Source: an optimization exercise on an open RTL-to-GDS flow (aim: small area). Production flows keep margins and buffers that such runs may drop. RTL that was checked went through simulation tests only; none was proved equivalent to the original. The series may have gaps, and a smaller design here may also do less where the tests do not look. No functional check of the RTL was part of runs 1, 2, 10 and 11.

--- flow/design.v: outline only ---
// module dct_row: 990 lines
// module dct_col: 1288 lines
// module dct_fa: 4 lines
// module dct_ha: 4 lines
// module xpose_in: 32 lines
// module xpose_out: 34 lines
// module dct2d_core: 28 lines
module dct2d_core(clk, reset, din, dout);
  // ...
==> flow/run.sh <==
#!/bin/bash
# synth_recipe.tcl (not shown) runs the flow's synth.tcl, then flattens the netlist and writes it again
# the make line also repeats each setting of config.mk as NAME=value (left out here)
make -C /OpenROAD-flow-scripts/flow DESIGN_CONFIG=/design/flow/config.mk WORK_HOME=/design/flow/orfs CLKGATE_MAP_FILE= SYNTH_SCRIPT=/design/flow/synth_recipe.tcl finish
==> flow/config.mk <==
export PLATFORM = sky130hd
export DESIGN_NAME = dct2d_core
export DESIGN_NICKNAME = dct2d_core
export VERILOG_FILES = /design/flow/design.v
export SDC_FILE = /design/flow/constraint.sdc
export NUM_CORES = 4
export LEC_CHECK = 0
export CAP_MARGIN = 20
export CORE_MARGIN = 2
export CORE_UTILIZATION = 50
export CTS_BUF_LIST = sky130_fd_sc_hd__clkbuf_2
export GPL_ROUTABILITY_DRIVEN = 1
export PLACE_DENSITY = 0.6
export SLEW_MARGIN = 20
export SYNTH_HIERARCHICAL = 1
==> flow/constraint.sdc <==
create_clock -name core_clock -period 14.0 [get_ports {clk}]
set_input_delay 2.8000 -clock core_clock [delete_from_list [all_inputs] [get_ports {clk}]]
set_output_delay 2.8000 -clock core_clock [all_outputs]
set_load 0.01 [all_outputs]
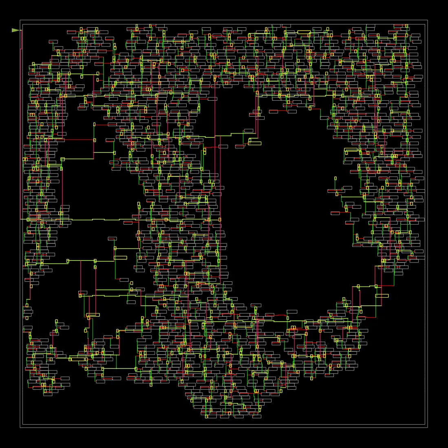
Figure 1: run 1, the clock network.
CTS Sinks: 1557
num sequential: 1557
clkbuf count: 529

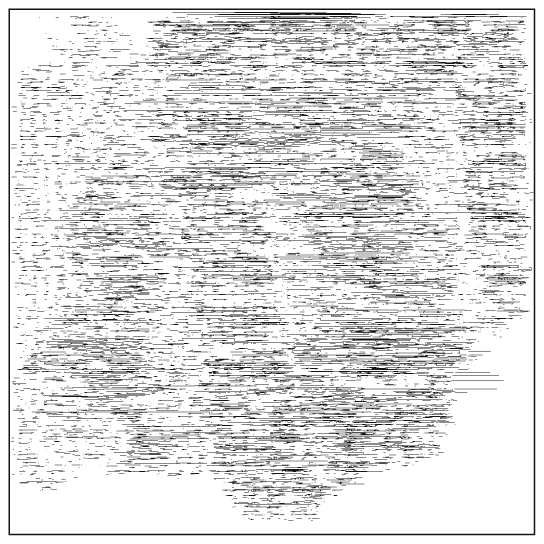
Figure 2: run 1, the metal 1 layer.
(1.5 px per um)
longest straight run	123 um
share of all routed wire	40%
wire length on this layer	50.5 mm
wirelength, routed: 125000 um
met1 Track Usage GR: 0.257
Via Count: 29806

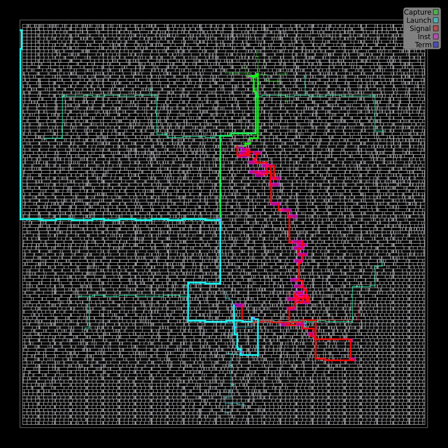
Figure 3: run 1, path with the least slack.
post-route setup TNS: 0 ns
Final min period: 13.65 ns
Final WS setup: 0.355 ns

==> impl_metrics.json, run 1 <==
{
  "status": "complete, no violations",
  "yosys_warnings": 9,
  "via_per_inst": 4.93,
  "synth-main-ff-cell": "dfxtp_1",
  "hold_viol": 0,
  "hold_buffers": 0,
  "drtIter0Drc": 1545,
  "place_congestion": 0.866,
  "finalCritPeriodShare": 0.975,
  "synth-edff-count": 0,
  "startpoint_type": "flop",
  "drc": 0,
  "largest_reg_flops": 143,
  "die_y_um": 349,
  "worst-setup-path-type": "reg2reg",
  "ant_nets": 0,
  "synth.avg_cell_area_sq_um": 15.6,
  "die_w_um": 349,
  "io_buffers": 137,
  "crit_path_end_kind": "flop",
  "skew_ns": 0.227,
  "grt_pass1_vias": 34197,
  "setup_viol": 0,
  "r2r_cells": 41,
  "worstHoldPathType": "reg2reg",
  "die_area_sq_mm": 0.122,
  "hold_slack_ns": 0.214,
  "crit_top_cell": "fa_1",
  "drtPass1Iterations": 5,
  "slew_headroom": 0.292,
  "most-common-layout-cells": "dfxtp_1 (1549), fa_1 (979), clkbuf_2 (529), a22oi_1 (428), inv_1 (308)",
  "final_common_cell": "dfxtp_1",
  "max_freq_mhz": 73.3,
  "clock_latency_ns": 1.65,
  "fillers": 9774,
  "cts_buffers": 376,
  "ys_seq_area_frac": 0.523
}
[run 1: critical path: cells and delay by family, from the launching register on]
kind	cells	cell delay, ns
xor gates and xnor gates	1	0.22
adders and majority gates	28	11.97
and+or+nand+nor	2	0.22
AOI/OAI and AO/OA	1	0.18
buffers and inverters	9	0.49
DFF	1	0.41
[run 1: repair_timing]
action | 4_1_cts | 5_1_grt
pin swaps | 5 | 7
resized for setup | 12 | 9
endpoints found under the setup margin | 1 | 3
buffers inserted | 11 | 1
[run 1: cell families (layout without fill, tap and decap cells)]
kind of cell               after synthesis  count (layout)  share of synthesized area
muxes                                    1               1                   0.000168
xor gates and xnor gates                13              13                    0.00315
AOI/OAI and AO/OA                      546             546                     0.0702
buffers and inverters                  530            1191                     0.0475
and+or+nand+nor                        129             129                     0.0114
DFF                                   1557            1557                      0.523
adders and majority gates             1043            1043                      0.344
other                                    1              33                  0.0000630
[run 1: stage by stage]
step           instance area (sq um)  setup TNS (ns)  instances  worst slack (ns)
3_5_place_dp                   62100          -0.242       5406            -0.242
3_3_place_gp                   62100          -0.135       5406            -0.135
5_1_grt                        65600         -0.0105       6049           -0.0105
4_1_cts                        65500               0       6039            0.0401
6_report                       65600               0       6049             0.355
2_1_floorplan                  59600               0       3843            0.0454
[run 1: area by class of cell]
| class | count | area (sq um) | area share |
|---|---|---|---|
| Timing Repair Buffer | 260 | 2310 | 0.0352 |
| Sequential cell | 1557 | 31200 | 0.476 |
| Antenna cell | 9 | 22.5 | 0.000344 |
| Clock buffer | 529 | 2650 | 0.0404 |
| Multi-Input combinational cell | 1756 | 25700 | 0.392 |
| Tap cell | 1536 | 1920 | 0.0293 |
| Inverter | 309 | 1160 | 0.0177 |
| Clock inverter | 93 | 583 | 0.00889 |
[run 1: metal layers]
| metal | global-route usage | up-vias | share of wire |
|---|---|---|---|
| li1 | - | 13460 | - |
| met1 | 0.257 | 15486 | 0.40 |
| met2 | 0.381 | 633 | 0.53 |
| met3 | 0.0422 | 225 | 0.036 |
| met4 | 0.0937 | 2 | 0.036 |
| met5 | 0 | - | 0.00013 |
[run 1: synth_stat cells (all sizes together), types with 2 or more instances]
cell type | number | share of area
a222oi | 8 | 0.0013
a22oi | 464 | 0.061
a31oi | 72 | 0.0076
and2 | 13 | 0.0014
and3 | 3 | 0.00032
buf | 214 | 0.028
clkbuf | 7 | 0.00044
dfxtp | 1557 | 0.52
fa | 994 | 0.33
ha | 39 | 0.0082
inv | 309 | 0.019
maj3 | 10 | 0.0019
nand2 | 12 | 0.00076
nand2b | 2 | 0.00021
nand3 | 80 | 0.0067
nor2 | 4 | 0.00025
nor2b | 9 | 0.00099
xnor2 | 8 | 0.0012
xor3 | 4 | 0.0016
Figure 4. Where the registers sit (run 1).
(1.5 px per um) Other sequential cells in the stronger gray, the rest of the logic in the fainter gray.
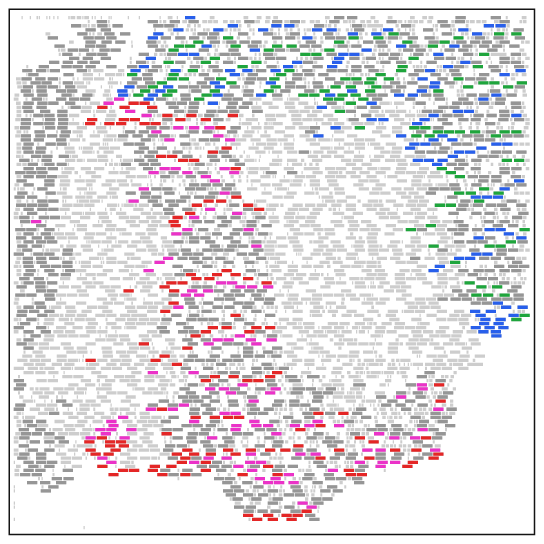

==> inputs of run 2 (changes only) <==
--- a/flow/config.mk
+++ b/flow/config.mk
@@ -8,8 +8,8 @@
 export CAP_MARGIN = 20
 export CORE_MARGIN = 2
-export CORE_UTILIZATION = 50
-export CTS_BUF_LIST = sky130_fd_sc_hd__clkbuf_2
+export CORE_UTILIZATION = 25
+export CTS_BUF_LIST = sky130_fd_sc_hd__clkbuf_4
 export GPL_ROUTABILITY_DRIVEN = 1
-export PLACE_DENSITY = 0.6
+export PLACE_DENSITY = 0.35
 export SLEW_MARGIN = 20
 export SYNTH_HIERARCHICAL = 1
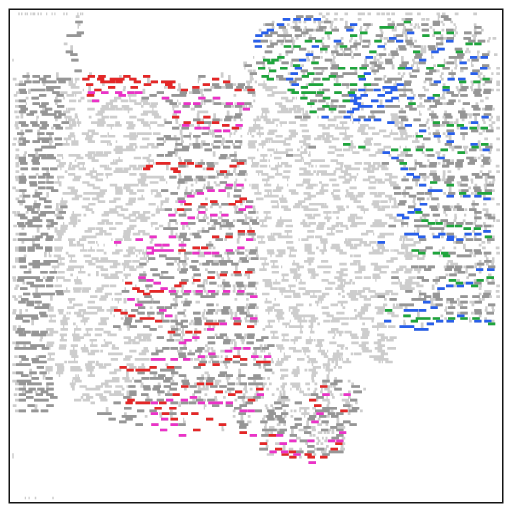
Figure 5: run 2, where the registers sit.
(1 px per um) Other sequential cells in the stronger gray, the rest of the logic in the fainter gray.
signal	color	flops
`u_xin.l3`	magenta	121
`u_xout.y5`	blue	132
`u_xin.l5`	red	143
`u_xout.y4`	green	120
final core occ: 0.293
Reg area: 0.0312 sq mm

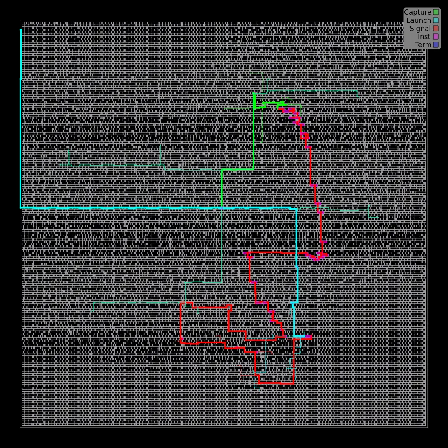
Figure 6: run 2, path with the least slack.
Final WS setup: 0.458 ns
Non-Filler Instances: 7742
Final min period: 13.54 ns

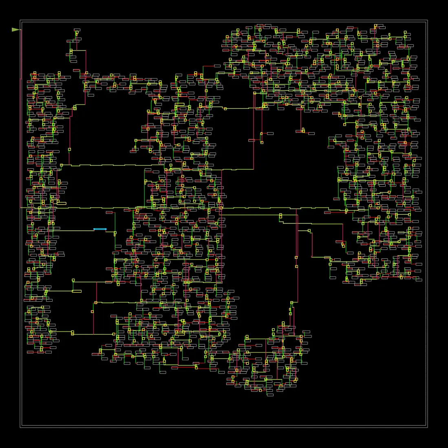
Figure 7: run 2, the clock network.
clock latency (worst-skew pair): 1.33 ns
CTS Buf Count: 413

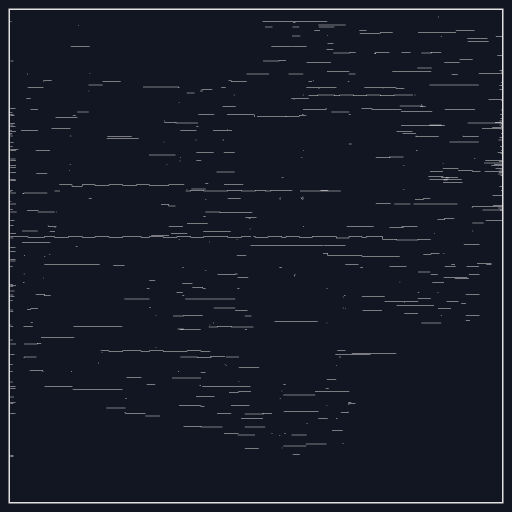
Figure 8: run 2, M3 wires.
(1 px per um)
wire length on this layer	5910 um
nets with wire on the layer	227
main direction	horizontal
longest straight run	72.4 um
met3 GRT Util: 0.0273
Via Count: 29669
wirelength, routed: 150000 um

==> run 2 against run 1 <==
  * Critical path depth fell by 6
  * Worst setup slack improved by 0.10 ns
  * Flip-flop and latch count did not move
  * Design area rose by 6.0%
  * Final cell count rose by 28%
  * Core utilization fell by 26 points
  * Largest cell class unchanged
  * Highest routed layer unchanged
==> impl_metrics.json, run 2 <==
{
  "ys_top_cells_by_area": "dfxtp_1 (52%), fa_1 (33%), a22oi_1 (5.5%)",
  "status": "complete, no violations",
  "ys_seq_area_frac": 0.523,
  "place_congestion": 0.762,
  "r2r_cells": 35,
  "die_w_um": 492,
  "startpoint_type": "flop",
  "fillers": 24215,
  "largest_reg_flops": 143,
  "hold_slack_ns": 0.247,
  "synthAdderAreaFrac": 0.344,
  "cts.sinks": 1557,
  "synth.largest_area_cell": "dfxtp_1",
  "setup_viol": 0,
  "worst-setup-path-type": "reg2reg",
  "final_cell_area_sq_mm": 0.0695,
  "finalCritPeriodShare": 0.967,
  "yosys_warnings": 9,
  "detailed_place.area_sq_mm": 0.0643,
  "yosysTopAreaCellShare": 0.523,
  "final_common_cell": "dfxtp_1",
  "io_buffers": 137,
  "crit_path_end_kind": "flop",
  "drtPass1Iterations": 5,
  "skew_ns": 0.133,
  "die_y_um": 492,
  "synth-main-ff-cell": "dfxtp_1"
}
==> run 2: cell counts after synthesis <==
No cell type changed its count.
==> run 2: critical path: cells and delay by family (launching register included) <==
family	cells	cell delay, ns
adders and majority gates	27	11.62
buffers and inverters	5	0.67
DFF	1	0.41
xor gates and xnor gates	1	0.40
AOI/OAI and AO/OA	1	0.17
and+or+nand+nor	1	0.13
==> run 2: final cells by class <==
| type | instances | area, sq um | area share |
|---|---|---|---|
| diodes | 10 | 25.0 | 0.000360 |
| clock buffers | 610 | 4580 | 0.0659 |
| clock inverters | 56 | 347 | 0.00499 |
| inverters | 309 | 1160 | 0.0167 |
| multi-input cells | 1756 | 25800 | 0.371 |
| flip-flops and latches | 1557 | 31200 | 0.449 |
| well taps | 3167 | 3960 | 0.0570 |
| repair buffers | 277 | 2450 | 0.0353 |
==> run 2: cell families after synthesis <==
kind of cell / after synthesis
buffers and inverters: 530
xor gates and xnor gates: 13
muxes: 1
and+or+nand+nor: 129
AOI/OAI and AO/OA: 546
other: 1
DFF: 1557
adders and majority gates: 1043
==> run 2: repair_timing <==
| item | CTS | global route |
|---|---|---|
| gates resized for setup | 15 | 21 |
| buffers inserted | 8 | 1 |
| pin swaps | 7 | 13 |
| endpoints found under the setup margin | 2 | 3 |
==> run 2: layer usage <==
| layer | track usage | part of all wire | wire length, um | up-vias |
|---|---|---|---|---|
| li1 | - | - | - | 13566 |
| met1 | 0.149 | 0.41 | 61800 | 15182 |
| met2 | 0.228 | 0.53 | 78800 | 672 |
| met3 | 0.0273 | 0.039 | 5910 | 247 |
| met4 | 0.0398 | 0.022 | 3220 | 2 |
| met5 | 0 | 0.000087 | 13 | - |
==> run 2: per-stage QoR <==
step	util	TNS, ns
after CTS	0.292	0
after detailed placement	0.271	-0.380
final	0.293	0
after global placement	0.271	-0.399
after global routing	0.293	0
after floorplan	-	0
Figure 9. I/O nets highlighted (run 2).
(1 px per um)
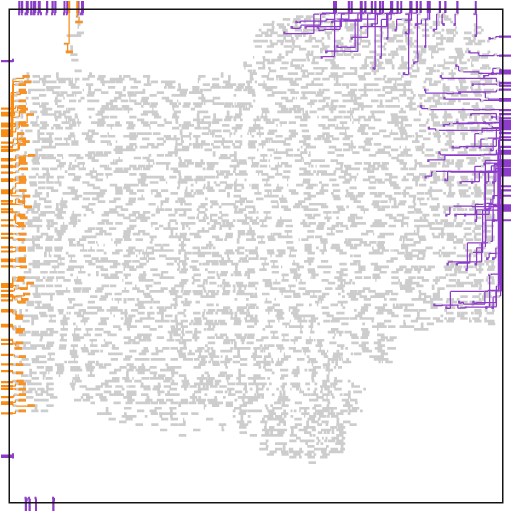

--- run 3: outline of the changes from run 2 ---
flow/design.v: 2380 -> 2380 lines; modules unchanged: 5
  dct_row: edited, 990 -> 990 lines
  dct_col: edited, 1288 -> 1288 lines
--- a/flow/config.mk
+++ b/flow/config.mk
@@ -8,8 +8,10 @@
 export CAP_MARGIN = 20
 export CORE_MARGIN = 2
-export CORE_UTILIZATION = 25
-export CTS_BUF_LIST = sky130_fd_sc_hd__clkbuf_4
+export CORE_UTILIZATION = 50
+export CTS_BUF_LIST = sky130_fd_sc_hd__clkbuf_8
+export CTS_CLUSTER_DIAMETER = 80
+export CTS_CLUSTER_SIZE = 20
 export GPL_ROUTABILITY_DRIVEN = 1
-export PLACE_DENSITY = 0.35
+export PLACE_DENSITY = 0.6
 export SLEW_MARGIN = 20
 export SYNTH_HIERARCHICAL = 1
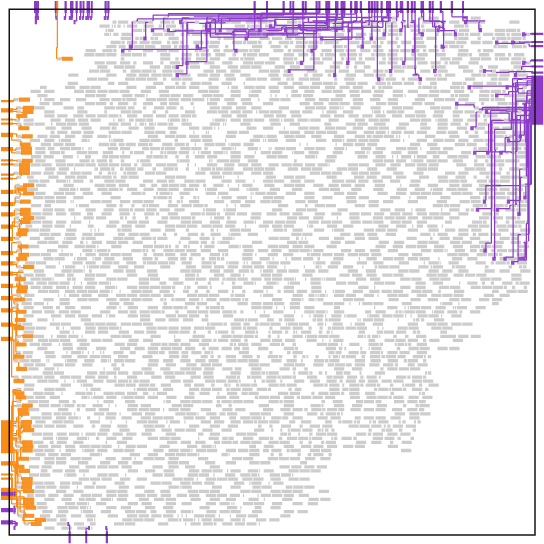
Figure 10: run 3, I/O nets highlighted.
(1.5 px per um)
port	color	bits	direction	edge	end cells	buffers	wire
`din`	orange	64	input	63 left, 1 top	64	64	976 um
`dout`	purple	96	output	57 top, 30 right, 6 left, 3 bottom	96	72	4610 um
I/O pin count: 162
IO Port Bufs: 137

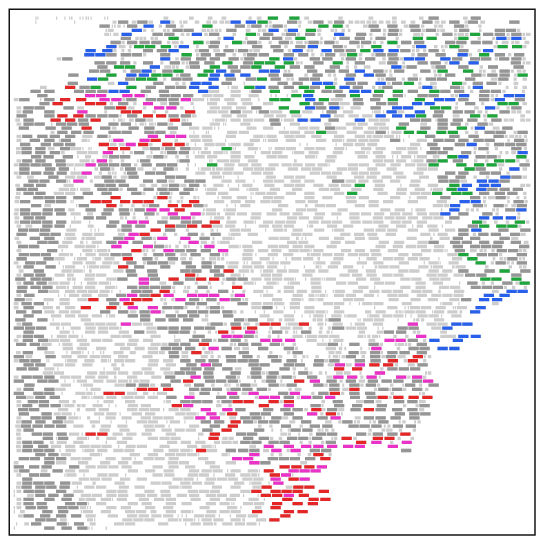
Figure 11: run 3, where the registers sit.
(1.5 px per um) Other sequential cells in the stronger gray, the rest of the logic in the fainter gray.
sequential share of cell area: 0.494

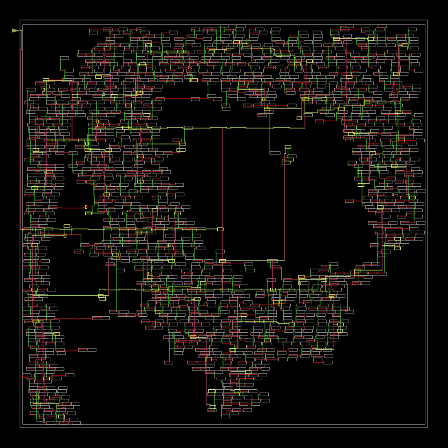
Figure 12: run 3, the clock network.
Final Skew: 0.0487 ns
CTS Buf Count: 91
clkbuf count: 94
clock latency (worst-skew pair): 0.80 ns

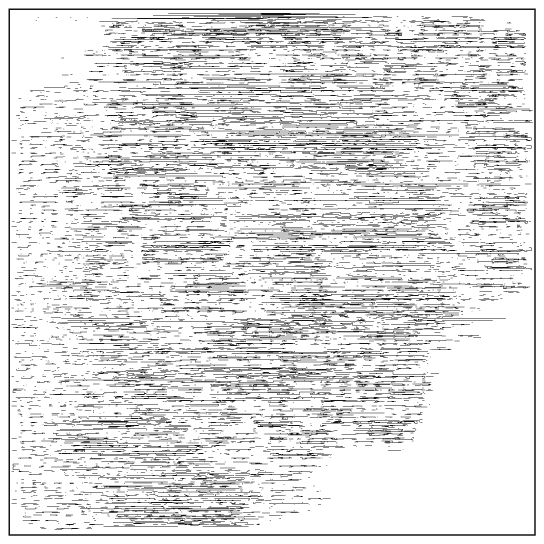
Figure 13: run 3, the metal 1 layer.
(1.5 px per um)
main direction	horizontal
nets with wire on the layer	4590
longest straight run	110 um
met1 Track Usage GR: 0.265
wirelength, routed: 117000 um
Via Count: 27509

==> run 3 against run 2 <==
  * Still clean
  * Flip-flop and latch count is the same
  * Synthesized area grew 0.18%
  * First-iteration DRC count grew 38%
  * Core utilization grew 24 points
  * Non-clock buffer count shrank 106
==> impl_metrics.json, run 3 <==
{
  "die_y_um": 349,
  "setup_ws_ns": 1.85,
  "fillers": 9772,
  "hold_buffers": 0,
  "final_cell_area_sq_mm": 0.0631,
  "stdcell_count": 5463,
  "r2r_cells": 27,
  "crit_path_end_kind": "flop",
  "max_freq_mhz": 82.3,
  "cts.sinks": 1557,
  "core_area_sq_mm": 0.118,
  "slew_headroom": 0.307,
  "antenna_found_initial": 5,
  "ant_nets": 0,
  "tightest_slew_ns": 1.04,
  "drive_gt1_frac": 0.0487,
  "synth_cells": 3842,
  "finalCritPeriodShare": 0.868,
  "synth_common_cells": "dfxtp_1 (1557), fa_1 (994), a22oi_1 (433), inv_1 (324), buf_4 (136)",
  "setup_tns_ns": 0,
  "slowest_stage": "dfxtp_4",
  "setup_viol": 0,
  "detailed_place.area_sq_mm": 0.0616,
  "startpoint_type": "flop",
  "die_area_sq_mm": 0.122,
  "drtIter0Drc": 1638,
  "post-route-util": 0.534,
  "worstPathMaxFanout": 49,
  "synth.avg_cell_area_sq_um": 15.5,
  "synth.largest_area_cell": "dfxtp_1",
  "worst-setup-path-type": "reg2reg",
  "cts_setup_buffers": 0,
  "period_needed_ns": 12.15,
  "ys_seq_area_frac": 0.522,
  "synth.distinct_cells": 36,
  "synth-main-ff-cell": "dfxtp_1",
  "r2r_slack_ns": 1.85,
  "yosys_warnings": 9,
  "ctsResizeCount": 0,
  "yosysTopAreaCellShare": 0.522,
  "drc": 0,
  "largest_reg_flops": 143,
  "drtPass1Iterations": 5,
  "place_congestion": 0.856,
  "ys_top_cells_by_area": "dfxtp_1 (52%), fa_1 (33%), a22oi_1 (5.4%)",
  "die_w_um": 349,
  "final_common_cell": "dfxtp_1",
  "status": "complete, no violations",
  "grt-ovfl-total": 0,
  "hold_depth": 0,
  "hold_viol": 0,
  "pre_cts_slack_ns": 1.78
}
## run 3: cell types whose count changed after synthesis, sizes merged
| cell | change |
|---|---|
| xnor2 | -1 |
| inv | +16 |
| xor2 | +1 |
| and2 | +1 |
| buf | +6 |
| nor2b | -1 |
## run 3: area by class of cell
cell class / count / area (sq um) / area share
diodes: 4 / 10.0 / 0.000159
clock buffers: 94 / 1290 / 0.0205
clock inverters: 20 / 201 / 0.00319
inverters: 325 / 1220 / 0.0193
multi-input cells: 1756 / 25600 / 0.406
flip-flops and latches: 1557 / 31200 / 0.494
well taps: 1536 / 1920 / 0.0304
repair buffers: 171 / 1630 / 0.0258
## run 3: kinds of logic after synthesis
| group | Yosys count | synth area share |
|---|---|---|
| simple gates | 129 | 0.0114 |
| mux | 1 | 0.000168 |
| buf+inv | 552 | 0.0491 |
| flops | 1557 | 0.522 |
| xor+xnor | 13 | 0.00315 |
| other cells | 1 | 0.0000629 |
| compound gates | 546 | 0.0701 |
| fa+ha+maj | 1043 | 0.344 |
## run 3: per-layer routing
metal,global-route usage,part of all wire
met5,0,0
met4,0.0627,0.032
met3,0.0275,0.033
met2,0.350,0.51
met1,0.265,0.43
## run 3: critical path: cells and delay by family, from the launching register on
| family | cells | cell delay, ns |
|---|---|---|
| simple gates | 1 | 0.20 |
| fa+ha+maj | 22 | 9.73 |
| xor+xnor | 1 | 0.41 |
| buf+inv | 2 | 0.63 |
| flops | 1 | 0.81 |
| compound gates | 1 | 0.17 |
## run 3: metrics by stage
stage / hold slack [ns]
after floorplan: 0.310
after global placement: 0.310
after detailed placement: 0.312
after CTS: 0.273
after global routing: 0.283
final: 0.294
==> inputs of run 4 (changes only) <==
--- a/flow/config.mk
+++ b/flow/config.mk
@@ -9,7 +9,7 @@
 export CORE_MARGIN = 2
 export CORE_UTILIZATION = 50
-export CTS_BUF_LIST = sky130_fd_sc_hd__clkbuf_8
+export CTS_BUF_LIST = sky130_fd_sc_hd__clkbuf_16
 export CTS_CLUSTER_DIAMETER = 80
-export CTS_CLUSTER_SIZE = 20
+export CTS_CLUSTER_SIZE = 30
 export GPL_ROUTABILITY_DRIVEN = 1
 export PLACE_DENSITY = 0.6
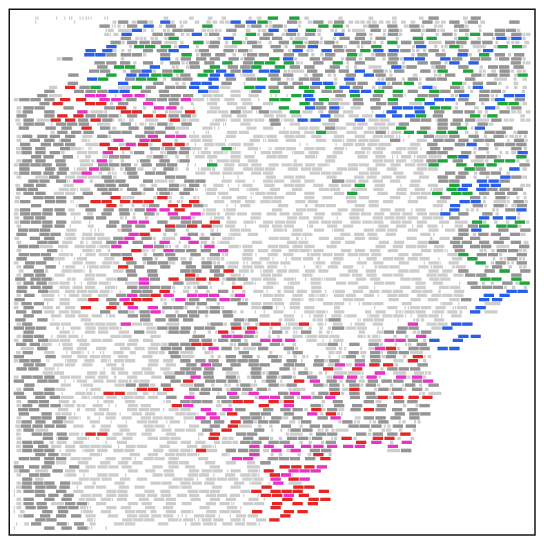
Figure 14: run 4, where the registers sit.
(1.5 px per um) Other sequential cells in the stronger gray, the rest of the logic in the fainter gray.
signal	color	flops
`u_xout.y4`	green	120
`u_xin.l5`	red	143
`u_xout.y5`	blue	132
`u_xin.l3`	magenta	121
sequential share of cell area: 0.490

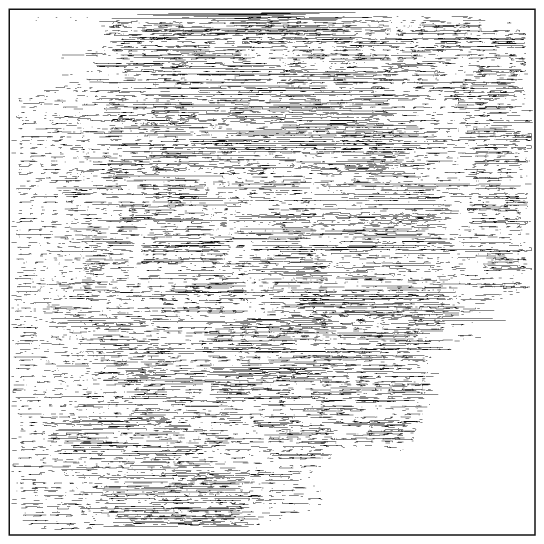
Figure 15: run 4, the metal 1 layer.
(1.5 px per um)
wire length on this layer	50.0 mm
share of all routed wire	43%
longest straight run	101 um
wirelength, routed: 116000 um
Via Count: 27426

==> run 4 against run 3 <==
  * Critical path type unchanged
  * Via count down 0.30%
  * Highest routed layer unchanged
  * Core utilization up 0.47 points
  * Critical endpoint unchanged
  * Global-route usage about the same
  * Final cell count down 0.46%
  * First-iteration DRC count down 0.73%
==> impl_metrics.json, run 4 <==
{
  "setup_viol": 0,
  "synth.largest_area_cell": "dfxtp_1",
  "fillers": 9709,
  "final_cell_area_sq_mm": 0.0637,
  "max_freq_mhz": 82.6,
  "detailed_place.area_sq_mm": 0.0616,
  "status": "complete, no violations",
  "muxShareOfSynthArea": 0.000168,
  "synth.distinct_cells": 36,
  "yosys.area_share.simple": 0.0114,
  "ctsResizeCount": 0,
  "antenna_cells": 0,
  "synthAdderAreaFrac": 0.344,
  "yosysTopAreaCellShare": 0.522,
  "antenna_found_initial": 4,
  "worstPathMaxFanout": 49,
  "finalCritPeriodShare": 0.864,
  "hold_slack_ns": 0.308,
  "r2r_cells": 27,
  "synth-xor-area-share": 0.00315,
  "synth.avg_cell_area_sq_um": 15.5,
  "crit_path_end_kind": "flop",
  "drc": 0,
  "ys_top_cells_by_area": "dfxtp_1 (52%), fa_1 (33%), a22oi_1 (5.4%)",
  "tightest_slew_ns": 1.04
}
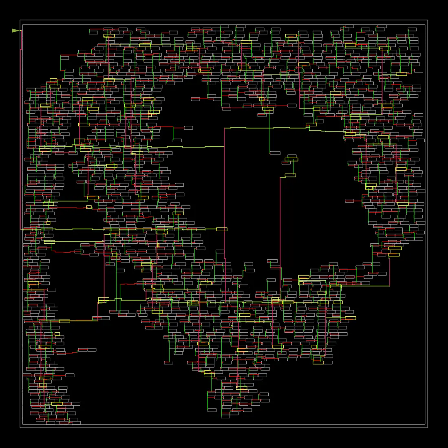
Figure 16: run 4, the clock network.
clock latency (worst-skew pair): 0.68 ns
CTS Buf Count: 67
clkbuf count: 70
Final Skew: 0.0420 ns

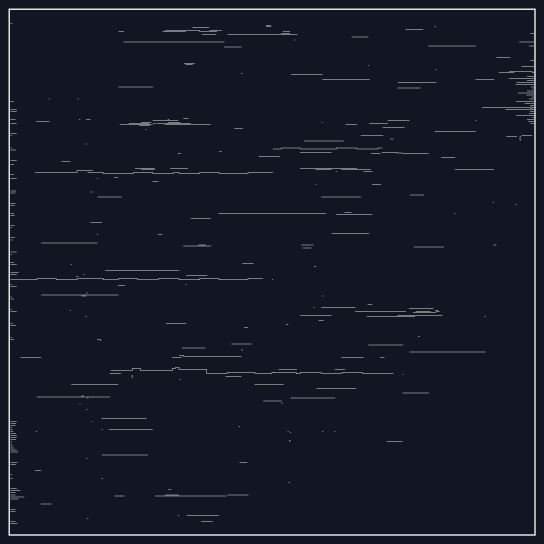
Figure 17: run 4, M3 wires.
(1.5 px per um)
met3 GRT Util: 0.0232

## run 4: layout make-up
cell class	instances	area (sq um)	share of cell area
flip-flops and latches	1557	31200	0.490
inverters	325	1220	0.0192
clock inverters	23	305	0.00480
multi-input cells	1756	25600	0.403
well taps	1536	1920	0.0302
repair buffers	171	1630	0.0255
clock buffers	70	1750	0.0275
## run 4: critical path, stage by stage, from the launching register on
cell and delay (ns):
dfxtp_4 0.82, buf_4 0.55, a22oi_1 0.17, nand3_1 0.20, ha_1 0.19, fa_1 0.49
fa_1 0.47, fa_1 0.55, inv_1 0.07, fa_1 0.41, fa_1 0.40, fa_1 0.39
fa_1 0.41, fa_1 0.68, fa_1 0.48, fa_1 0.40, fa_1 0.43, fa_1 0.43
fa_1 0.42, fa_1 0.42, fa_1 0.43, fa_1 0.41, fa_1 0.54, fa_1 0.46
fa_1 0.40, fa_1 0.39, fa_1 0.52, xor3_1 0.40
## run 4: cell families after synthesis
logic type | after synthesis
AND/OR/NAND/NOR | 129
XOR/XNOR | 13
buffers and inverters | 552
adder cells (fa/ha/maj) | 1043
other | 1
flip-flops | 1557
AO/OA/AOI/OAI | 546
multiplexers | 1
## run 4: stage by stage
step	utilization
finish	0.538
global route	0.538
CTS	0.538
detailed placement	0.521
global placement	0.521
floorplan	-
## run 4: metal layers
layer	vias up	global-route usage	part of all wire
met1	14511	0.268	0.43
met2	418	0.352	0.52
met5	-	0	0
met4	0	0.0531	0.027
met3	127	0.0232	0.028
li1	12370	-	-
Figure 18. Path with the least slack (run 4).
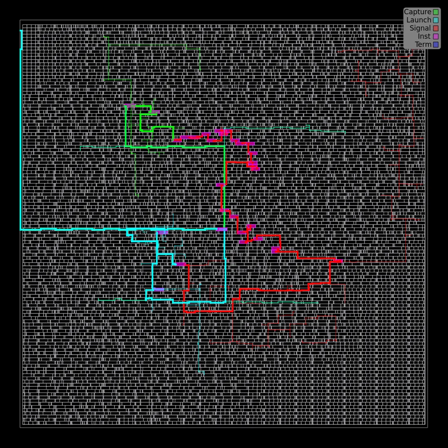

==> inputs of run 5 (changes only) <==
--- a/flow/config.mk
+++ b/flow/config.mk
@@ -9,7 +9,7 @@
 export CORE_MARGIN = 2
 export CORE_UTILIZATION = 50
-export CTS_BUF_LIST = sky130_fd_sc_hd__clkbuf_16
-export CTS_CLUSTER_DIAMETER = 80
-export CTS_CLUSTER_SIZE = 30
+export CTS_BUF_LIST = sky130_fd_sc_hd__clkbuf_8
+export CTS_CLUSTER_DIAMETER = 60
+export CTS_CLUSTER_SIZE = 16
 export GPL_ROUTABILITY_DRIVEN = 1
 export PLACE_DENSITY = 0.6
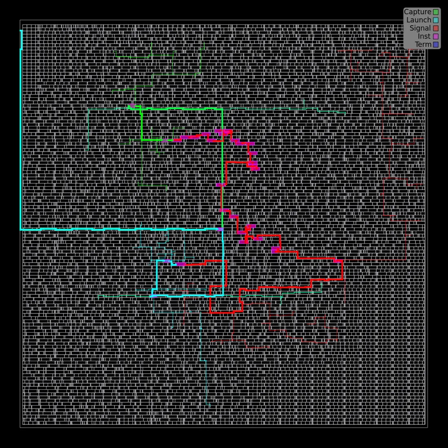
Figure 19: run 5, path with the least slack.
Final WS setup: 1.84 ns
final core occ: 0.538

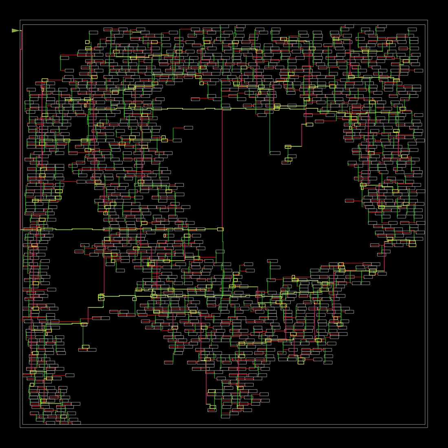
Figure 20: run 5, the clock network.
clock latency (worst-skew pair): 0.81 ns
CTS Buf Count: 118
clkbuf count: 120
Final Skew: 0.0593 ns

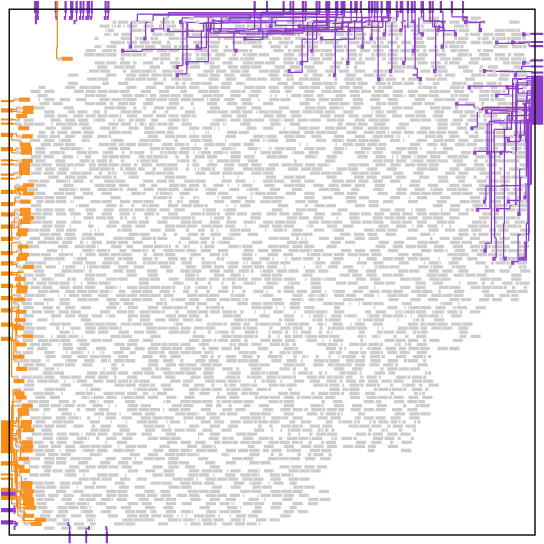
Figure 21: run 5, I/O nets highlighted.
(1.5 px per um)
port	color	bits	direction	edge	end cells	buffers	wire
`dout`	purple	96	output	57 top, 30 right, 6 left, 3 bottom	96	72	4590 um
`din`	orange	64	input	63 left, 1 top	64	64	981 um

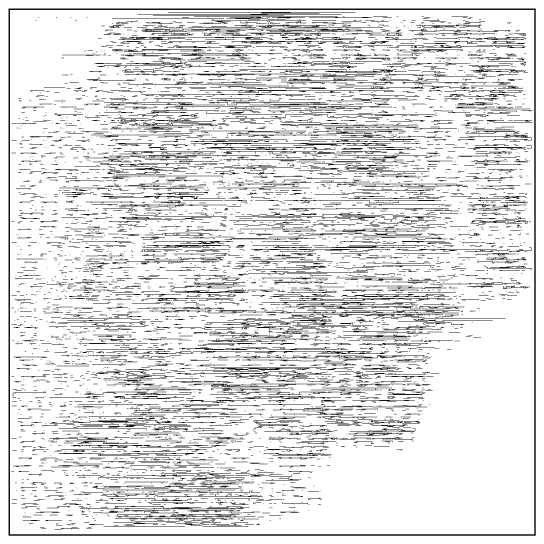
Figure 22: run 5, the metal 1 layer.
(1.5 px per um)
wirelength, routed: 117000 um
met1 Track Usage GR: 0.264
Via Count: 27753

==> run 5 against run 4 <==
  * Global-route usage up 0.064 points
  * Count of clock-buffer cells in the layout is 50 higher
  * Synthesized cell count did not move
  * Die area unchanged
  * Final cell count rose by 1.2%
  * Register-to-register slack got worse by 0.06 ns
  * Worst setup slack lost 0.062 ns
  * Flip-flop and latch count unchanged
  * Critical endpoint unchanged
==> impl_metrics.json, run 5 <==
{
  "synth.largest_area_cell": "dfxtp_1",
  "setup_tns_ns": 0,
  "status": "complete, no violations",
  "synth-xor-area-share": 0.00315,
  "initial_core_util": 0.505,
  "r2r_cells": 27,
  "synthAdderAreaFrac": 0.344,
  "fillers": 9718,
  "grt-ovfl-total": 0,
  "synth_seq_cells": 1557,
  "yosys.cell_count.top_type": "dfxtp_1",
  "synth-compound-area-share": 0.0701,
  "io_buffers": 137,
  "synth.avg_cell_area_sq_um": 15.5,
  "maxCapViolCount": 0,
  "synth.distinct_cells": 36,
  "crit_path_end_kind": "flop",
  "largest_reg_flops": 143,
  "hold_viol": 0,
  "drtIter0Drc": 1522,
  "rsz0062_at_grt": "false",
  "ctsResizeCount": 0,
  "setup_viol": 0,
  "synth-edff-count": 0,
  "yosysTopAreaCellShare": 0.522,
  "synth_cells": 3842,
  "final_common_cell": "dfxtp_1",
  "worstHoldPathType": "reg2reg",
  "hold_slack_ns": 0.312,
  "nets": 5028,
  "ys_top_cells_by_area": "dfxtp_1 (52%), fa_1 (33%), a22oi_1 (5.4%)",
  "synth_common_cells": "dfxtp_1 (1557), fa_1 (994), a22oi_1 (433), inv_1 (324), buf_4 (136)",
  "io_pins": 162,
  "via_per_inst": 5.05,
  "place_congestion": 0.856,
  "ctsLongestPathBuffers": 3,
  "yosys.area_share.simple": 0.0114,
  "muxShareOfSynthArea": 0.000168,
  "max_freq_mhz": 82.2,
  "worstPathMaxFanout": 49,
  "antenna_found_initial": 6,
  "track_usage": 0.202,
  "drc": 0,
  "place_inst": 5345,
  "htree_levels": 3,
  "tightest_slew_ns": 1.05,
  "finalCritPeriodShare": 0.869,
  "ant_nets": 0,
  "grt_max_degree": 76
}
==> run 5: cell counts after synthesis <==
Identical to the previous run, type by type.
==> run 5: cell type report <==
class                      count  area (sq um)  area share
multi-input combinational   1756         25600       0.403
timing repair buffer         171          1630      0.0256
clock buffer                 120          1650      0.0260
antenna                        3          7.51    0.000118
tap                         1536          1920      0.0302
clock inverter                33           335     0.00527
sequential                  1557         31200       0.490
inverter                     325          1220      0.0192
==> run 5: metal layers <==
layer | wire [um] | share of wire | vias up | track usage
met3 | 3990 | 0.034 | 148 | 0.0294
met2 | 59900 | 0.51 | 514 | 0.352
met4 | 3190 | 0.027 | 0 | 0.0580
met5 | 0 | 0 | - | 0
met1 | 49600 | 0.42 | 14618 | 0.264
li1 | - | - | 12473 | -
==> run 5: logic make-up (layout without fill, tap and decap cells) <==
group | after synthesis | after routing
flops | 1557 | 1557
simple gates | 129 | 129
compound gates | 546 | 546
other cells | 1 | 27
fa+ha+maj | 1043 | 1043
mux | 1 | 1
xor+xnor | 13 | 13
buf+inv | 552 | 649
==> run 5: worst max-delay path, stage by stage (launching register included) <==
cell and delay, ns:
dfxtp_4 0.80, buf_4 0.57, a22oi_1 0.17, nand3_1 0.20, ha_1 0.19, fa_1 0.49
fa_1 0.47, fa_1 0.56, inv_1 0.07, fa_1 0.41, fa_1 0.40, fa_1 0.39
fa_1 0.41, fa_1 0.68, fa_1 0.48, fa_1 0.40, fa_1 0.43, fa_1 0.43
fa_1 0.42, fa_1 0.42, fa_1 0.43, fa_1 0.41, fa_1 0.54, fa_1 0.47
fa_1 0.40, fa_1 0.39, fa_1 0.53, xor3_1 0.41
==> run 5: through the flow <==
stage / setup slack, ns / area [sq um]
finish: 1.84 / 63600
global route: 1.31 / 63600
global placement: 1.90 / 61600
detailed placement: 1.78 / 61600
floorplan: 2.93 / 59700
CTS: 1.75 / 63600
==> inputs of run 6 (changes only) <==
==> flow/flow/run.sh (new file) <==
#!/bin/bash
set -euo pipefail
export BUFFER_PORTS_ARGS="-buffer_cell sky130_fd_sc_hd__buf_1"
bash standard.sh > standard_flow.log 2>&1
==> flow/standard.sh (new file) <==
#!/bin/bash
# synth_recipe.tcl (not shown) runs the flow's synth.tcl, then flattens the netlist and writes it again
# the make line also repeats each setting of config.mk as NAME=value (left out here)
make -C /OpenROAD-flow-scripts/flow DESIGN_CONFIG=/design/flow/config.mk WORK_HOME=/design/flow/orfs CLKGATE_MAP_FILE= SYNTH_SCRIPT=/design/flow/synth_recipe.tcl "${@:-finish}"
removed: flow/run.sh
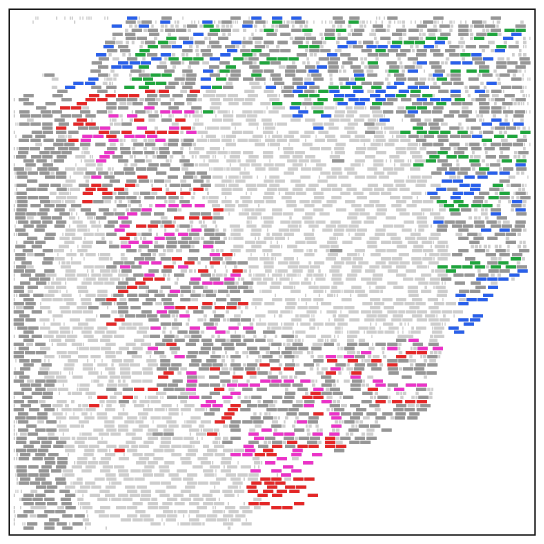
Figure 23: run 6, where the registers sit.
(1.5 px per um) Other sequential cells in the stronger gray, the rest of the logic in the fainter gray.
signal	color	flops
`u_xin.l5`	red	143
`u_xout.y4`	green	120
`u_xout.y5`	blue	132
`u_xin.l3`	magenta	121
not colored	1041
final core occ: 0.531
sequential share of cell area: 0.497
Reg area: 0.0312 sq mm

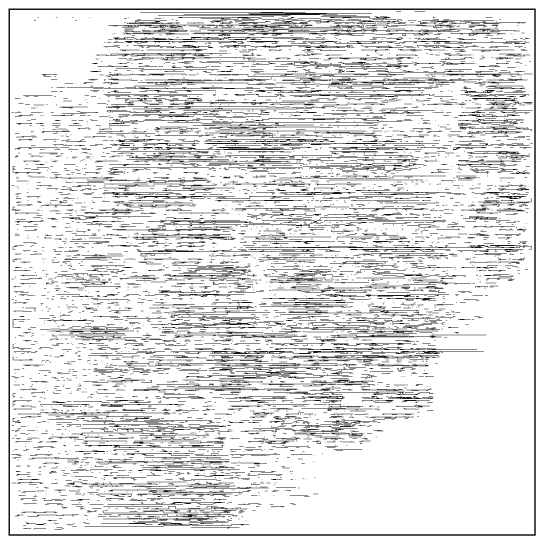
Figure 24: run 6, the metal 1 layer.
(1.5 px per um)
met1 Track Usage GR: 0.256
Via Count: 27771
wirelength, routed: 115000 um

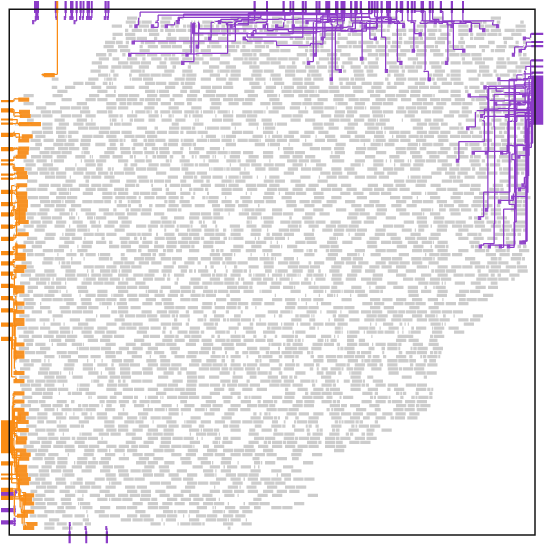
Figure 25: run 6, I/O nets highlighted.
(1.5 px per um)
port	color	bits	direction	edge	end cells	buffers	wire
`dout`	purple	96	output	57 top, 30 right, 6 left, 3 bottom	96	72	4680 um
`din`	orange	64	input	63 left, 1 top	64	64	1020 um

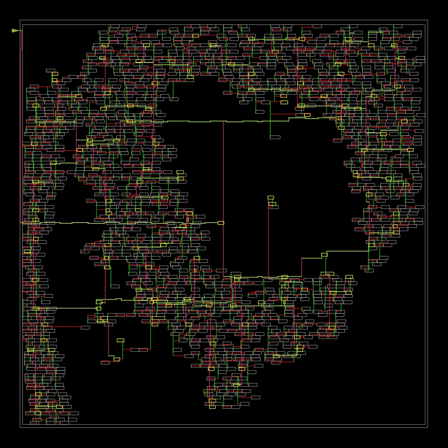
Figure 26: run 6, the clock network.
clock latency (worst-skew pair): 0.83 ns
Final Skew: 0.0823 ns

==> run 6 against run 5 <==
  * Still clean
  * Core utilization down 0.73 points
  * Synthesized cell count is the same
  * Critical path depth down 2
  * Die area did not move
  * Sequential share of layout area up 0.68 points
  * Flip-flop and latch count unchanged
  * Worst hold slack worse by 0.019 ns
  * Via count hardly changed
  * Design area shrank 1.4%
  * Final cell count is 0.16% lower
  * Critical path type unchanged
==> impl_metrics.json, run 6 <==
{
  "status": "complete, no violations",
  "finalCritPeriodShare": 0.841,
  "synth_common_cells": "dfxtp_1 (1557), fa_1 (994), a22oi_1 (433), inv_1 (324), buf_4 (136)",
  "track_usage": 0.198,
  "maxCapViolCount": 0,
  "worstPathMaxFanout": 58,
  "hold_viol": 0,
  "ctsResizeCount": 0,
  "setup_tns_ns": 0,
  "final_common_cell": "dfxtp_1",
  "max_freq_mhz": 84.9,
  "synth.avg_cell_area_sq_um": 15.5,
  "largest_reg_flops": 143,
  "ctsLongestPathBuffers": 3,
  "synth_cells": 3842,
  "rsz0062_at_grt": "false",
  "busiest_layer": "met2",
  "synth.largest_area_cell": "dfxtp_1",
  "io_buffers": 137,
  "htree_levels": 3,
  "cts_buffers": 117,
  "detailed_place.area_sq_mm": 0.0607,
  "drive_gt1_frac": 0.0569,
  "drtPass1Iterations": 6,
  "synth-edff-count": 0,
  "met3_usage": 0.0255,
  "place_inst": 5342,
  "final_cell_area_sq_mm": 0.0627,
  "drtIter0Drc": 1670,
  "nets": 5024,
  "grt_util_met2": 0.348,
  "yosys.cell_count.top_type": "dfxtp_1",
  "crit_path_end_kind": "flop",
  "setup_viol": 0,
  "grt-ovfl-total": 0,
  "grt_max_degree": 80,
  "r2r_cells": 25,
  "ys_top_cells_by_area": "dfxtp_1 (52%), fa_1 (33%), a22oi_1 (5.4%)",
  "worstHoldPathType": "reg2reg",
  "startpoint_type": "flop",
  "yosysTopAreaCellShare": 0.522,
  "antenna_found_initial": 2,
  "num_rows": 126,
  "tightest_slew_ns": 1.11,
  "synth_seq_cells": 1557,
  "drc": 0,
  "via_per_inst": 5.06
}
-- run 6: cell counts after synthesis --
No cell type changed its count.
-- run 6: critical path: stages (launching register included) --
cell and delay, ns:
dfxtp_4 0.85, a22oi_1 0.21, nand3_1 0.27, ha_1 0.21
fa_1 0.49, fa_1 0.46, fa_1 0.39, fa_1 0.39
fa_1 0.42, fa_1 0.52, fa_1 0.47, fa_1 0.71
fa_1 0.49, fa_1 0.41, fa_1 0.43, fa_1 0.44
fa_1 0.43, fa_1 0.42, fa_1 0.43, fa_1 0.42
fa_1 0.55, fa_1 0.46, fa_1 0.40, fa_1 0.38
fa_1 0.54, xor3_1 0.41
-- run 6: cells by family (layout without fill, tap and decap cells) --
kind of cell | after synthesis | count (layout) | share of synthesized area
compound gates | 546 | 546 | 0.0701
xor+xnor | 13 | 13 | 0.00315
fa+ha+maj | 1043 | 1043 | 0.344
buf+inv | 552 | 640 | 0.0491
flops | 1557 | 1557 | 0.522
mux | 1 | 1 | 0.000168
other cells | 1 | 27 | 0.0000629
simple gates | 129 | 129 | 0.0114
-- run 6: routing by layer --
metal  wire length (um)  up-vias
met2              58600      503
met5                  0        -
met3               3670      162
li1                   -    12457
met1              48900    14649
met4               3740        0
-- run 6: final cells by class --
type	instances	area, sq um
clock buffers	118	1620
well taps	1536	1920
clock inverters	29	378
fillers	9932	55500
flip-flops and latches	1557	31200
diodes	3	7.51
inverters	325	1220
repair buffers	168	747
multi-input cells	1756	25600
-- run 6: stage by stage --
step | setup WS, ns | hold slack (ns) | utilization
2_1_floorplan | 2.93 | 0.310 | -
3_5_place_dp | 2.19 | 0.312 | 0.514
4_1_cts | 2.17 | 0.277 | 0.531
5_1_grt | 1.77 | 0.283 | 0.531
3_3_place_gp | 2.26 | 0.310 | 0.514
6_report | 2.22 | 0.293 | 0.531
Figure 27. M3 wires (run 6).
(1.5 px per um)
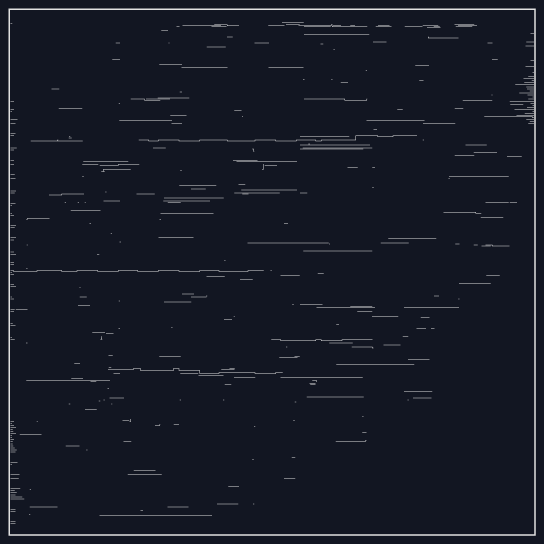

==> inputs of run 7 (changes only) <==
--- a/flow/design.v
+++ b/flow/design.v
@@ -2306,13 +2306,18 @@
     wire s4 = oh[1];
     wire s5 = oh[2];
-    genvar j;
+    genvar j, b;
     generate for (j = 0; j < 8; j = j + 1) begin : g_col
-        assign colin[(8-j)*11-1 -: 11] =
-              ({11{s0}} & {1'b0, l0[(7-j)*10 +: 10]})
-            | ({11{s1}} & l1[(8-j)*11 +: 11])
-            | ({11{s2}} & l2[(9-j)*11 +: 11])
-            | ({11{s3}} & l3[(10-j)*11 +: 11])
-            | ({11{s4}} & l4[(11-j)*11 +: 11])
-            | ({11{s5}} & l5[(12-j)*11 +: 11]);
+        wire [10:0] v0 = {1'b0, l0[(7-j)*10 +: 10]};
+        wire [10:0] v1 = l1[(8-j)*11 +: 11];
+        wire [10:0] v2 = l2[(9-j)*11 +: 11];
+        wire [10:0] v3 = l3[(10-j)*11 +: 11];
+        wire [10:0] v4 = l4[(11-j)*11 +: 11];
+        wire [10:0] v5 = l5[(12-j)*11 +: 11];
+        for (b = 0; b < 11; b = b + 1) begin : g_bit
+            wire na, nb;
+            dct_aoi222 ma (.a0(s0), .b0(v0[b]), .a1(s1), .b1(v1[b]), .a2(s2), .b2(v2[b]), .y(na));
+            dct_aoi222 mb (.a0(s3), .b0(v3[b]), .a1(s4), .b1(v4[b]), .a2(s5), .b2(v5[b]), .y(nb));
+            assign colin[(7-j)*11 + b] = ~(na & nb);
+        end
     end endgenerate
 endmodule
@@ -2338,17 +2343,25 @@
     wire o4 = valid & oh[7];
     wire o5 = valid & oh[0];
-    genvar k;
+    genvar k, b;
     generate for (k = 0; k < 6; k = k + 1) begin : g_out
         wire [10:0] a0 = y0[(5-k)*11 +: 11];
-        assign dout[(8-k)*12-1 -: 12] =
-              ({12{o0}} & {a0[10], a0})
-            | ({12{o1}} & y1[(6-k)*12 +: 12])
-            | ({12{o2}} & y2[(7-k)*12 +: 12])
-            | ({12{o3}} & y3[(8-k)*12 +: 12])
-            | ({12{o4}} & y4[(9-k)*12 +: 12])
-            | ({12{o5}} & y5[(10-k)*12 +: 12]);
+        wire [11:0] v0 = {a0[10], a0};
+        wire [11:0] v1 = y1[(6-k)*12 +: 12];
+        wire [11:0] v2 = y2[(7-k)*12 +: 12];
+        wire [11:0] v3 = y3[(8-k)*12 +: 12];
+        wire [11:0] v4 = y4[(9-k)*12 +: 12];
+        wire [11:0] v5 = y5[(10-k)*12 +: 12];
+        for (b = 0; b < 12; b = b + 1) begin : g_bit
+            wire na, nb;
+            dct_aoi222 ma (.a0(o0), .b0(v0[b]), .a1(o1), .b1(v1[b]), .a2(o2), .b2(v2[b]), .y(na));
+            dct_aoi222 mb (.a0(o3), .b0(v3[b]), .a1(o4), .b1(v4[b]), .a2(o5), .b2(v5[b]), .y(nb));
+            assign dout[(7-k)*12 + b] = ~(na & nb);
+        end
     end endgenerate
     assign dout[23:0] = 24'd0;
 endmodule
+module dct_aoi222(input a0, input b0, input a1, input b1, input a2, input b2, output y);
+    assign y = ~((a0 & b0) | (a1 & b1) | (a2 & b2));
+endmodule
 module dct2d_core(clk, reset, din, dout);
 input clk, reset;
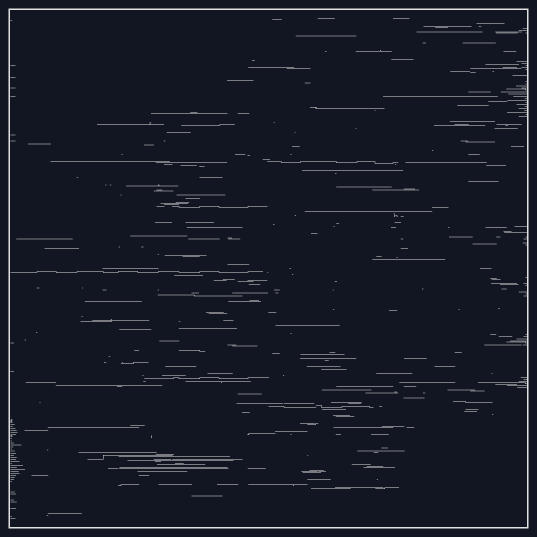
Figure 28: run 7, M3 wires.
(1.5 px per um)
main direction	horizontal
longest straight run	84.6 um
nets with wire on the layer	220
wire length on this layer	5390 um
met3 GRT Util: 0.0322
wirelength, routed: 110000 um

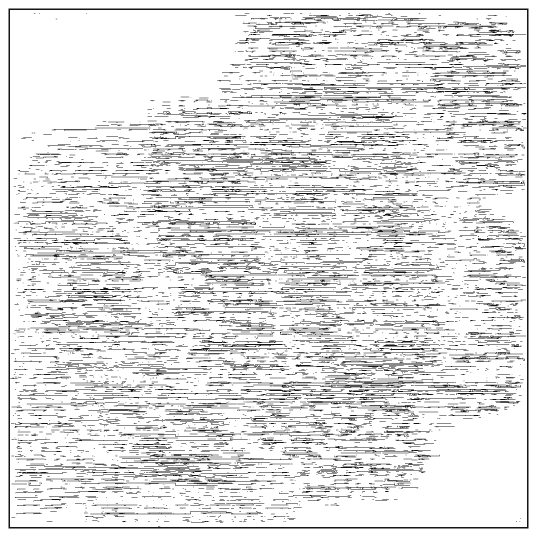
Figure 29: run 7, the metal 1 layer.
(1.5 px per um)
longest straight run	81.6 um
share of all routed wire	41%
main direction	horizontal
wire length on this layer	45.2 mm
nets with wire on the layer	4552
Via Count: 27073
met1 Track Usage GR: 0.249

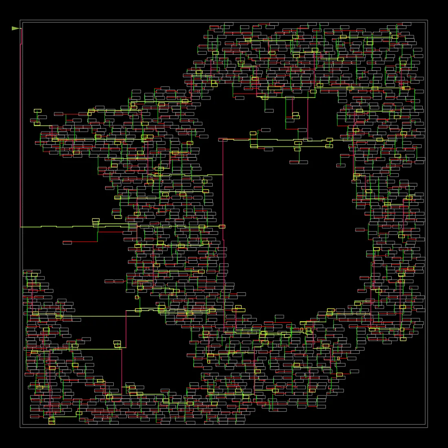
Figure 30: run 7, the clock network.
clkbuf count: 121
Final Skew: 0.0703 ns

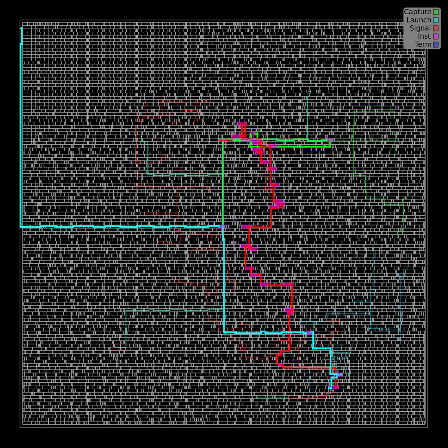
Figure 31: run 7, path with the least slack.
Final WS setup: 1.98 ns
final core occ: 0.536
Final min period: 12.02 ns
Non-Filler Instances: 5330

==> run 7 against run 6 <==
  * Critical path depth up 1
  * Design area down 1.1%
  * Final cell count down 2.9%
  * Worst hold slack worse by 0.0030 ns
  * Via count down 2.5%
  * Wire length down 4.7%
  * Still clean on timing, DRC and antenna
==> impl_metrics.json, run 7 <==
{
  "worstPathMaxFanout": 91,
  "rsz0062_at_grt": "false",
  "io_buffers": 137,
  "pre_cts_slack_ns": 1.90,
  "grt_util_met2": 0.337,
  "grt_max_degree": 92,
  "synth_cells": 3582,
  "r2r_cells": 26,
  "ctsLongestPathBuffers": 3,
  "fillers": 9580,
  "startpoint_type": "flop",
  "largest_reg_flops": 143,
  "status": "complete, no violations",
  "yosysTopAreaCellShare": 0.537,
  "tightest_slew_ns": 1.14,
  "cts_buffers": 118,
  "drtIter0Drc": 2669,
  "synth-edff-count": 0,
  "antenna_found_initial": 14,
  "nets": 4873,
  "num_rows": 125,
  "drc": 0,
  "hold_viol": 0,
  "synth.largest_area_cell": "dfxtp_1",
  "max_freq_mhz": 83.2,
  "drive_gt1_frac": 0.0497,
  "ctsResizeCount": 0,
  "maxCapViolCount": 0,
  "final_common_cell": "dfxtp_1",
  "drtPass1Iterations": 7,
  "ff_latch_area_sq_mm": 0.0312,
  "setup_viol": 0,
  "detailed_place.area_sq_mm": 0.0599,
  "synth_common_cells": "dfxtp_1 (1557), fa_1 (994), inv_1 (324), a222oi_1 (320), nand2_1 (164)",
  "htree_levels": 3,
  "synth_seq_cells": 1557,
  "yosys.cell_count.top_type": "dfxtp_1",
  "multiInputGateArea_sq_mm": 0.0249,
  "via_per_inst": 5.08,
  "clock_latency_ns": 0.83
}
[run 7: metal layers]
layer  up-vias  share of wire
met5         -        0.00035
met4         8          0.027
met3       156          0.049
met2       650           0.51
met1     14173           0.41
li1      12086              -
[run 7: layout make-up]
cell class              instances  share of cell area
flip-flops and latches       1557               0.503
multi-input cells            1618               0.402
well taps                    1524              0.0307
clock buffers                 121              0.0268
inverters                     324              0.0196
repair buffers                155              0.0118
clock inverters                30             0.00667
diodes                          1           0.0000403
[run 7: logic make-up (layout without fill, tap and decap cells)]
group / count (synthesis) / after routing / share of synthesized area
flip-flops: 1557 / 1557 / 0.537
adder cells (fa/ha/maj): 1043 / 1043 / 0.353
buffers and inverters: 437 / 630 / 0.0357
AO/OA/AOI/OAI: 322 / 322 / 0.0554
AND/OR/NAND/NOR: 207 / 207 / 0.0153
XOR/XNOR: 13 / 13 / 0.00323
other: 2 / 33 / 0.000129
multiplexers: 1 / 1 / 0.000172
[run 7: metrics by stage]
| step | hold slack (ns) | std cells | util |
|---|---|---|---|
| detailed placement | 0.312 | 5174 | 0.517 |
| finish | 0.290 | 5330 | 0.536 |
| CTS | 0.279 | 5325 | 0.535 |
| global placement | 0.310 | 5174 | 0.517 |
| floorplan | 0.310 | 3612 | - |
| global route | 0.279 | 5330 | 0.536 |
[run 7: worst max-delay path, stage by stage, from the launching register on]
cell and delay, ns:
dfxtp_4 1.02, a222oi_1 0.30, nand2_1 0.19, ha_1 0.18, fa_1 0.48, fa_1 0.47
fa_1 0.40, fa_1 0.39, fa_1 0.40, fa_1 0.55, inv_1 0.07, fa_1 0.42
fa_1 0.71, fa_1 0.50, fa_1 0.40, fa_1 0.44, fa_1 0.44, fa_1 0.45
fa_1 0.45, fa_1 0.44, fa_1 0.42, fa_1 0.53, fa_1 0.45, fa_1 0.39
fa_1 0.40, fa_1 0.53, xor3_1 0.42
==> inputs of run 8 (changes only) <==
--- a/flow/config.mk
+++ b/flow/config.mk
@@ -9,7 +9,7 @@
 export CORE_MARGIN = 2
 export CORE_UTILIZATION = 50
-export CTS_BUF_LIST = sky130_fd_sc_hd__clkbuf_8
-export CTS_CLUSTER_DIAMETER = 60
-export CTS_CLUSTER_SIZE = 16
+export CTS_BUF_LIST = sky130_fd_sc_hd__clkbuf_4 sky130_fd_sc_hd__clkbuf_8
+export CTS_CLUSTER_DIAMETER = 50
+export CTS_CLUSTER_SIZE = 14
 export GPL_ROUTABILITY_DRIVEN = 1
 export PLACE_DENSITY = 0.6
==> run 8 against run 7 <==
  * Final cell count increased by 0.81%
  * Register-to-register slack improved by 0.03 ns
  * Design area increased by 0.82%
  * Count of clock-buffer cells in the layout increased by 37
  * Synthesized area unchanged
  * Wire length increased by 0.44%
  * Worst setup slack improved by 0.033 ns
  * Largest cell class unchanged
==> impl_metrics.json, run 8 <==
{
  "status": "complete, no violations",
  "yosysTopAreaCellShare": 0.537,
  "grt_max_degree": 92,
  "ant_nets": 0,
  "synth_common_cells": "dfxtp_1 (1557), fa_1 (994), inv_1 (324), a222oi_1 (320), nand2_1 (164)",
  "hold_viol": 0,
  "synth_seq_cells": 1557,
  "period_needed_ns": 11.98,
  "worstPathMaxFanout": 58,
  "io_buffers": 137,
  "final_common_cell": "dfxtp_1",
  "synth-edff-count": 0,
  "synth-main-ff-cell": "dfxtp_1",
  "largest_reg_flops": 143,
  "ys_async_sr_fraction": 0,
  "setup_ws_ns": 2.02,
  "ys_top_cells_by_area": "dfxtp_1 (54%), fa_1 (34%), a222oi_1 (5.5%)",
  "cts-root-buf": "clkbuf_8",
  "num_rows": 125,
  "hold_buffers": 0,
  "synth.largest_area_cell": "dfxtp_1",
  "setup_tns_ns": 0,
  "maxCapViolCount": 0,
  "synth-xor-area-share": 0.00323,
  "r2r_cells": 26,
  "via_per_inst": 5.06,
  "fillers": 9530,
  "synth.distinct_cells": 29,
  "synth.avg_cell_area_sq_um": 16.2,
  "synth-compound-area-share": 0.0554,
  "multiInputGateArea_sq_mm": 0.0249,
  "grt-ovfl-total": 0,
  "antenna_found_initial": 9,
  "muxShareOfSynthArea": 0.000172,
  "tightest_slew_ns": 1.14,
  "rsz0062_at_grt": "false",
  "drc": 0,
  "startpoint_type": "flop",
  "synth_top_family_by_area": "adder cells",
  "r2r_slack_ns": 2.02,
  "pre_cts_slack_ns": 1.90,
  "hold_depth": 0,
  "synth_cells": 3582,
  "synthAdderAreaFrac": 0.353,
  "ctsResizeCount": 0,
  "cts_setup_buffers": 0,
  "htree_levels": 4,
  "drtPass1Iterations": 8,
  "ctsLongestPathBuffers": 3,
  "yosys.cell_count.top_type": "dfxtp_1",
  "track_usage": 0.195,
  "setup_viol": 0,
  "nets": 4897,
  "slew_headroom": 0.242,
  "drtIter0Drc": 2672,
  "yosys.area_share.simple": 0.0153,
  "drive_gt1_frac": 0.0608,
  "arrival_ns": 12.68,
  "max_freq_mhz": 83.5
}
-- run 8: logic make-up (layout without fill, tap and decap cells) --
logic type	after synthesis	count (layout)
AOI/OAI and AO/OA	322	322
xor gates and xnor gates	13	13
adders and majority gates	1043	1043
buffers and inverters	437	672
DFF	1557	1557
muxes	1	1
other	2	34
and+or+nand+nor	207	207
-- run 8: worst max-delay path: stages, from the launching register on --
cell and delay (ns):
dfxtp_4 0.65, buf_4 0.63, a222oi_1 0.19, nand2_1 0.18
fa_1 0.51, fa_1 0.47, fa_1 0.40, fa_1 0.39
fa_1 0.40, fa_1 0.55, inv_1 0.07, fa_1 0.42
fa_1 0.71, fa_1 0.50, fa_1 0.40, fa_1 0.44
fa_1 0.44, fa_1 0.45, fa_1 0.45, fa_1 0.43
fa_1 0.42, fa_1 0.53, fa_1 0.45, fa_1 0.39
fa_1 0.40, fa_1 0.54, xor3_1 0.42
-- run 8: area by class of cell --
type,instances,area share
clock inverter,35,0.00732
inverter,324,0.0194
tap,1524,0.0305
antenna,2,0.0000800
timing repair buffer,155,0.0117
sequential,1557,0.499
multi-input combinational,1618,0.398
clock buffer,158,0.0341
-- run 8: metal layers --
metal / wire, um / up-vias / share of wire / track usage
met5: 8 / - / 0.000073 / 0
li1: - / 12170 / - / -
met1: 46000 / 14261 / 0.42 / 0.251
met3: 4510 / 139 / 0.041 / 0.0316
met4: 2360 / 2 / 0.021 / 0.0532
met2: 57100 / 619 / 0.52 / 0.344
-- run 8: metrics by stage --
step	area [sq um]	instances	util	hold WS (ns)
3_3_place_gp	59900	5174	0.517	0.310
2_1_floorplan	58200	3612	-	0.310
5_1_grt	62600	5372	0.541	0.290
6_report	62600	5373	0.541	0.291
4_1_cts	62500	5367	0.540	0.293
3_5_place_dp	59900	5174	0.517	0.312
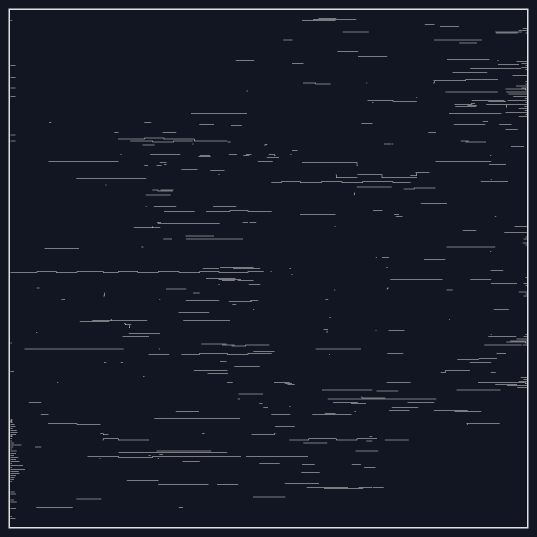
Figure 32: run 8, M3 wires.
(1.5 px per um)
longest straight run	72.2 um
share of all routed wire	4.1%
main direction	horizontal
nets with wire on the layer	212
Via Count: 27191
wirelength, routed: 110000 um
met3 GRT Util: 0.0316

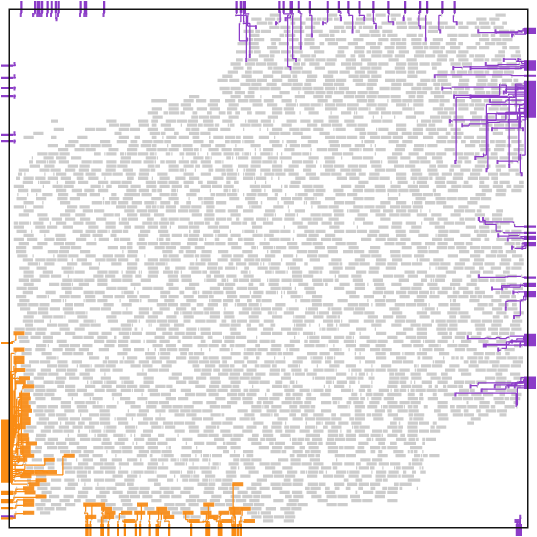
Figure 33: run 8, I/O nets highlighted.
(1.5 px per um)
port	color	bits	direction	edge	end cells	buffers	wire
`din`	orange	64	input	38 left, 26 bottom	64	64	1230 um
`dout`	purple	96	output	51 right, 34 top, 7 left, 4 bottom	96	72	2110 um

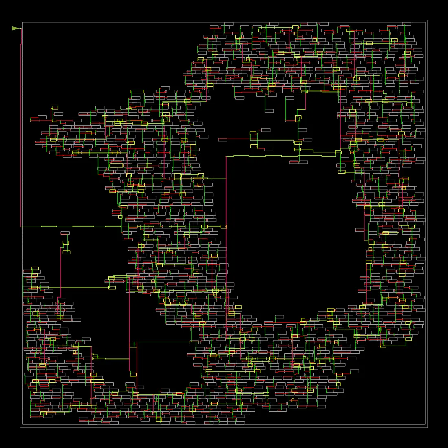
Figure 34: run 8, the clock network.
CTS Buf Count: 142
clock latency (worst-skew pair): 0.84 ns
Final Skew: 0.0546 ns

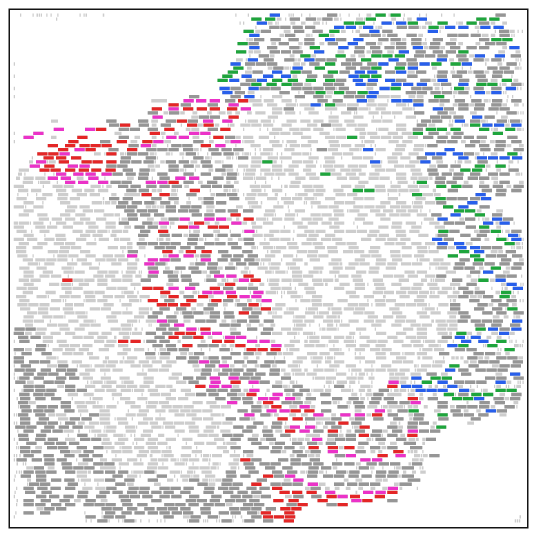
Figure 35: run 8, where the registers sit.
(1.5 px per um) Other sequential cells in the stronger gray, the rest of the logic in the fainter gray.
signal	color	flops
`u_xin.l3`	magenta	121
`u_xin.l5`	red	143
`u_xout.y4`	green	120
`u_xout.y5`	blue	132
not colored	1041
final core occ: 0.541
Reg area: 0.0312 sq mm

==> inputs of run 9 (changes only) <==
--- a/flow/config.mk
+++ b/flow/config.mk
@@ -9,7 +9,7 @@
 export CORE_MARGIN = 2
 export CORE_UTILIZATION = 50
-export CTS_BUF_LIST = sky130_fd_sc_hd__clkbuf_4 sky130_fd_sc_hd__clkbuf_8
-export CTS_CLUSTER_DIAMETER = 50
-export CTS_CLUSTER_SIZE = 14
+export CTS_BUF_LIST = sky130_fd_sc_hd__clkbuf_4
+export CTS_CLUSTER_DIAMETER = 40
+export CTS_CLUSTER_SIZE = 10
 export GPL_ROUTABILITY_DRIVEN = 1
 export PLACE_DENSITY = 0.6
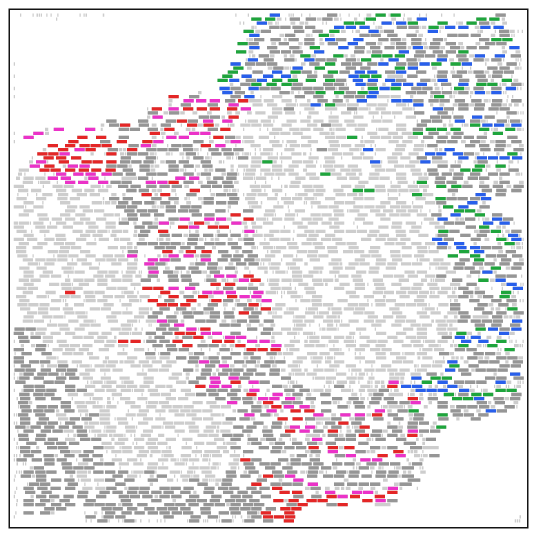
Figure 36: run 9, where the registers sit.
(1.5 px per um) Other sequential cells in the stronger gray, the rest of the logic in the fainter gray.
signal	color	flops
`u_xin.l5`	red	143
`u_xin.l3`	magenta	121
`u_xout.y4`	green	120
`u_xout.y5`	blue	132
sequential share of cell area: 0.503
final core occ: 0.536

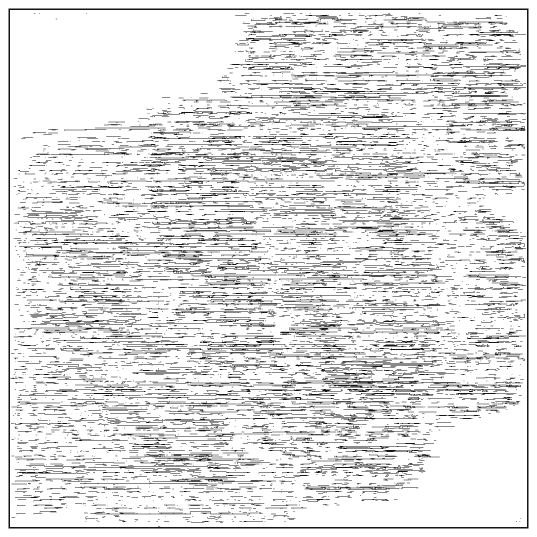
Figure 37: run 9, the metal 1 layer.
(1.5 px per um)
main direction	horizontal
longest straight run	85.1 um
share of all routed wire	41%
nets with wire on the layer	4635
Via Count: 27554
met1 Track Usage GR: 0.250

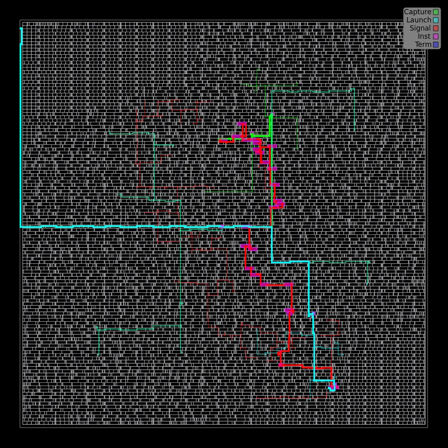
Figure 38: run 9, path with the least slack.
Final min period: 11.96 ns
Non-Filler Instances: 5428
Final WS setup: 2.04 ns

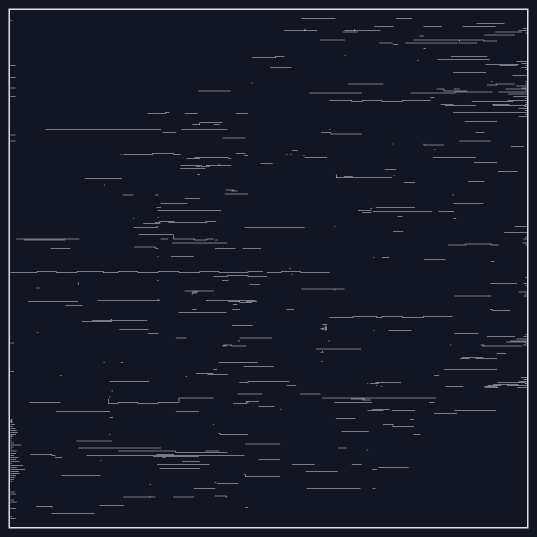
Figure 39: run 9, M3 wires.
(1.5 px per um)
wire length on this layer	4940 um
share of all routed wire	4.5%
wirelength, routed: 110000 um
met3 GRT Util: 0.0330

==> run 9 against run 8 <==
  * Still clean
  * Worst setup slack improved by 0.023 ns
  * Flip-flop and latch count stayed put
  * Critical endpoint unchanged
  * Highest routed layer unchanged
==> impl_metrics.json, run 9 <==
{
  "synth_common_cells": "dfxtp_1 (1557), fa_1 (994), inv_1 (324), a222oi_1 (320), nand2_1 (164)",
  "ctsLongestPathBuffers": 3,
  "ys_async_sr_fraction": 0,
  "drive_gt1_frac": 0.0726,
  "track_usage": 0.196,
  "hold_slack_ns": 0.297,
  "cts_setup_buffers": 0,
  "setup_tns_ns": 0,
  "status": "complete, no violations",
  "cts-root-buf": "clkbuf_4",
  "pre_cts_slack_ns": 1.90,
  "hold_buffers": 0,
  "max_freq_mhz": 83.6,
  "slew_headroom": 0.240,
  "clock_latency_ns": 1.11,
  "grt_max_degree": 92,
  "yosys.cell_count.top_type": "dfxtp_1",
  "crit_cells": 26,
  "cp.buffers_inverters": 1,
  "num_rows": 125,
  "startpoint_type": "flop",
  "antenna_found_initial": 10,
  "crit_top_cell": "fa_1",
  "worstPathMaxFanout": 91,
  "rsz0062_at_grt": "false",
  "maxCapViolCount": 0,
  "htree_levels": 4,
  "via_per_inst": 5.08,
  "r2r_cells": 26,
  "slowest_stage": "dfxtp_4"
}
run 9: cell counts after synthesis:
No cell type changed its count.
run 9: worst reg2reg max path, stage by stage (launching register included):
cell	delay, ns
dfxtp_4	1.02
a222oi_1	0.34
nand2_1	0.19
ha_1	0.18
fa_1	0.49
fa_1	0.48
fa_1	0.40
fa_1	0.39
fa_1	0.40
fa_1	0.55
inv_1	0.07
fa_1	0.42
fa_1	0.71
fa_1	0.50
fa_1	0.40
fa_1	0.44
fa_1	0.44
fa_1	0.45
fa_1	0.45
fa_1	0.44
fa_1	0.42
fa_1	0.53
fa_1	0.45
fa_1	0.39
fa_1	0.40
fa_1	0.53
xor3_1	0.43
run 9: area by class of cell:
cell class	instances	area, sq um
clock inverter	45	503
multi-input combinational	1618	24900
sequential	1557	31200
clock buffer	201	1510
tap	1524	1910
antenna	4	10.0
fill	9634	53700
inverter	324	1220
timing repair buffer	155	729
run 9: stage by stage:
| step | utilization | area, sq um | cells |
|---|---|---|---|
| 2_1_floorplan | - | 58200 | 3612 |
| 3_3_place_gp | 0.517 | 59900 | 5174 |
| 3_5_place_dp | 0.517 | 59900 | 5174 |
| 4_1_cts | 0.535 | 61900 | 5420 |
| 5_1_grt | 0.536 | 62000 | 5427 |
| 6_report | 0.536 | 62000 | 5428 |
run 9: layer usage:
metal,wire (um),vias to the layer above,GRT usage,share of wire
met4,2210,4,0.0576,0.020
met2,57400,668,0.344,0.52
met5,18,-,0,0.00016
met1,45600,14393,0.250,0.41
li1,-,12351,-,-
met3,4940,138,0.0330,0.045
run 9: cells by family (layout without fill, tap and decap cells):
group	count (synthesis)	after routing	share of synthesized area
simple gates	207	207	0.0153
fa+ha+maj	1043	1043	0.353
other cells	2	36	0.000129
flops	1557	1557	0.537
xor+xnor	13	13	0.00323
mux	1	1	0.000172
compound gates	322	322	0.0554
buf+inv	437	725	0.0357
## Run 10: large edit since run 9, in outline
flow/design.v: 2393 -> 2226 lines; modules unchanged: 5
  dct_row: edited, 990 -> 925 lines
  dct_col: edited, 1288 -> 1182 lines
  xpose_in: edited, 37 -> 41 lines
==> module xpose_in as of run 10 <==
module xpose_in(input clk, input [7:0] oh, input [64:0] rowc, output [87:0] colin);
    reg [8*10-1:0]  l0;
    reg [9*11-1:0]  l1;
    reg [10*11-1:0] l2;
    reg [11*11-1:0] l3;
    reg [12*11-1:0] l4;
    reg [13*11-1:0] l5;
    always @(posedge clk) begin
        l0 <= {l0[7*10-1:0],  rowc[64:55]};
        l1 <= {l1[8*11-1:0],  rowc[54:44]};
        l2 <= {l2[9*11-1:0],  rowc[43:33]};
        l3 <= {l3[10*11-1:0], rowc[32:22]};
        l4 <= {l4[11*11-1:0], rowc[21:11]};
        l5 <= {l5[12*11-1:0], rowc[10:0]};
    end
    wire s0 = oh[5];
    wire s1 = oh[6];
    wire s2 = oh[7];
    wire s3 = oh[0];
    wire s4 = oh[1];
    wire s5 = oh[2];
    genvar j, b;
    generate for (j = 0; j < 8; j = j + 1) begin : g_col
        wire [10:0] v0 = {1'b0, l0[(7-j)*10 +: 10]};
        wire [10:0] v1 = l1[(8-j)*11 +: 11];
        wire [10:0] v2 = l2[(9-j)*11 +: 11];
        wire [10:0] v3 = l3[(10-j)*11 +: 11];
        wire [10:0] v4 = l4[(11-j)*11 +: 11];
        wire [10:0] v5 = l5[(12-j)*11 +: 11];
        for (b = 0; b < 10; b = b + 1) begin : g_bit
            wire na, nb;
            dct_aoi222 ma (.a0(s0), .b0(v0[b]), .a1(s1), .b1(v1[b]), .a2(s2), .b2(v2[b]), .y(na));
            dct_aoi222 mb (.a0(s3), .b0(v3[b]), .a1(s4), .b1(v4[b]), .a2(s5), .b2(v5[b]), .y(nb));
            assign colin[(7-j)*11 + b] = ~(na & nb);
        end
        wire ta, tb;
        dct_aoi222 ta_m (.a0(s1), .b0(v1[10]), .a1(s2), .b1(v2[10]), .a2(s3), .b2(v3[10]), .y(ta));
        assign tb = ~((s4 & v4[10]) | (s5 & v5[10]));
        assign colin[(7-j)*11 + 10] = ~(ta & tb);
    end endgenerate
endmodule
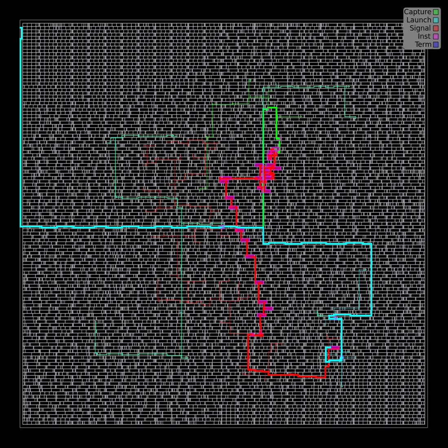
Figure 40: run 10, path with the least slack.
final core occ: 0.538
Final min period: 12.35 ns
Non-Filler Instances: 5391
Final WS setup: 1.65 ns

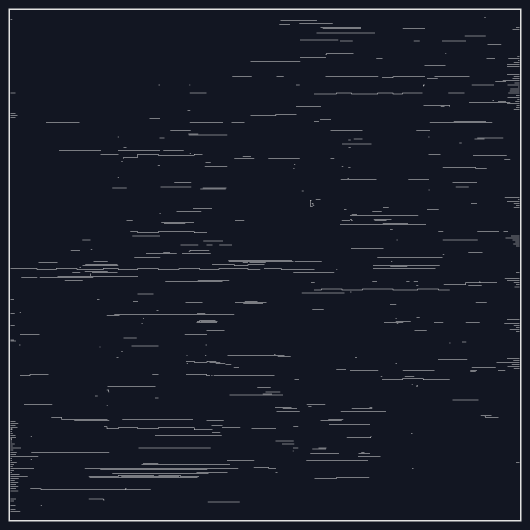
Figure 41: run 10, M3 wires.
(1.5 px per um)
share of all routed wire	5.0%
nets with wire on the layer	243
longest straight run	102 um
main direction	horizontal
met3 GRT Util: 0.0408
wirelength, routed: 108000 um
Via Count: 27039

==> run 10 against run 9 <==
  * Core utilization rose by 0.23 points
  * Worst setup slack got worse by 0.39 ns
  * Clock skew rose by 0.022 ns
  * Design area fell by 2.6%
  * Critical path type unchanged
  * Largest cell class unchanged
==> impl_metrics.json, run 10 <==
{
  "largest_reg_flops": 143,
  "hold_buffers": 0,
  "worstPathMaxFanout": 63,
  "drive_gt1_frac": 0.0742,
  "slew_headroom": 0.339,
  "r2r_cells": 31,
  "synth_common_cells": "dfxtp_1 (1557), fa_1 (894), inv_1 (385), a222oi_1 (312), nand2_1 (167)",
  "maxCapViolCount": 0,
  "slew_viol_final": 0,
  "grt_max_degree": 74,
  "synth.avg_cell_area_sq_um": 15.8,
  "htree_levels": 4,
  "via_per_inst": 5.02,
  "multiInputGateArea_sq_mm": 0.0231,
  "fillers": 9406,
  "startpoint_type": "flop",
  "rsz0062_at_grt": "false",
  "ctsLongestPathBuffers": 3,
  "status": "complete, no violations",
  "synth_seq_cells": 1557,
  "detailed_place.area_sq_mm": 0.0582,
  "slowest_stage": "buf_4",
  "crit_top_cell": "fa_1",
  "max_freq_mhz": 81.0,
  "setup_tns_ns": 0,
  "cts_setup_buffers": 0,
  "num_rows": 123,
  "place_congestion": 0.892,
  "final_cell_area_sq_mm": 0.0604,
  "yosys.cell_count.top_type": "dfxtp_1",
  "grt_util_met2": 0.339,
  "ys_async_sr_fraction": 0,
  "antenna_found_initial": 9,
  "track_usage": 0.196,
  "clock_latency_ns": 1.13
}
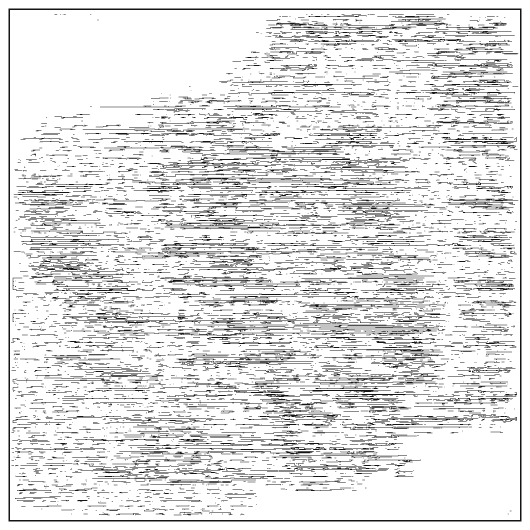
Figure 42: run 10, the metal 1 layer.
(1.5 px per um)
wire length on this layer	44.7 mm
main direction	horizontal
longest straight run	82.8 um
share of all routed wire	41%
met1 Track Usage GR: 0.243

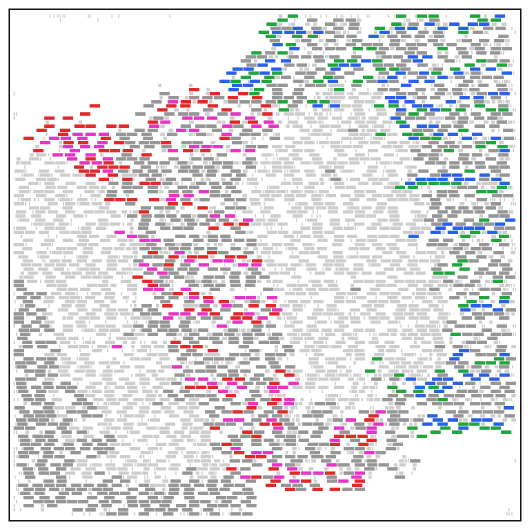
Figure 43: run 10, where the registers sit.
(1.5 px per um) Other sequential cells in the stronger gray, the rest of the logic in the fainter gray.
signal	color	flops
`u_xout.y5`	blue	132
`u_xin.l3`	magenta	121
`u_xout.y4`	green	120
`u_xin.l5`	red	143
not colored	1041
Reg area: 0.0312 sq mm
sequential share of cell area: 0.517

run 10: cell type report:
class                           instances  share of cell area
Sequential cell                      1557               0.517
Multi-Input combinational cell       1536               0.382
Tap cell                             1500              0.0311
Clock buffer                          210              0.0261
Inverter                              385              0.0239
Timing Repair Buffer                  149              0.0100
Clock inverter                         45             0.00987
Antenna cell                            9            0.000373
run 10: worst max-delay path, delay by kind of cell, from the launching register on:
family / cells / cell delay (ns)
AOI/OAI and AO/OA: 1 / 0.24
xor gates and xnor gates: 2 / 0.34
adders and majority gates: 22 / 9.93
buffers and inverters: 5 / 0.97
DFF: 1 / 0.61
and+or+nand+nor: 1 / 0.19
run 10: metrics by stage:
step / std cells / setup slack (ns) / hold slack, ns
floorplan: 3592 / 1.44 / 0.310
global placement: 5127 / 1.60 / 0.310
detailed placement: 5127 / 1.55 / 0.312
CTS: 5382 / 1.55 / 0.266
global route: 5388 / 1.14 / 0.275
finish: 5391 / 1.65 / 0.294
run 10: logic make-up after synthesis:
group                    Yosys count  synth area share
buffers and inverters            499            0.0410
AND/OR/NAND/NOR                  209            0.0156
multiplexers                       1          0.000177
XOR/XNOR                          24           0.00372
AO/OA/AOI/OAI                    324            0.0570
flip-flops                      1557             0.552
other                              1         0.0000664
adder cells (fa/ha/maj)          954             0.330
run 10: metal layers:
| layer | wire (um) | share of wire |
|---|---|---|
| met4 | 3120 | 0.029 |
| met3 | 5470 | 0.050 |
| met2 | 55200 | 0.51 |
| met5 | 23 | 0.00021 |
| met1 | 44700 | 0.41 |
--- run 11: outline of the changes from run 10 ---
flow/design.v: 2226 -> 2831 lines; modules unchanged: 6
  xpose_in: edited, 41 -> 374 lines
  xpose_out: edited, 39 -> 311 lines
==> run 11 against run 10 <==
  * Synthesized cell count decreased by 0.14%
  * Die area decreased by 0.18%
  * Global-route usage increased by 0.18 points
  * Final cell count decreased by 0.33%
  * Clock skew decreased by 0.011 ns
  * Count of clock-buffer cells in the layout decreased by 9
  * Core utilization decreased by 0.31 points
  * Sequential share of layout area increased by 0.13 points
  * Critical path depth unchanged
  * Flip-flop and latch count decreased by 5
  * Largest cell class unchanged
  * Highest routed layer is now met4
==> impl_metrics.json, run 11 <==
{
  "worstPathMaxFanout": 63,
  "grt_max_degree": 74,
  "r2r_cells": 31,
  "synth_common_cells": "dfxtp_1 (1552), fa_1 (894), inv_1 (385), a222oi_1 (312), nand2_1 (167)",
  "synth_seq_cells": 1552,
  "synth.avg_cell_area_sq_um": 15.8,
  "track_usage": 0.198,
  "startpoint_type": "flop",
  "clock_latency_ns": 1.11,
  "slew_headroom": 0.342,
  "slowest_stage": "buf_4",
  "crit_top_cell": "fa_1",
  "cts_setup_buffers": 0,
  "ys_async_sr_fraction": 0,
  "yosys.cell_count.top_type": "dfxtp_1",
  "crit_family": "adder cells",
  "drive_gt1_frac": 0.0714,
  "hold_buffers": 0,
  "htree_levels": 4,
  "antenna_found_initial": 5,
  "cp.buffers_inverters": 5,
  "setup_tns_ns": 0,
  "rsz0062_at_grt": "false",
  "ys_seq_area_frac": 0.551,
  "detailed_place.area_sq_mm": 0.0581,
  "status": "complete, no violations",
  "via_per_inst": 5.04,
  "place_congestion": 0.869,
  "crit_cells": 31,
  "totalWireLength_um": 110000,
  "max_freq_mhz": 81.1,
  "num_rows": 123
}
run 11: worst register-to-register path: cells and delay by family, from the launching register on:
family | cells | cell delay [ns]
compound gates | 1 | 0.25
xor+xnor | 2 | 0.35
fa+ha+maj | 22 | 9.87
buf+inv | 5 | 0.99
flops | 1 | 0.62
simple gates | 1 | 0.19
run 11: logic make-up after synthesis:
kind of cell / share of synthesized area
buf+inv: 0.0410
other cells: 0.0000666
simple gates: 0.0157
flops: 0.551
mux: 0.000178
xor+xnor: 0.00373
fa+ha+maj: 0.331
compound gates: 0.0571
run 11: area by class of cell:
class / instances / area, sq um
Fill cell: 9409 / 52200
Sequential cell: 1552 / 31100
Multi-Input combinational cell: 1536 / 23100
Tap cell: 1500 / 1880
Clock buffer: 201 / 1510
Inverter: 385 / 1450
Timing Repair Buffer: 150 / 612
Clock inverter: 41 / 414
Antenna cell: 8 / 20.0
run 11: layer usage:
layer / wire (um) / part of all wire / GRT usage
met1: 46100 / 0.42 / 0.250
met2: 55900 / 0.51 / 0.345
met3: 4870 / 0.044 / 0.0359
met4: 2840 / 0.026 / 0.0643
met5: 0 / 0 / 0
run 11: per-stage QoR:
step | hold slack, ns | worst slack [ns]
global route | 0.277 | 1.05
finish | 0.272 | 1.67
detailed placement | 0.312 | 1.62
floorplan | 0.310 | 1.43
CTS | 0.260 | 1.60
global placement | 0.310 | 1.70
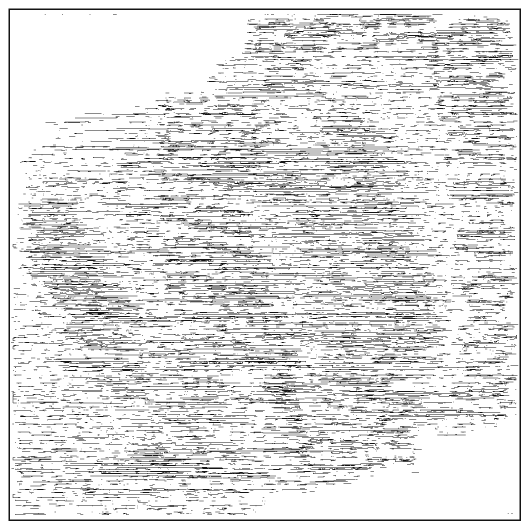
Figure 44: run 11, the metal 1 layer.
(1.5 px per um)
longest straight run	86.9 um
share of all routed wire	42%
met1 Track Usage GR: 0.250
Via Count: 27058

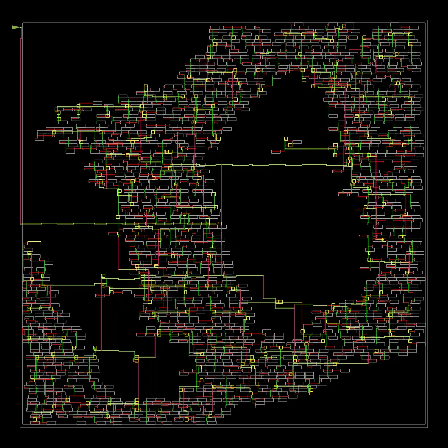
Figure 45: run 11, the clock network.
CTS Sinks: 1552

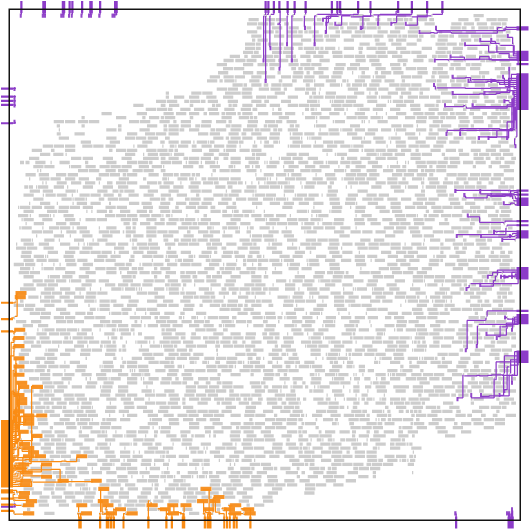
Figure 46: run 11, I/O nets highlighted.
(1.5 px per um)
port	color	bits	direction	edge	end cells	buffers	wire
`dout`	purple	96	output	56 right, 29 top, 6 left, 5 bottom	96	72	2430 um
`din`	orange	64	input	41 left, 23 bottom	64	64	1430 um

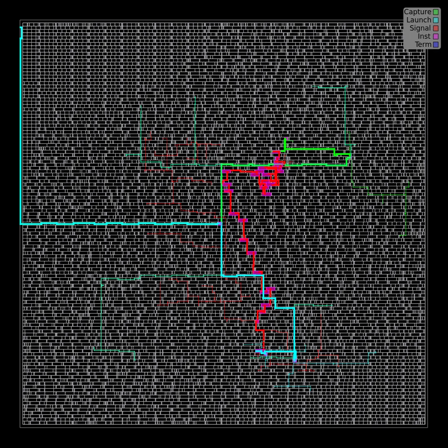
Figure 47: run 11, path with the least slack.
Final WS setup: 1.67 ns
Final min period: 12.33 ns
final core occ: 0.535
Non-Filler Instances: 5373

## Run 12: large edit since run 11, in outline
flow/design.v: 2831 -> 2801 lines; modules unchanged: 6
  dct_row: edited, 925 -> 914 lines
  dct_col: edited, 1182 -> 1163 lines
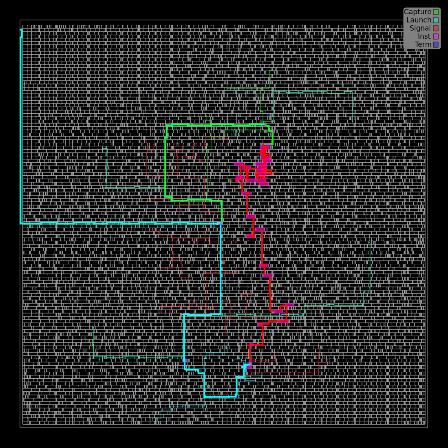
Figure 48: run 12, path with the least slack.
Non-Filler Instances: 5370
final core occ: 0.538

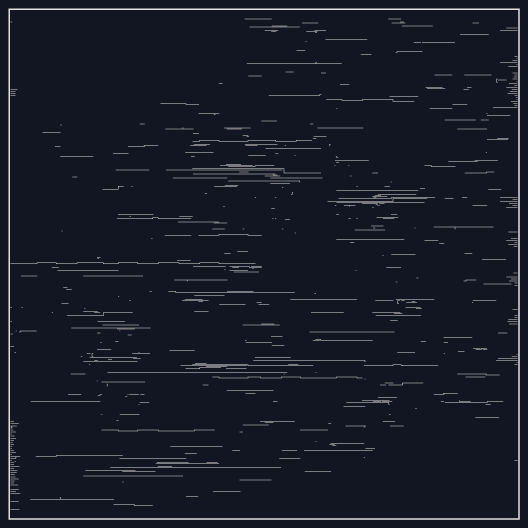
Figure 49: run 12, M3 wires.
(1.5 px per um)
main direction	horizontal
longest straight run	120 um
met3 GRT Util: 0.0426
wirelength, routed: 111000 um
Via Count: 27452

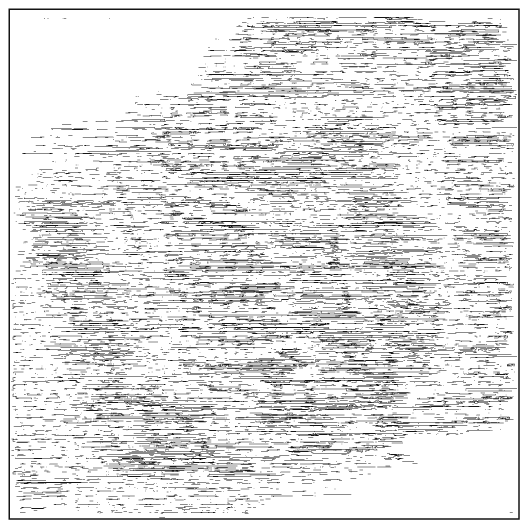
Figure 50: run 12, the metal 1 layer.
(1.5 px per um)
longest straight run	86.5 um
wire length on this layer	45.1 mm
met1 Track Usage GR: 0.250

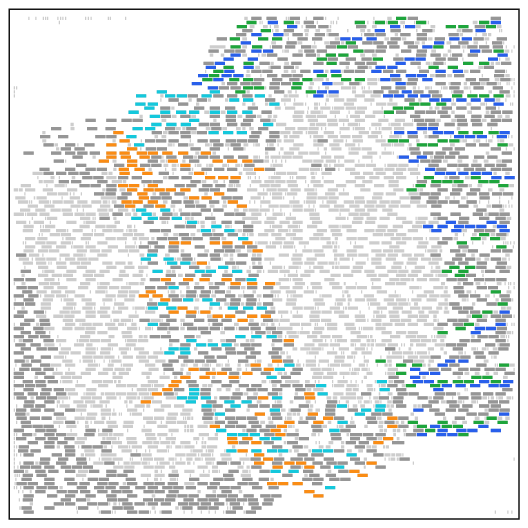
Figure 51: run 12, where the registers sit.
(1.5 px per um) Other sequential cells in the stronger gray, the rest of the logic in the fainter gray.
Reg area: 0.0311 sq mm
sequential share of cell area: 0.520

==> run 12 against run 11 <==
  * Maximum frequency shrank 1.1%
  * Core utilization grew 0.35 points
  * Global-route usage grew 0.34 points
  * Register-to-register slack lost 0.13 ns
  * Critical path depth is the same
  * Worst hold slack lost 0.0088 ns
  * Highest routed layer is now met5
==> impl_metrics.json, run 12 <==
{
  "status": "complete, no violations",
  "crit_cells": 31,
  "place_congestion": 0.881,
  "htree_levels": 4,
  "max_freq_mhz": 80.2,
  "crit_top_cell": "fa_1",
  "rsz0062_at_grt": "false",
  "num_rows": 122,
  "r2r_cells": 31,
  "setup_tns_ns": 0,
  "grt_pass1_wl_um": 174000,
  "worstPathMaxFanout": 65,
  "crit_family": "adder cells",
  "fillers": 9219,
  "tightest_slew_ns": 0.974,
  "cp.buffers_inverters": 5,
  "pre_cts_slack_ns": 1.52,
  "yosys.cell_count.top_type": "dfxtp_1",
  "synth_cells": 3582,
  "slowest_stage": "buf_4",
  "drive_gt1_frac": 0.0674,
  "cts.sinks": 1552,
  "period_needed_ns": 12.46,
  "post_drt_wl_per_cell_um": 20.7,
  "synth_seq_cells": 1552,
  "slew_headroom": 0.351,
  "track_usage": 0.201,
  "hold_buffers": 0,
  "synth.avg_cell_area_sq_um": 15.6,
  "clock_latency_ns": 1.08,
  "ys_seq_area_frac": 0.554,
  "synth_common_cells": "dfxtp_1 (1552), fa_1 (864), inv_1 (392), a222oi_1 (312), nand2_1 (169)",
  "initial_core_util": 0.505,
  "setup_ws_ns": 1.54,
  "antenna_found_initial": 10,
  "crit_path_end_kind": "flop",
  "grt_max_degree": 91,
  "cts_setup_buffers": 0,
  "startpoint_type": "flop",
  "hpwl_um": 86300,
  "ys_async_sr_fraction": 0,
  "nets": 4810,
  "synth.distinct_cells": 48,
  "detailed_place.area_sq_mm": 0.0578
}
-- run 12: cells by family (layout without fill, tap and decap cells) --
kind of cell               after synthesis  in the layout  synth area share
xor gates and xnor gates                21             21           0.00328
other                                    1             31         0.0000669
adders and majority gates              934            934             0.323
and+or+nand+nor                        208            208            0.0155
DFF                                   1552           1552             0.554
buffers and inverters                  506            776            0.0415
AOI/OAI and AO/OA                      359            359            0.0617
muxes                                    1              1          0.000179
-- run 12: layer usage --
layer | vias to the layer above | track usage | part of all wire
met3 | 209 | 0.0426 | 0.054
li1 | 12362 | - | -
met2 | 803 | 0.345 | 0.51
met4 | 6 | 0.0776 | 0.029
met1 | 14072 | 0.250 | 0.41
met5 | - | 0 | 0.00037
-- run 12: final cells by class --
type / instances / area, sq um / area share
clock inverter: 41 / 482 / 0.00806
tap: 1488 / 1860 / 0.0312
inverter: 392 / 1470 / 0.0246
antenna: 7 / 17.5 / 0.000293
multi-input combinational: 1547 / 22700 / 0.381
clock buffer: 193 / 1450 / 0.0242
timing repair buffer: 150 / 632 / 0.0106
sequential: 1552 / 31100 / 0.520
-- run 12: through the flow --
stage          hold slack, ns  instances   util
6_report                0.263       5370  0.538
5_1_grt                 0.263       5368  0.538
4_1_cts                 0.232       5362  0.538
3_5_place_dp            0.312       5128  0.521
3_3_place_gp            0.310       5128  0.521
2_1_floorplan           0.310       3605      -
Figure 52. I/O nets highlighted (run 12).
(1.5 px per um)
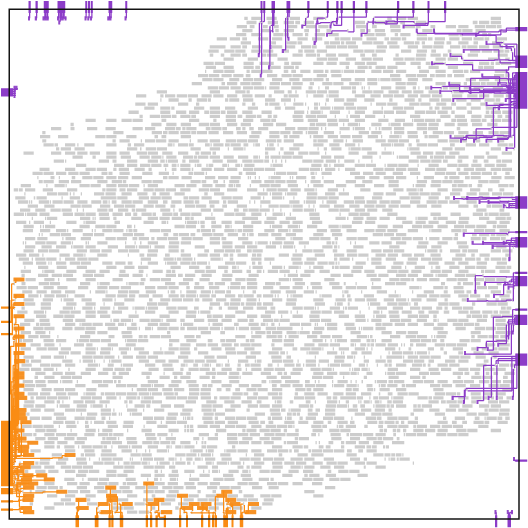

--- run 13: outline of the changes from run 12 ---
flow/design.v: 2801 -> 2801 lines; modules unchanged: 6
  dct_row: edited, 914 -> 914 lines
  dct_col: edited, 1163 -> 1163 lines
--- a/flow/config.mk
+++ b/flow/config.mk
@@ -10,6 +10,6 @@
 export CORE_UTILIZATION = 50
 export CTS_BUF_LIST = sky130_fd_sc_hd__clkbuf_4
-export CTS_CLUSTER_DIAMETER = 40
-export CTS_CLUSTER_SIZE = 10
+export CTS_CLUSTER_DIAMETER = 30
+export CTS_CLUSTER_SIZE = 12
 export GPL_ROUTABILITY_DRIVEN = 1
 export PLACE_DENSITY = 0.6
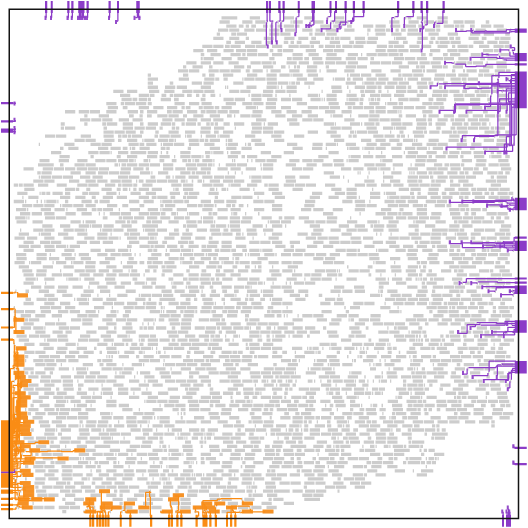
Figure 53: run 13, I/O nets highlighted.
(1.5 px per um)

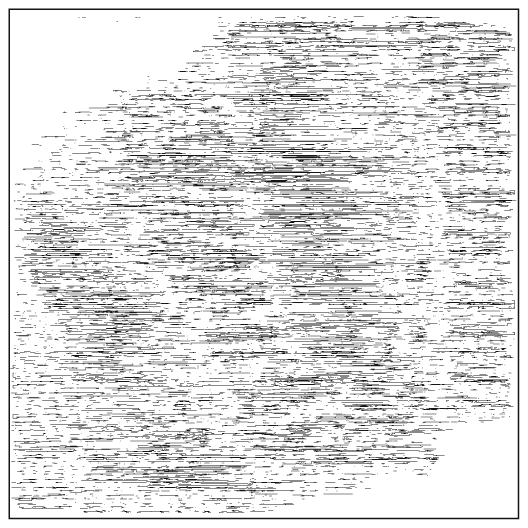
Figure 54: run 13, the metal 1 layer.
(1.5 px per um)
longest straight run	113 um
nets with wire on the layer	4596
wire length on this layer	46.8 mm
met1 Track Usage GR: 0.256
Via Count: 27609

==> run 13 against run 12 <==
  * Design area increased by 2.9%
  * Worst setup slack lost 0.59 ns
  * Final cell count rose by 2.8%
  * Wire length shrank 0.21%
  * Clock skew up 0.015 ns
  * Flip-flop and latch count stayed put
  * Count of clock-buffer cells in the layout up 45
  * Synthesized cell count fell by 1.0%
  * Via count increased by 0.57%
  * Highest routed layer unchanged
==> impl_metrics.json, run 13 <==
{
  "status": "complete, no violations",
  "synth_seq_cells": 1552,
  "cts.sinks": 1552,
  "muxShareOfSynthArea": 0.000179,
  "place_congestion": 0.900,
  "worstPathRequired_ns": 15.07,
  "synth_top_family_by_area": "adder cells",
  "grt-ovfl-total": 0,
  "synth-compound-area-share": 0.0625,
  "yosys.cell_count.top_type": "dfxtp_1",
  "worstPathMaxFanout": 34,
  "grt_pass1_wl_um": 174000,
  "crit_top_cell": "fa_1",
  "yosys.area_share.simple": 0.0161,
  "setup_tns_ns": 0,
  "nets": 4814,
  "track_usage": 0.202,
  "busiest_layer": "met2",
  "hpwl_um": 86500,
  "crit_path_end_kind": "flop",
  "slew_headroom": 0.359,
  "synth_common_cells": "dfxtp_1 (1552), fa_1 (864), inv_1 (343), a222oi_1 (312), nand2_1 (171)",
  "post_drt_wl_per_cell_um": 20.1,
  "antenna_found_initial": 8,
  "cts_setup_buffers": 0,
  "hold_depth": 0,
  "ys_async_sr_fraction": 0,
  "grt_max_degree": 73,
  "synth.avg_cell_area_sq_um": 15.8,
  "hold_buffers": 0,
  "synthAdderAreaFrac": 0.323,
  "rsz0062_at_grt": "false",
  "initial_core_util": 0.505,
  "htree_levels": 4,
  "arrival_ns": 14.12,
  "tightest_slew_ns": 0.961,
  "grt_util_met2": 0.342,
  "slowest_stage": "dfxtp_2",
  "num_rows": 122,
  "max_freq_mhz": 76.6,
  "synth_cells": 3545,
  "post-route-util": 0.555,
  "r2r_cells": 32,
  "synth.distinct_cells": 45,
  "ctsResizeCount": 0
}
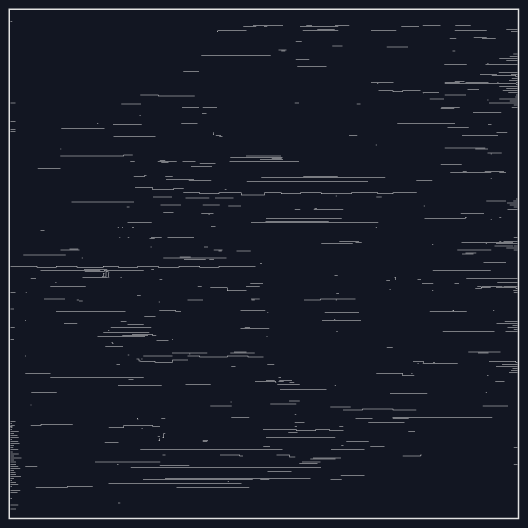
Figure 55: run 13, M3 wires.
(1.5 px per um)
share of all routed wire	5.1%
longest straight run	127 um
wire length on this layer	5600 um
met3 GRT Util: 0.0446
wirelength, routed: 111000 um

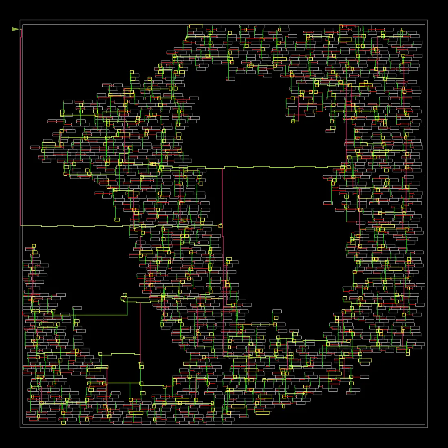
Figure 56: run 13, the clock network.
clock latency (worst-skew pair): 1.18 ns
CTS Buf Count: 224
num sequential: 1552

run 13: cell types whose count changed in the layout (fill, tap and decap cells not counted), sizes merged, moves of 2 or more:
| cell | change |
|---|---|
| bufinv | +20 |
| nand2 | +2 |
| buf | +9 |
| inv | -19 |
| clkbuf | +45 |
| diode | -2 |
| o21ai | +3 |
| maj3 | -4 |
| a21oi | +3 |
| nor2b | +7 |
| clkinvlp | +23 |
| clkinv | +70 |
run 13: metal layers:
| layer | part of all wire | vias to the layer above |
|---|---|---|
| met4 | 0.027 | 8 |
| met3 | 0.051 | 157 |
| met5 | 0.00048 | - |
| met2 | 0.50 | 727 |
| li1 | - | 12562 |
| met1 | 0.42 | 14155 |
run 13: stage by stage:
| step | hold slack (ns) | setup slack [ns] | instance area [sq um] | cells |
|---|---|---|---|---|
| after global placement | 0.310 | 0.933 | 57700 | 5095 |
| after global routing | 0.251 | 0.443 | 61500 | 5521 |
| after floorplan | 0.310 | 0.348 | 56000 | 3568 |
| final | 0.273 | 0.948 | 61500 | 5522 |
| after CTS | 0.259 | 0.878 | 61500 | 5517 |
| after detailed placement | 0.312 | 0.850 | 57700 | 5095 |
run 13: cells by family after synthesis:
kind of cell | count (synthesis)
compound gates | 363
xor+xnor | 21
fa+ha+maj | 930
buf+inv | 463
flops | 1552
mux | 1
other cells | 1
simple gates | 214
run 13: cell type report:
class,count,area (sq um)
inverter,343,1290
tap,1488,1860
sequential,1552,31100
fill,9112,49300
multi-input combinational,1553,22800
clock buffer,238,1790
timing repair buffer,159,679
clock inverter,184,2010
antenna,5,12.5
run 13: worst max-delay path: cells and delay by family (launching register included):
family	cells	cell delay [ns]
and+or+nand+nor	1	0.16
xor gates and xnor gates	2	0.31
DFF	1	0.81
adders and majority gates	26	11.39
buffers and inverters	2	0.10
AOI/OAI and AO/OA	1	0.24
Figure 57. Path with the least slack (run 13).
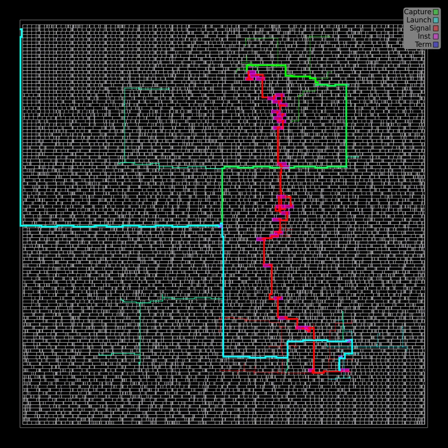

==> inputs of run 14 (changes only) <==
--- a/flow/config.mk
+++ b/flow/config.mk
@@ -9,7 +9,7 @@
 export CORE_MARGIN = 2
 export CORE_UTILIZATION = 50
-export CTS_BUF_LIST = sky130_fd_sc_hd__clkbuf_4
-export CTS_CLUSTER_DIAMETER = 30
-export CTS_CLUSTER_SIZE = 12
+export CTS_BUF_LIST = sky130_fd_sc_hd__clkbuf_16
+export CTS_CLUSTER_DIAMETER = 60
+export CTS_CLUSTER_SIZE = 28
 export GPL_ROUTABILITY_DRIVEN = 1
 export PLACE_DENSITY = 0.6
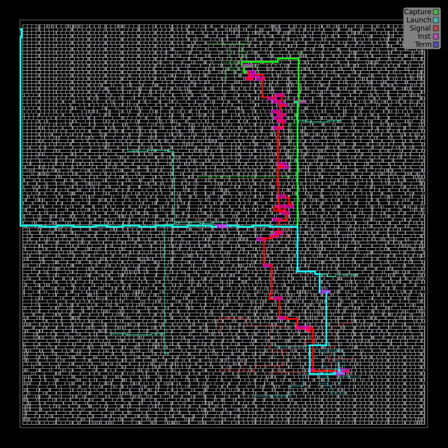
Figure 58: run 14, path with the least slack.
Non-Filler Instances: 5239
Final min period: 13.08 ns
final core occ: 0.547
Final WS setup: 0.919 ns

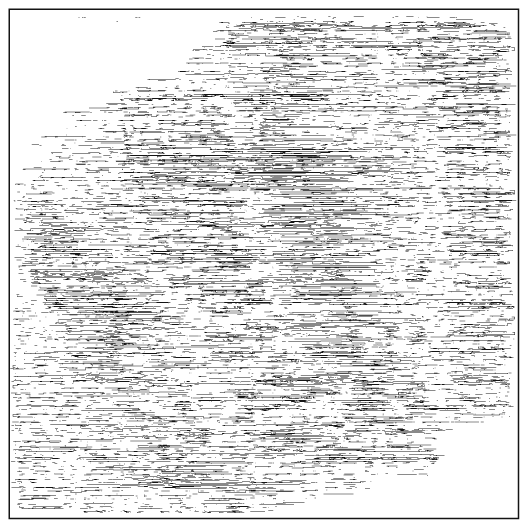
Figure 59: run 14, the metal 1 layer.
(1.5 px per um)
longest straight run	114 um
wire length on this layer	47.0 mm
share of all routed wire	43%
main direction	horizontal
Via Count: 26544
wirelength, routed: 109000 um
met1 Track Usage GR: 0.261

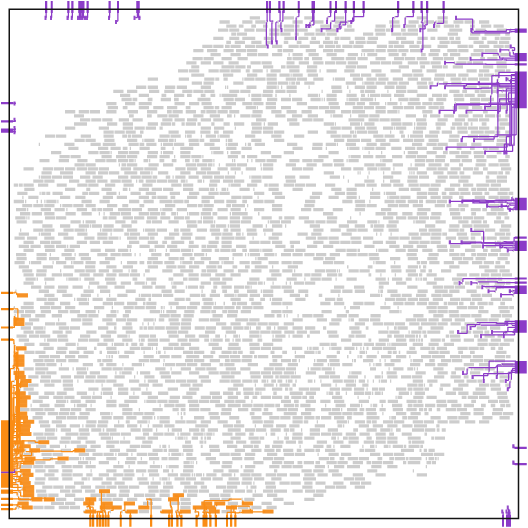
Figure 60: run 14, I/O nets highlighted.
(1.5 px per um)

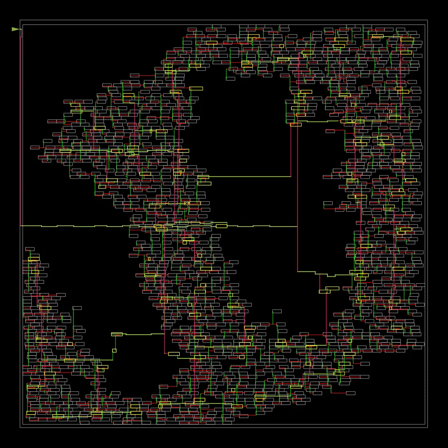
Figure 61: run 14, the clock network.
CTS Buf Count: 83
clock latency (worst-skew pair): 0.69 ns
clkbuf count: 84

==> run 14 against run 13 <==
  * Still clean
  * Design area is 1.4% lower
  * Synthesized area unchanged
  * Non-clock buffer count unchanged
  * Global-route usage is 0.41 points lower
  * Worst setup slack got worse by 0.029 ns
  * Die area unchanged
  * Core utilization shrank 0.77 points
  * Largest cell class unchanged
==> impl_metrics.json, run 14 <==
{
  "status": "complete, no violations",
  "synth_common_cells": "dfxtp_1 (1552), fa_1 (864), inv_1 (343), a222oi_1 (312), nand2_1 (171)",
  "setup_viol": 0,
  "grt_max_degree": 73,
  "hpwl_um": 86500,
  "worstPathMaxFanout": 34,
  "grt_pass1_wl_um": 171000,
  "ctsLongestPathBuffers": 3,
  "setup_tns_ns": 0,
  "cts.sinks": 1552,
  "antenna_found_initial": 6,
  "synth-edff-count": 0,
  "synth_seq_cells": 1552,
  "slowest_stage": "fa_1",
  "grt_util_met2": 0.340,
  "r2r_cells": 32,
  "cts_setup_buffers": 0,
  "worstHoldPathType": "reg2reg",
  "met3_usage": 0.0301,
  "synth.largest_area_cell": "dfxtp_1",
  "drtPass1Iterations": 7,
  "worstPathRequired_ns": 14.62,
  "fillers": 9079,
  "max_freq_mhz": 76.4,
  "tightest_slew_ns": 0.939,
  "post_drt_wl_per_cell_um": 20.9,
  "synth.distinct_cells": 45,
  "ctsResizeCount": 0,
  "nets": 4673,
  "hold_slack_ns": 0.306,
  "cts_tree": "yes",
  "ys_async_sr_fraction": 0,
  "busiest_layer": "met2",
  "hold_depth": 0,
  "htree_levels": 3,
  "track_usage": 0.198,
  "detailed_place.area_sq_mm": 0.0577,
  "synth.avg_cell_area_sq_um": 15.8,
  "yosys.cell_count.top_type": "dfxtp_1",
  "slew_headroom": 0.374,
  "rsz0062_at_grt": "false",
  "grt-ovfl-total": 0,
  "num_rows": 122,
  "place_congestion": 0.900,
  "arrival_ns": 13.70,
  "crit_path_end_kind": "flop",
  "synth_cells": 3545,
  "final_cell_area_sq_mm": 0.0607,
  "crit_top_cell": "fa_1",
  "initial_core_util": 0.505,
  "io_pins": 162
}
==> run 14: cell types whose count changed in the layout (fill, tap and decap cells not counted), moves of 15 or more <==
cell and change:
clkbuf_4 -238, clkbuf_16 +84, clkinv_4 -31, bufinv_16 -24
clkinv_1 -24, clkinvlp_4 -24, clkinv_2 -20, inv_6 -15
==> run 14: layout make-up <==
type,count,area (sq um),area share
inverters,343,1290,0.0212
multi-input cells,1553,22800,0.375
clock inverters,59,853,0.0141
well taps,1488,1860,0.0307
clock buffers,84,2100,0.0347
diodes,1,2.50,0.0000413
flip-flops and latches,1552,31100,0.513
repair buffers,159,679,0.0112
==> run 14: through the flow <==
stage,instances,setup slack (ns)
floorplan,3568,0.348
global placement,5095,0.933
detailed placement,5095,0.850
CTS,5238,0.852
global route,5238,0.411
finish,5239,0.919
==> run 14: cell families after synthesis <==
| group | synth area share |
|---|---|
| DFF | 0.555 |
| adders and majority gates | 0.323 |
| buffers and inverters | 0.0391 |
| AOI/OAI and AO/OA | 0.0625 |
| and+or+nand+nor | 0.0161 |
| xor gates and xnor gates | 0.00329 |
| other | 0.0000670 |
| muxes | 0.000179 |
==> run 14: worst max-delay path: cells and delay by family, from the launching register on <==
kind / cells / cell delay, ns
flops: 1 / 0.81
buf+inv: 2 / 0.10
simple gates: 1 / 0.16
compound gates: 1 / 0.23
xor+xnor: 2 / 0.31
fa+ha+maj: 26 / 11.41
==> run 14: layer usage <==
| layer | vias up | share of wire |
|---|---|---|
| li1 | 12042 | - |
| met1 | 13726 | 0.43 |
| met2 | 618 | 0.50 |
| met3 | 150 | 0.046 |
| met4 | 8 | 0.028 |
| met5 | - | 0.00049 |

==> gallery <==
M3 wires.
(1.5 px per um)
picture 1
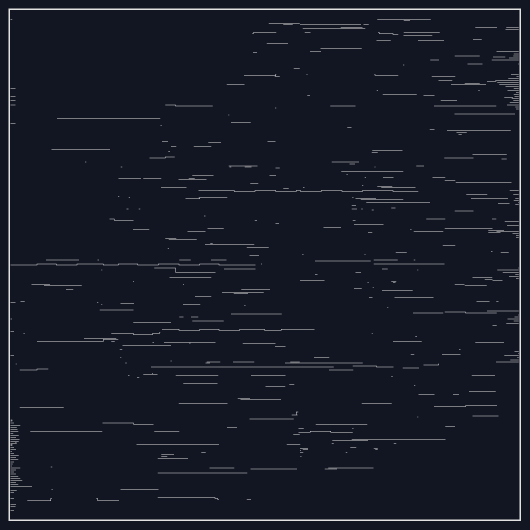
picture 2
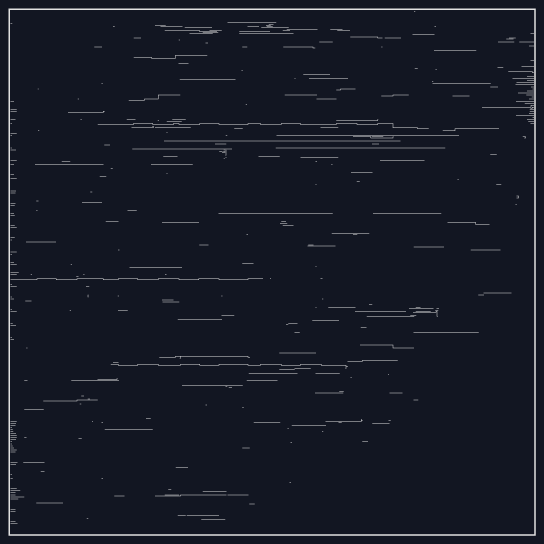
picture 3
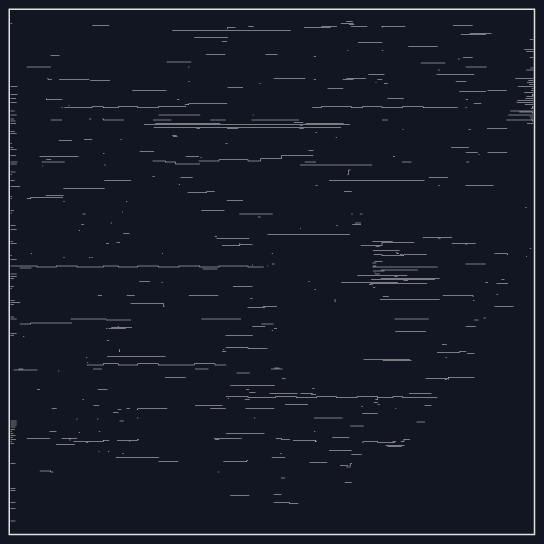
run 11: picture 1
run 5: picture 2
run 1: picture 3

Key to picture 1:
share of all routed wire	4.4%
longest straight run	122 um
wire length on this layer	4870 um
nets with wire on the layer	229
main direction	horizontal

==> static timing again, ports no longer ideal <==
No port has a modelled driver above. Below, the same layouts with a new extraction and two added sets of constraints. Step 1 assumes that a clkbuf_16 drives the clock port and a buf_2 every other input. Step 2, shift: input delay + t, output delay - t, t = (earliest + latest rising clock arrival at the registers) / 2. This alone moves slack from input paths to output paths. Three values: ideal, step 1, step 2; two values: the first two.
| run | t, ns | setup slack, ns | hold slack, ns |
|---|---|---|---|
| run 1 | 1.602 | 0.355 / 0.355 / 0.355 | 0.214 / 0.214 / 0.214 |
| run 2 | 1.349 | 0.458 / 0.458 / 0.458 | 0.247 / 0.247 / 0.247 |
| run 3 | 0.845 | 1.854 / 1.854 / 1.854 | 0.294 / 0.294 / 0.294 |
| run 4 | 0.728 | 1.900 / 1.900 / 1.900 | 0.308 / 0.308 / 0.308 |
| run 5 | 0.851 | 1.837 / 1.837 / 1.837 | 0.312 / 0.312 / 0.312 |
| run 6 | 0.858 | 2.219 / 2.219 / 2.219 | 0.293 / 0.293 / 0.293 |
| run 7 | 0.857 | 1.985 / 1.985 / 1.985 | 0.290 / 0.290 / 0.290 |
| run 8 | 0.875 | 2.018 / 2.018 / 2.018 | 0.291 / 0.291 / 0.291 |
| run 9 | 1.141 | 2.040 / 2.040 / 2.040 | 0.297 / 0.297 / 0.297 |
| run 10 | 1.145 | 1.654 / 1.654 / 1.654 | 0.294 / 0.294 / 0.294 |
| run 11 | 1.130 | 1.671 / 1.671 / 1.671 | 0.272 / 0.272 / 0.272 |
| run 12 | 1.094 | 1.536 / 1.536 / 1.536 | 0.263 / 0.263 / 0.263 |
| run 13 | 1.196 | 0.948 / 0.948 / 0.948 | 0.273 / 0.273 / 0.273 |
| run 14 | 0.744 | 0.919 / 0.919 / 0.919 | 0.306 / 0.306 / 0.306 |
After both steps every run listed still meets setup and hold.
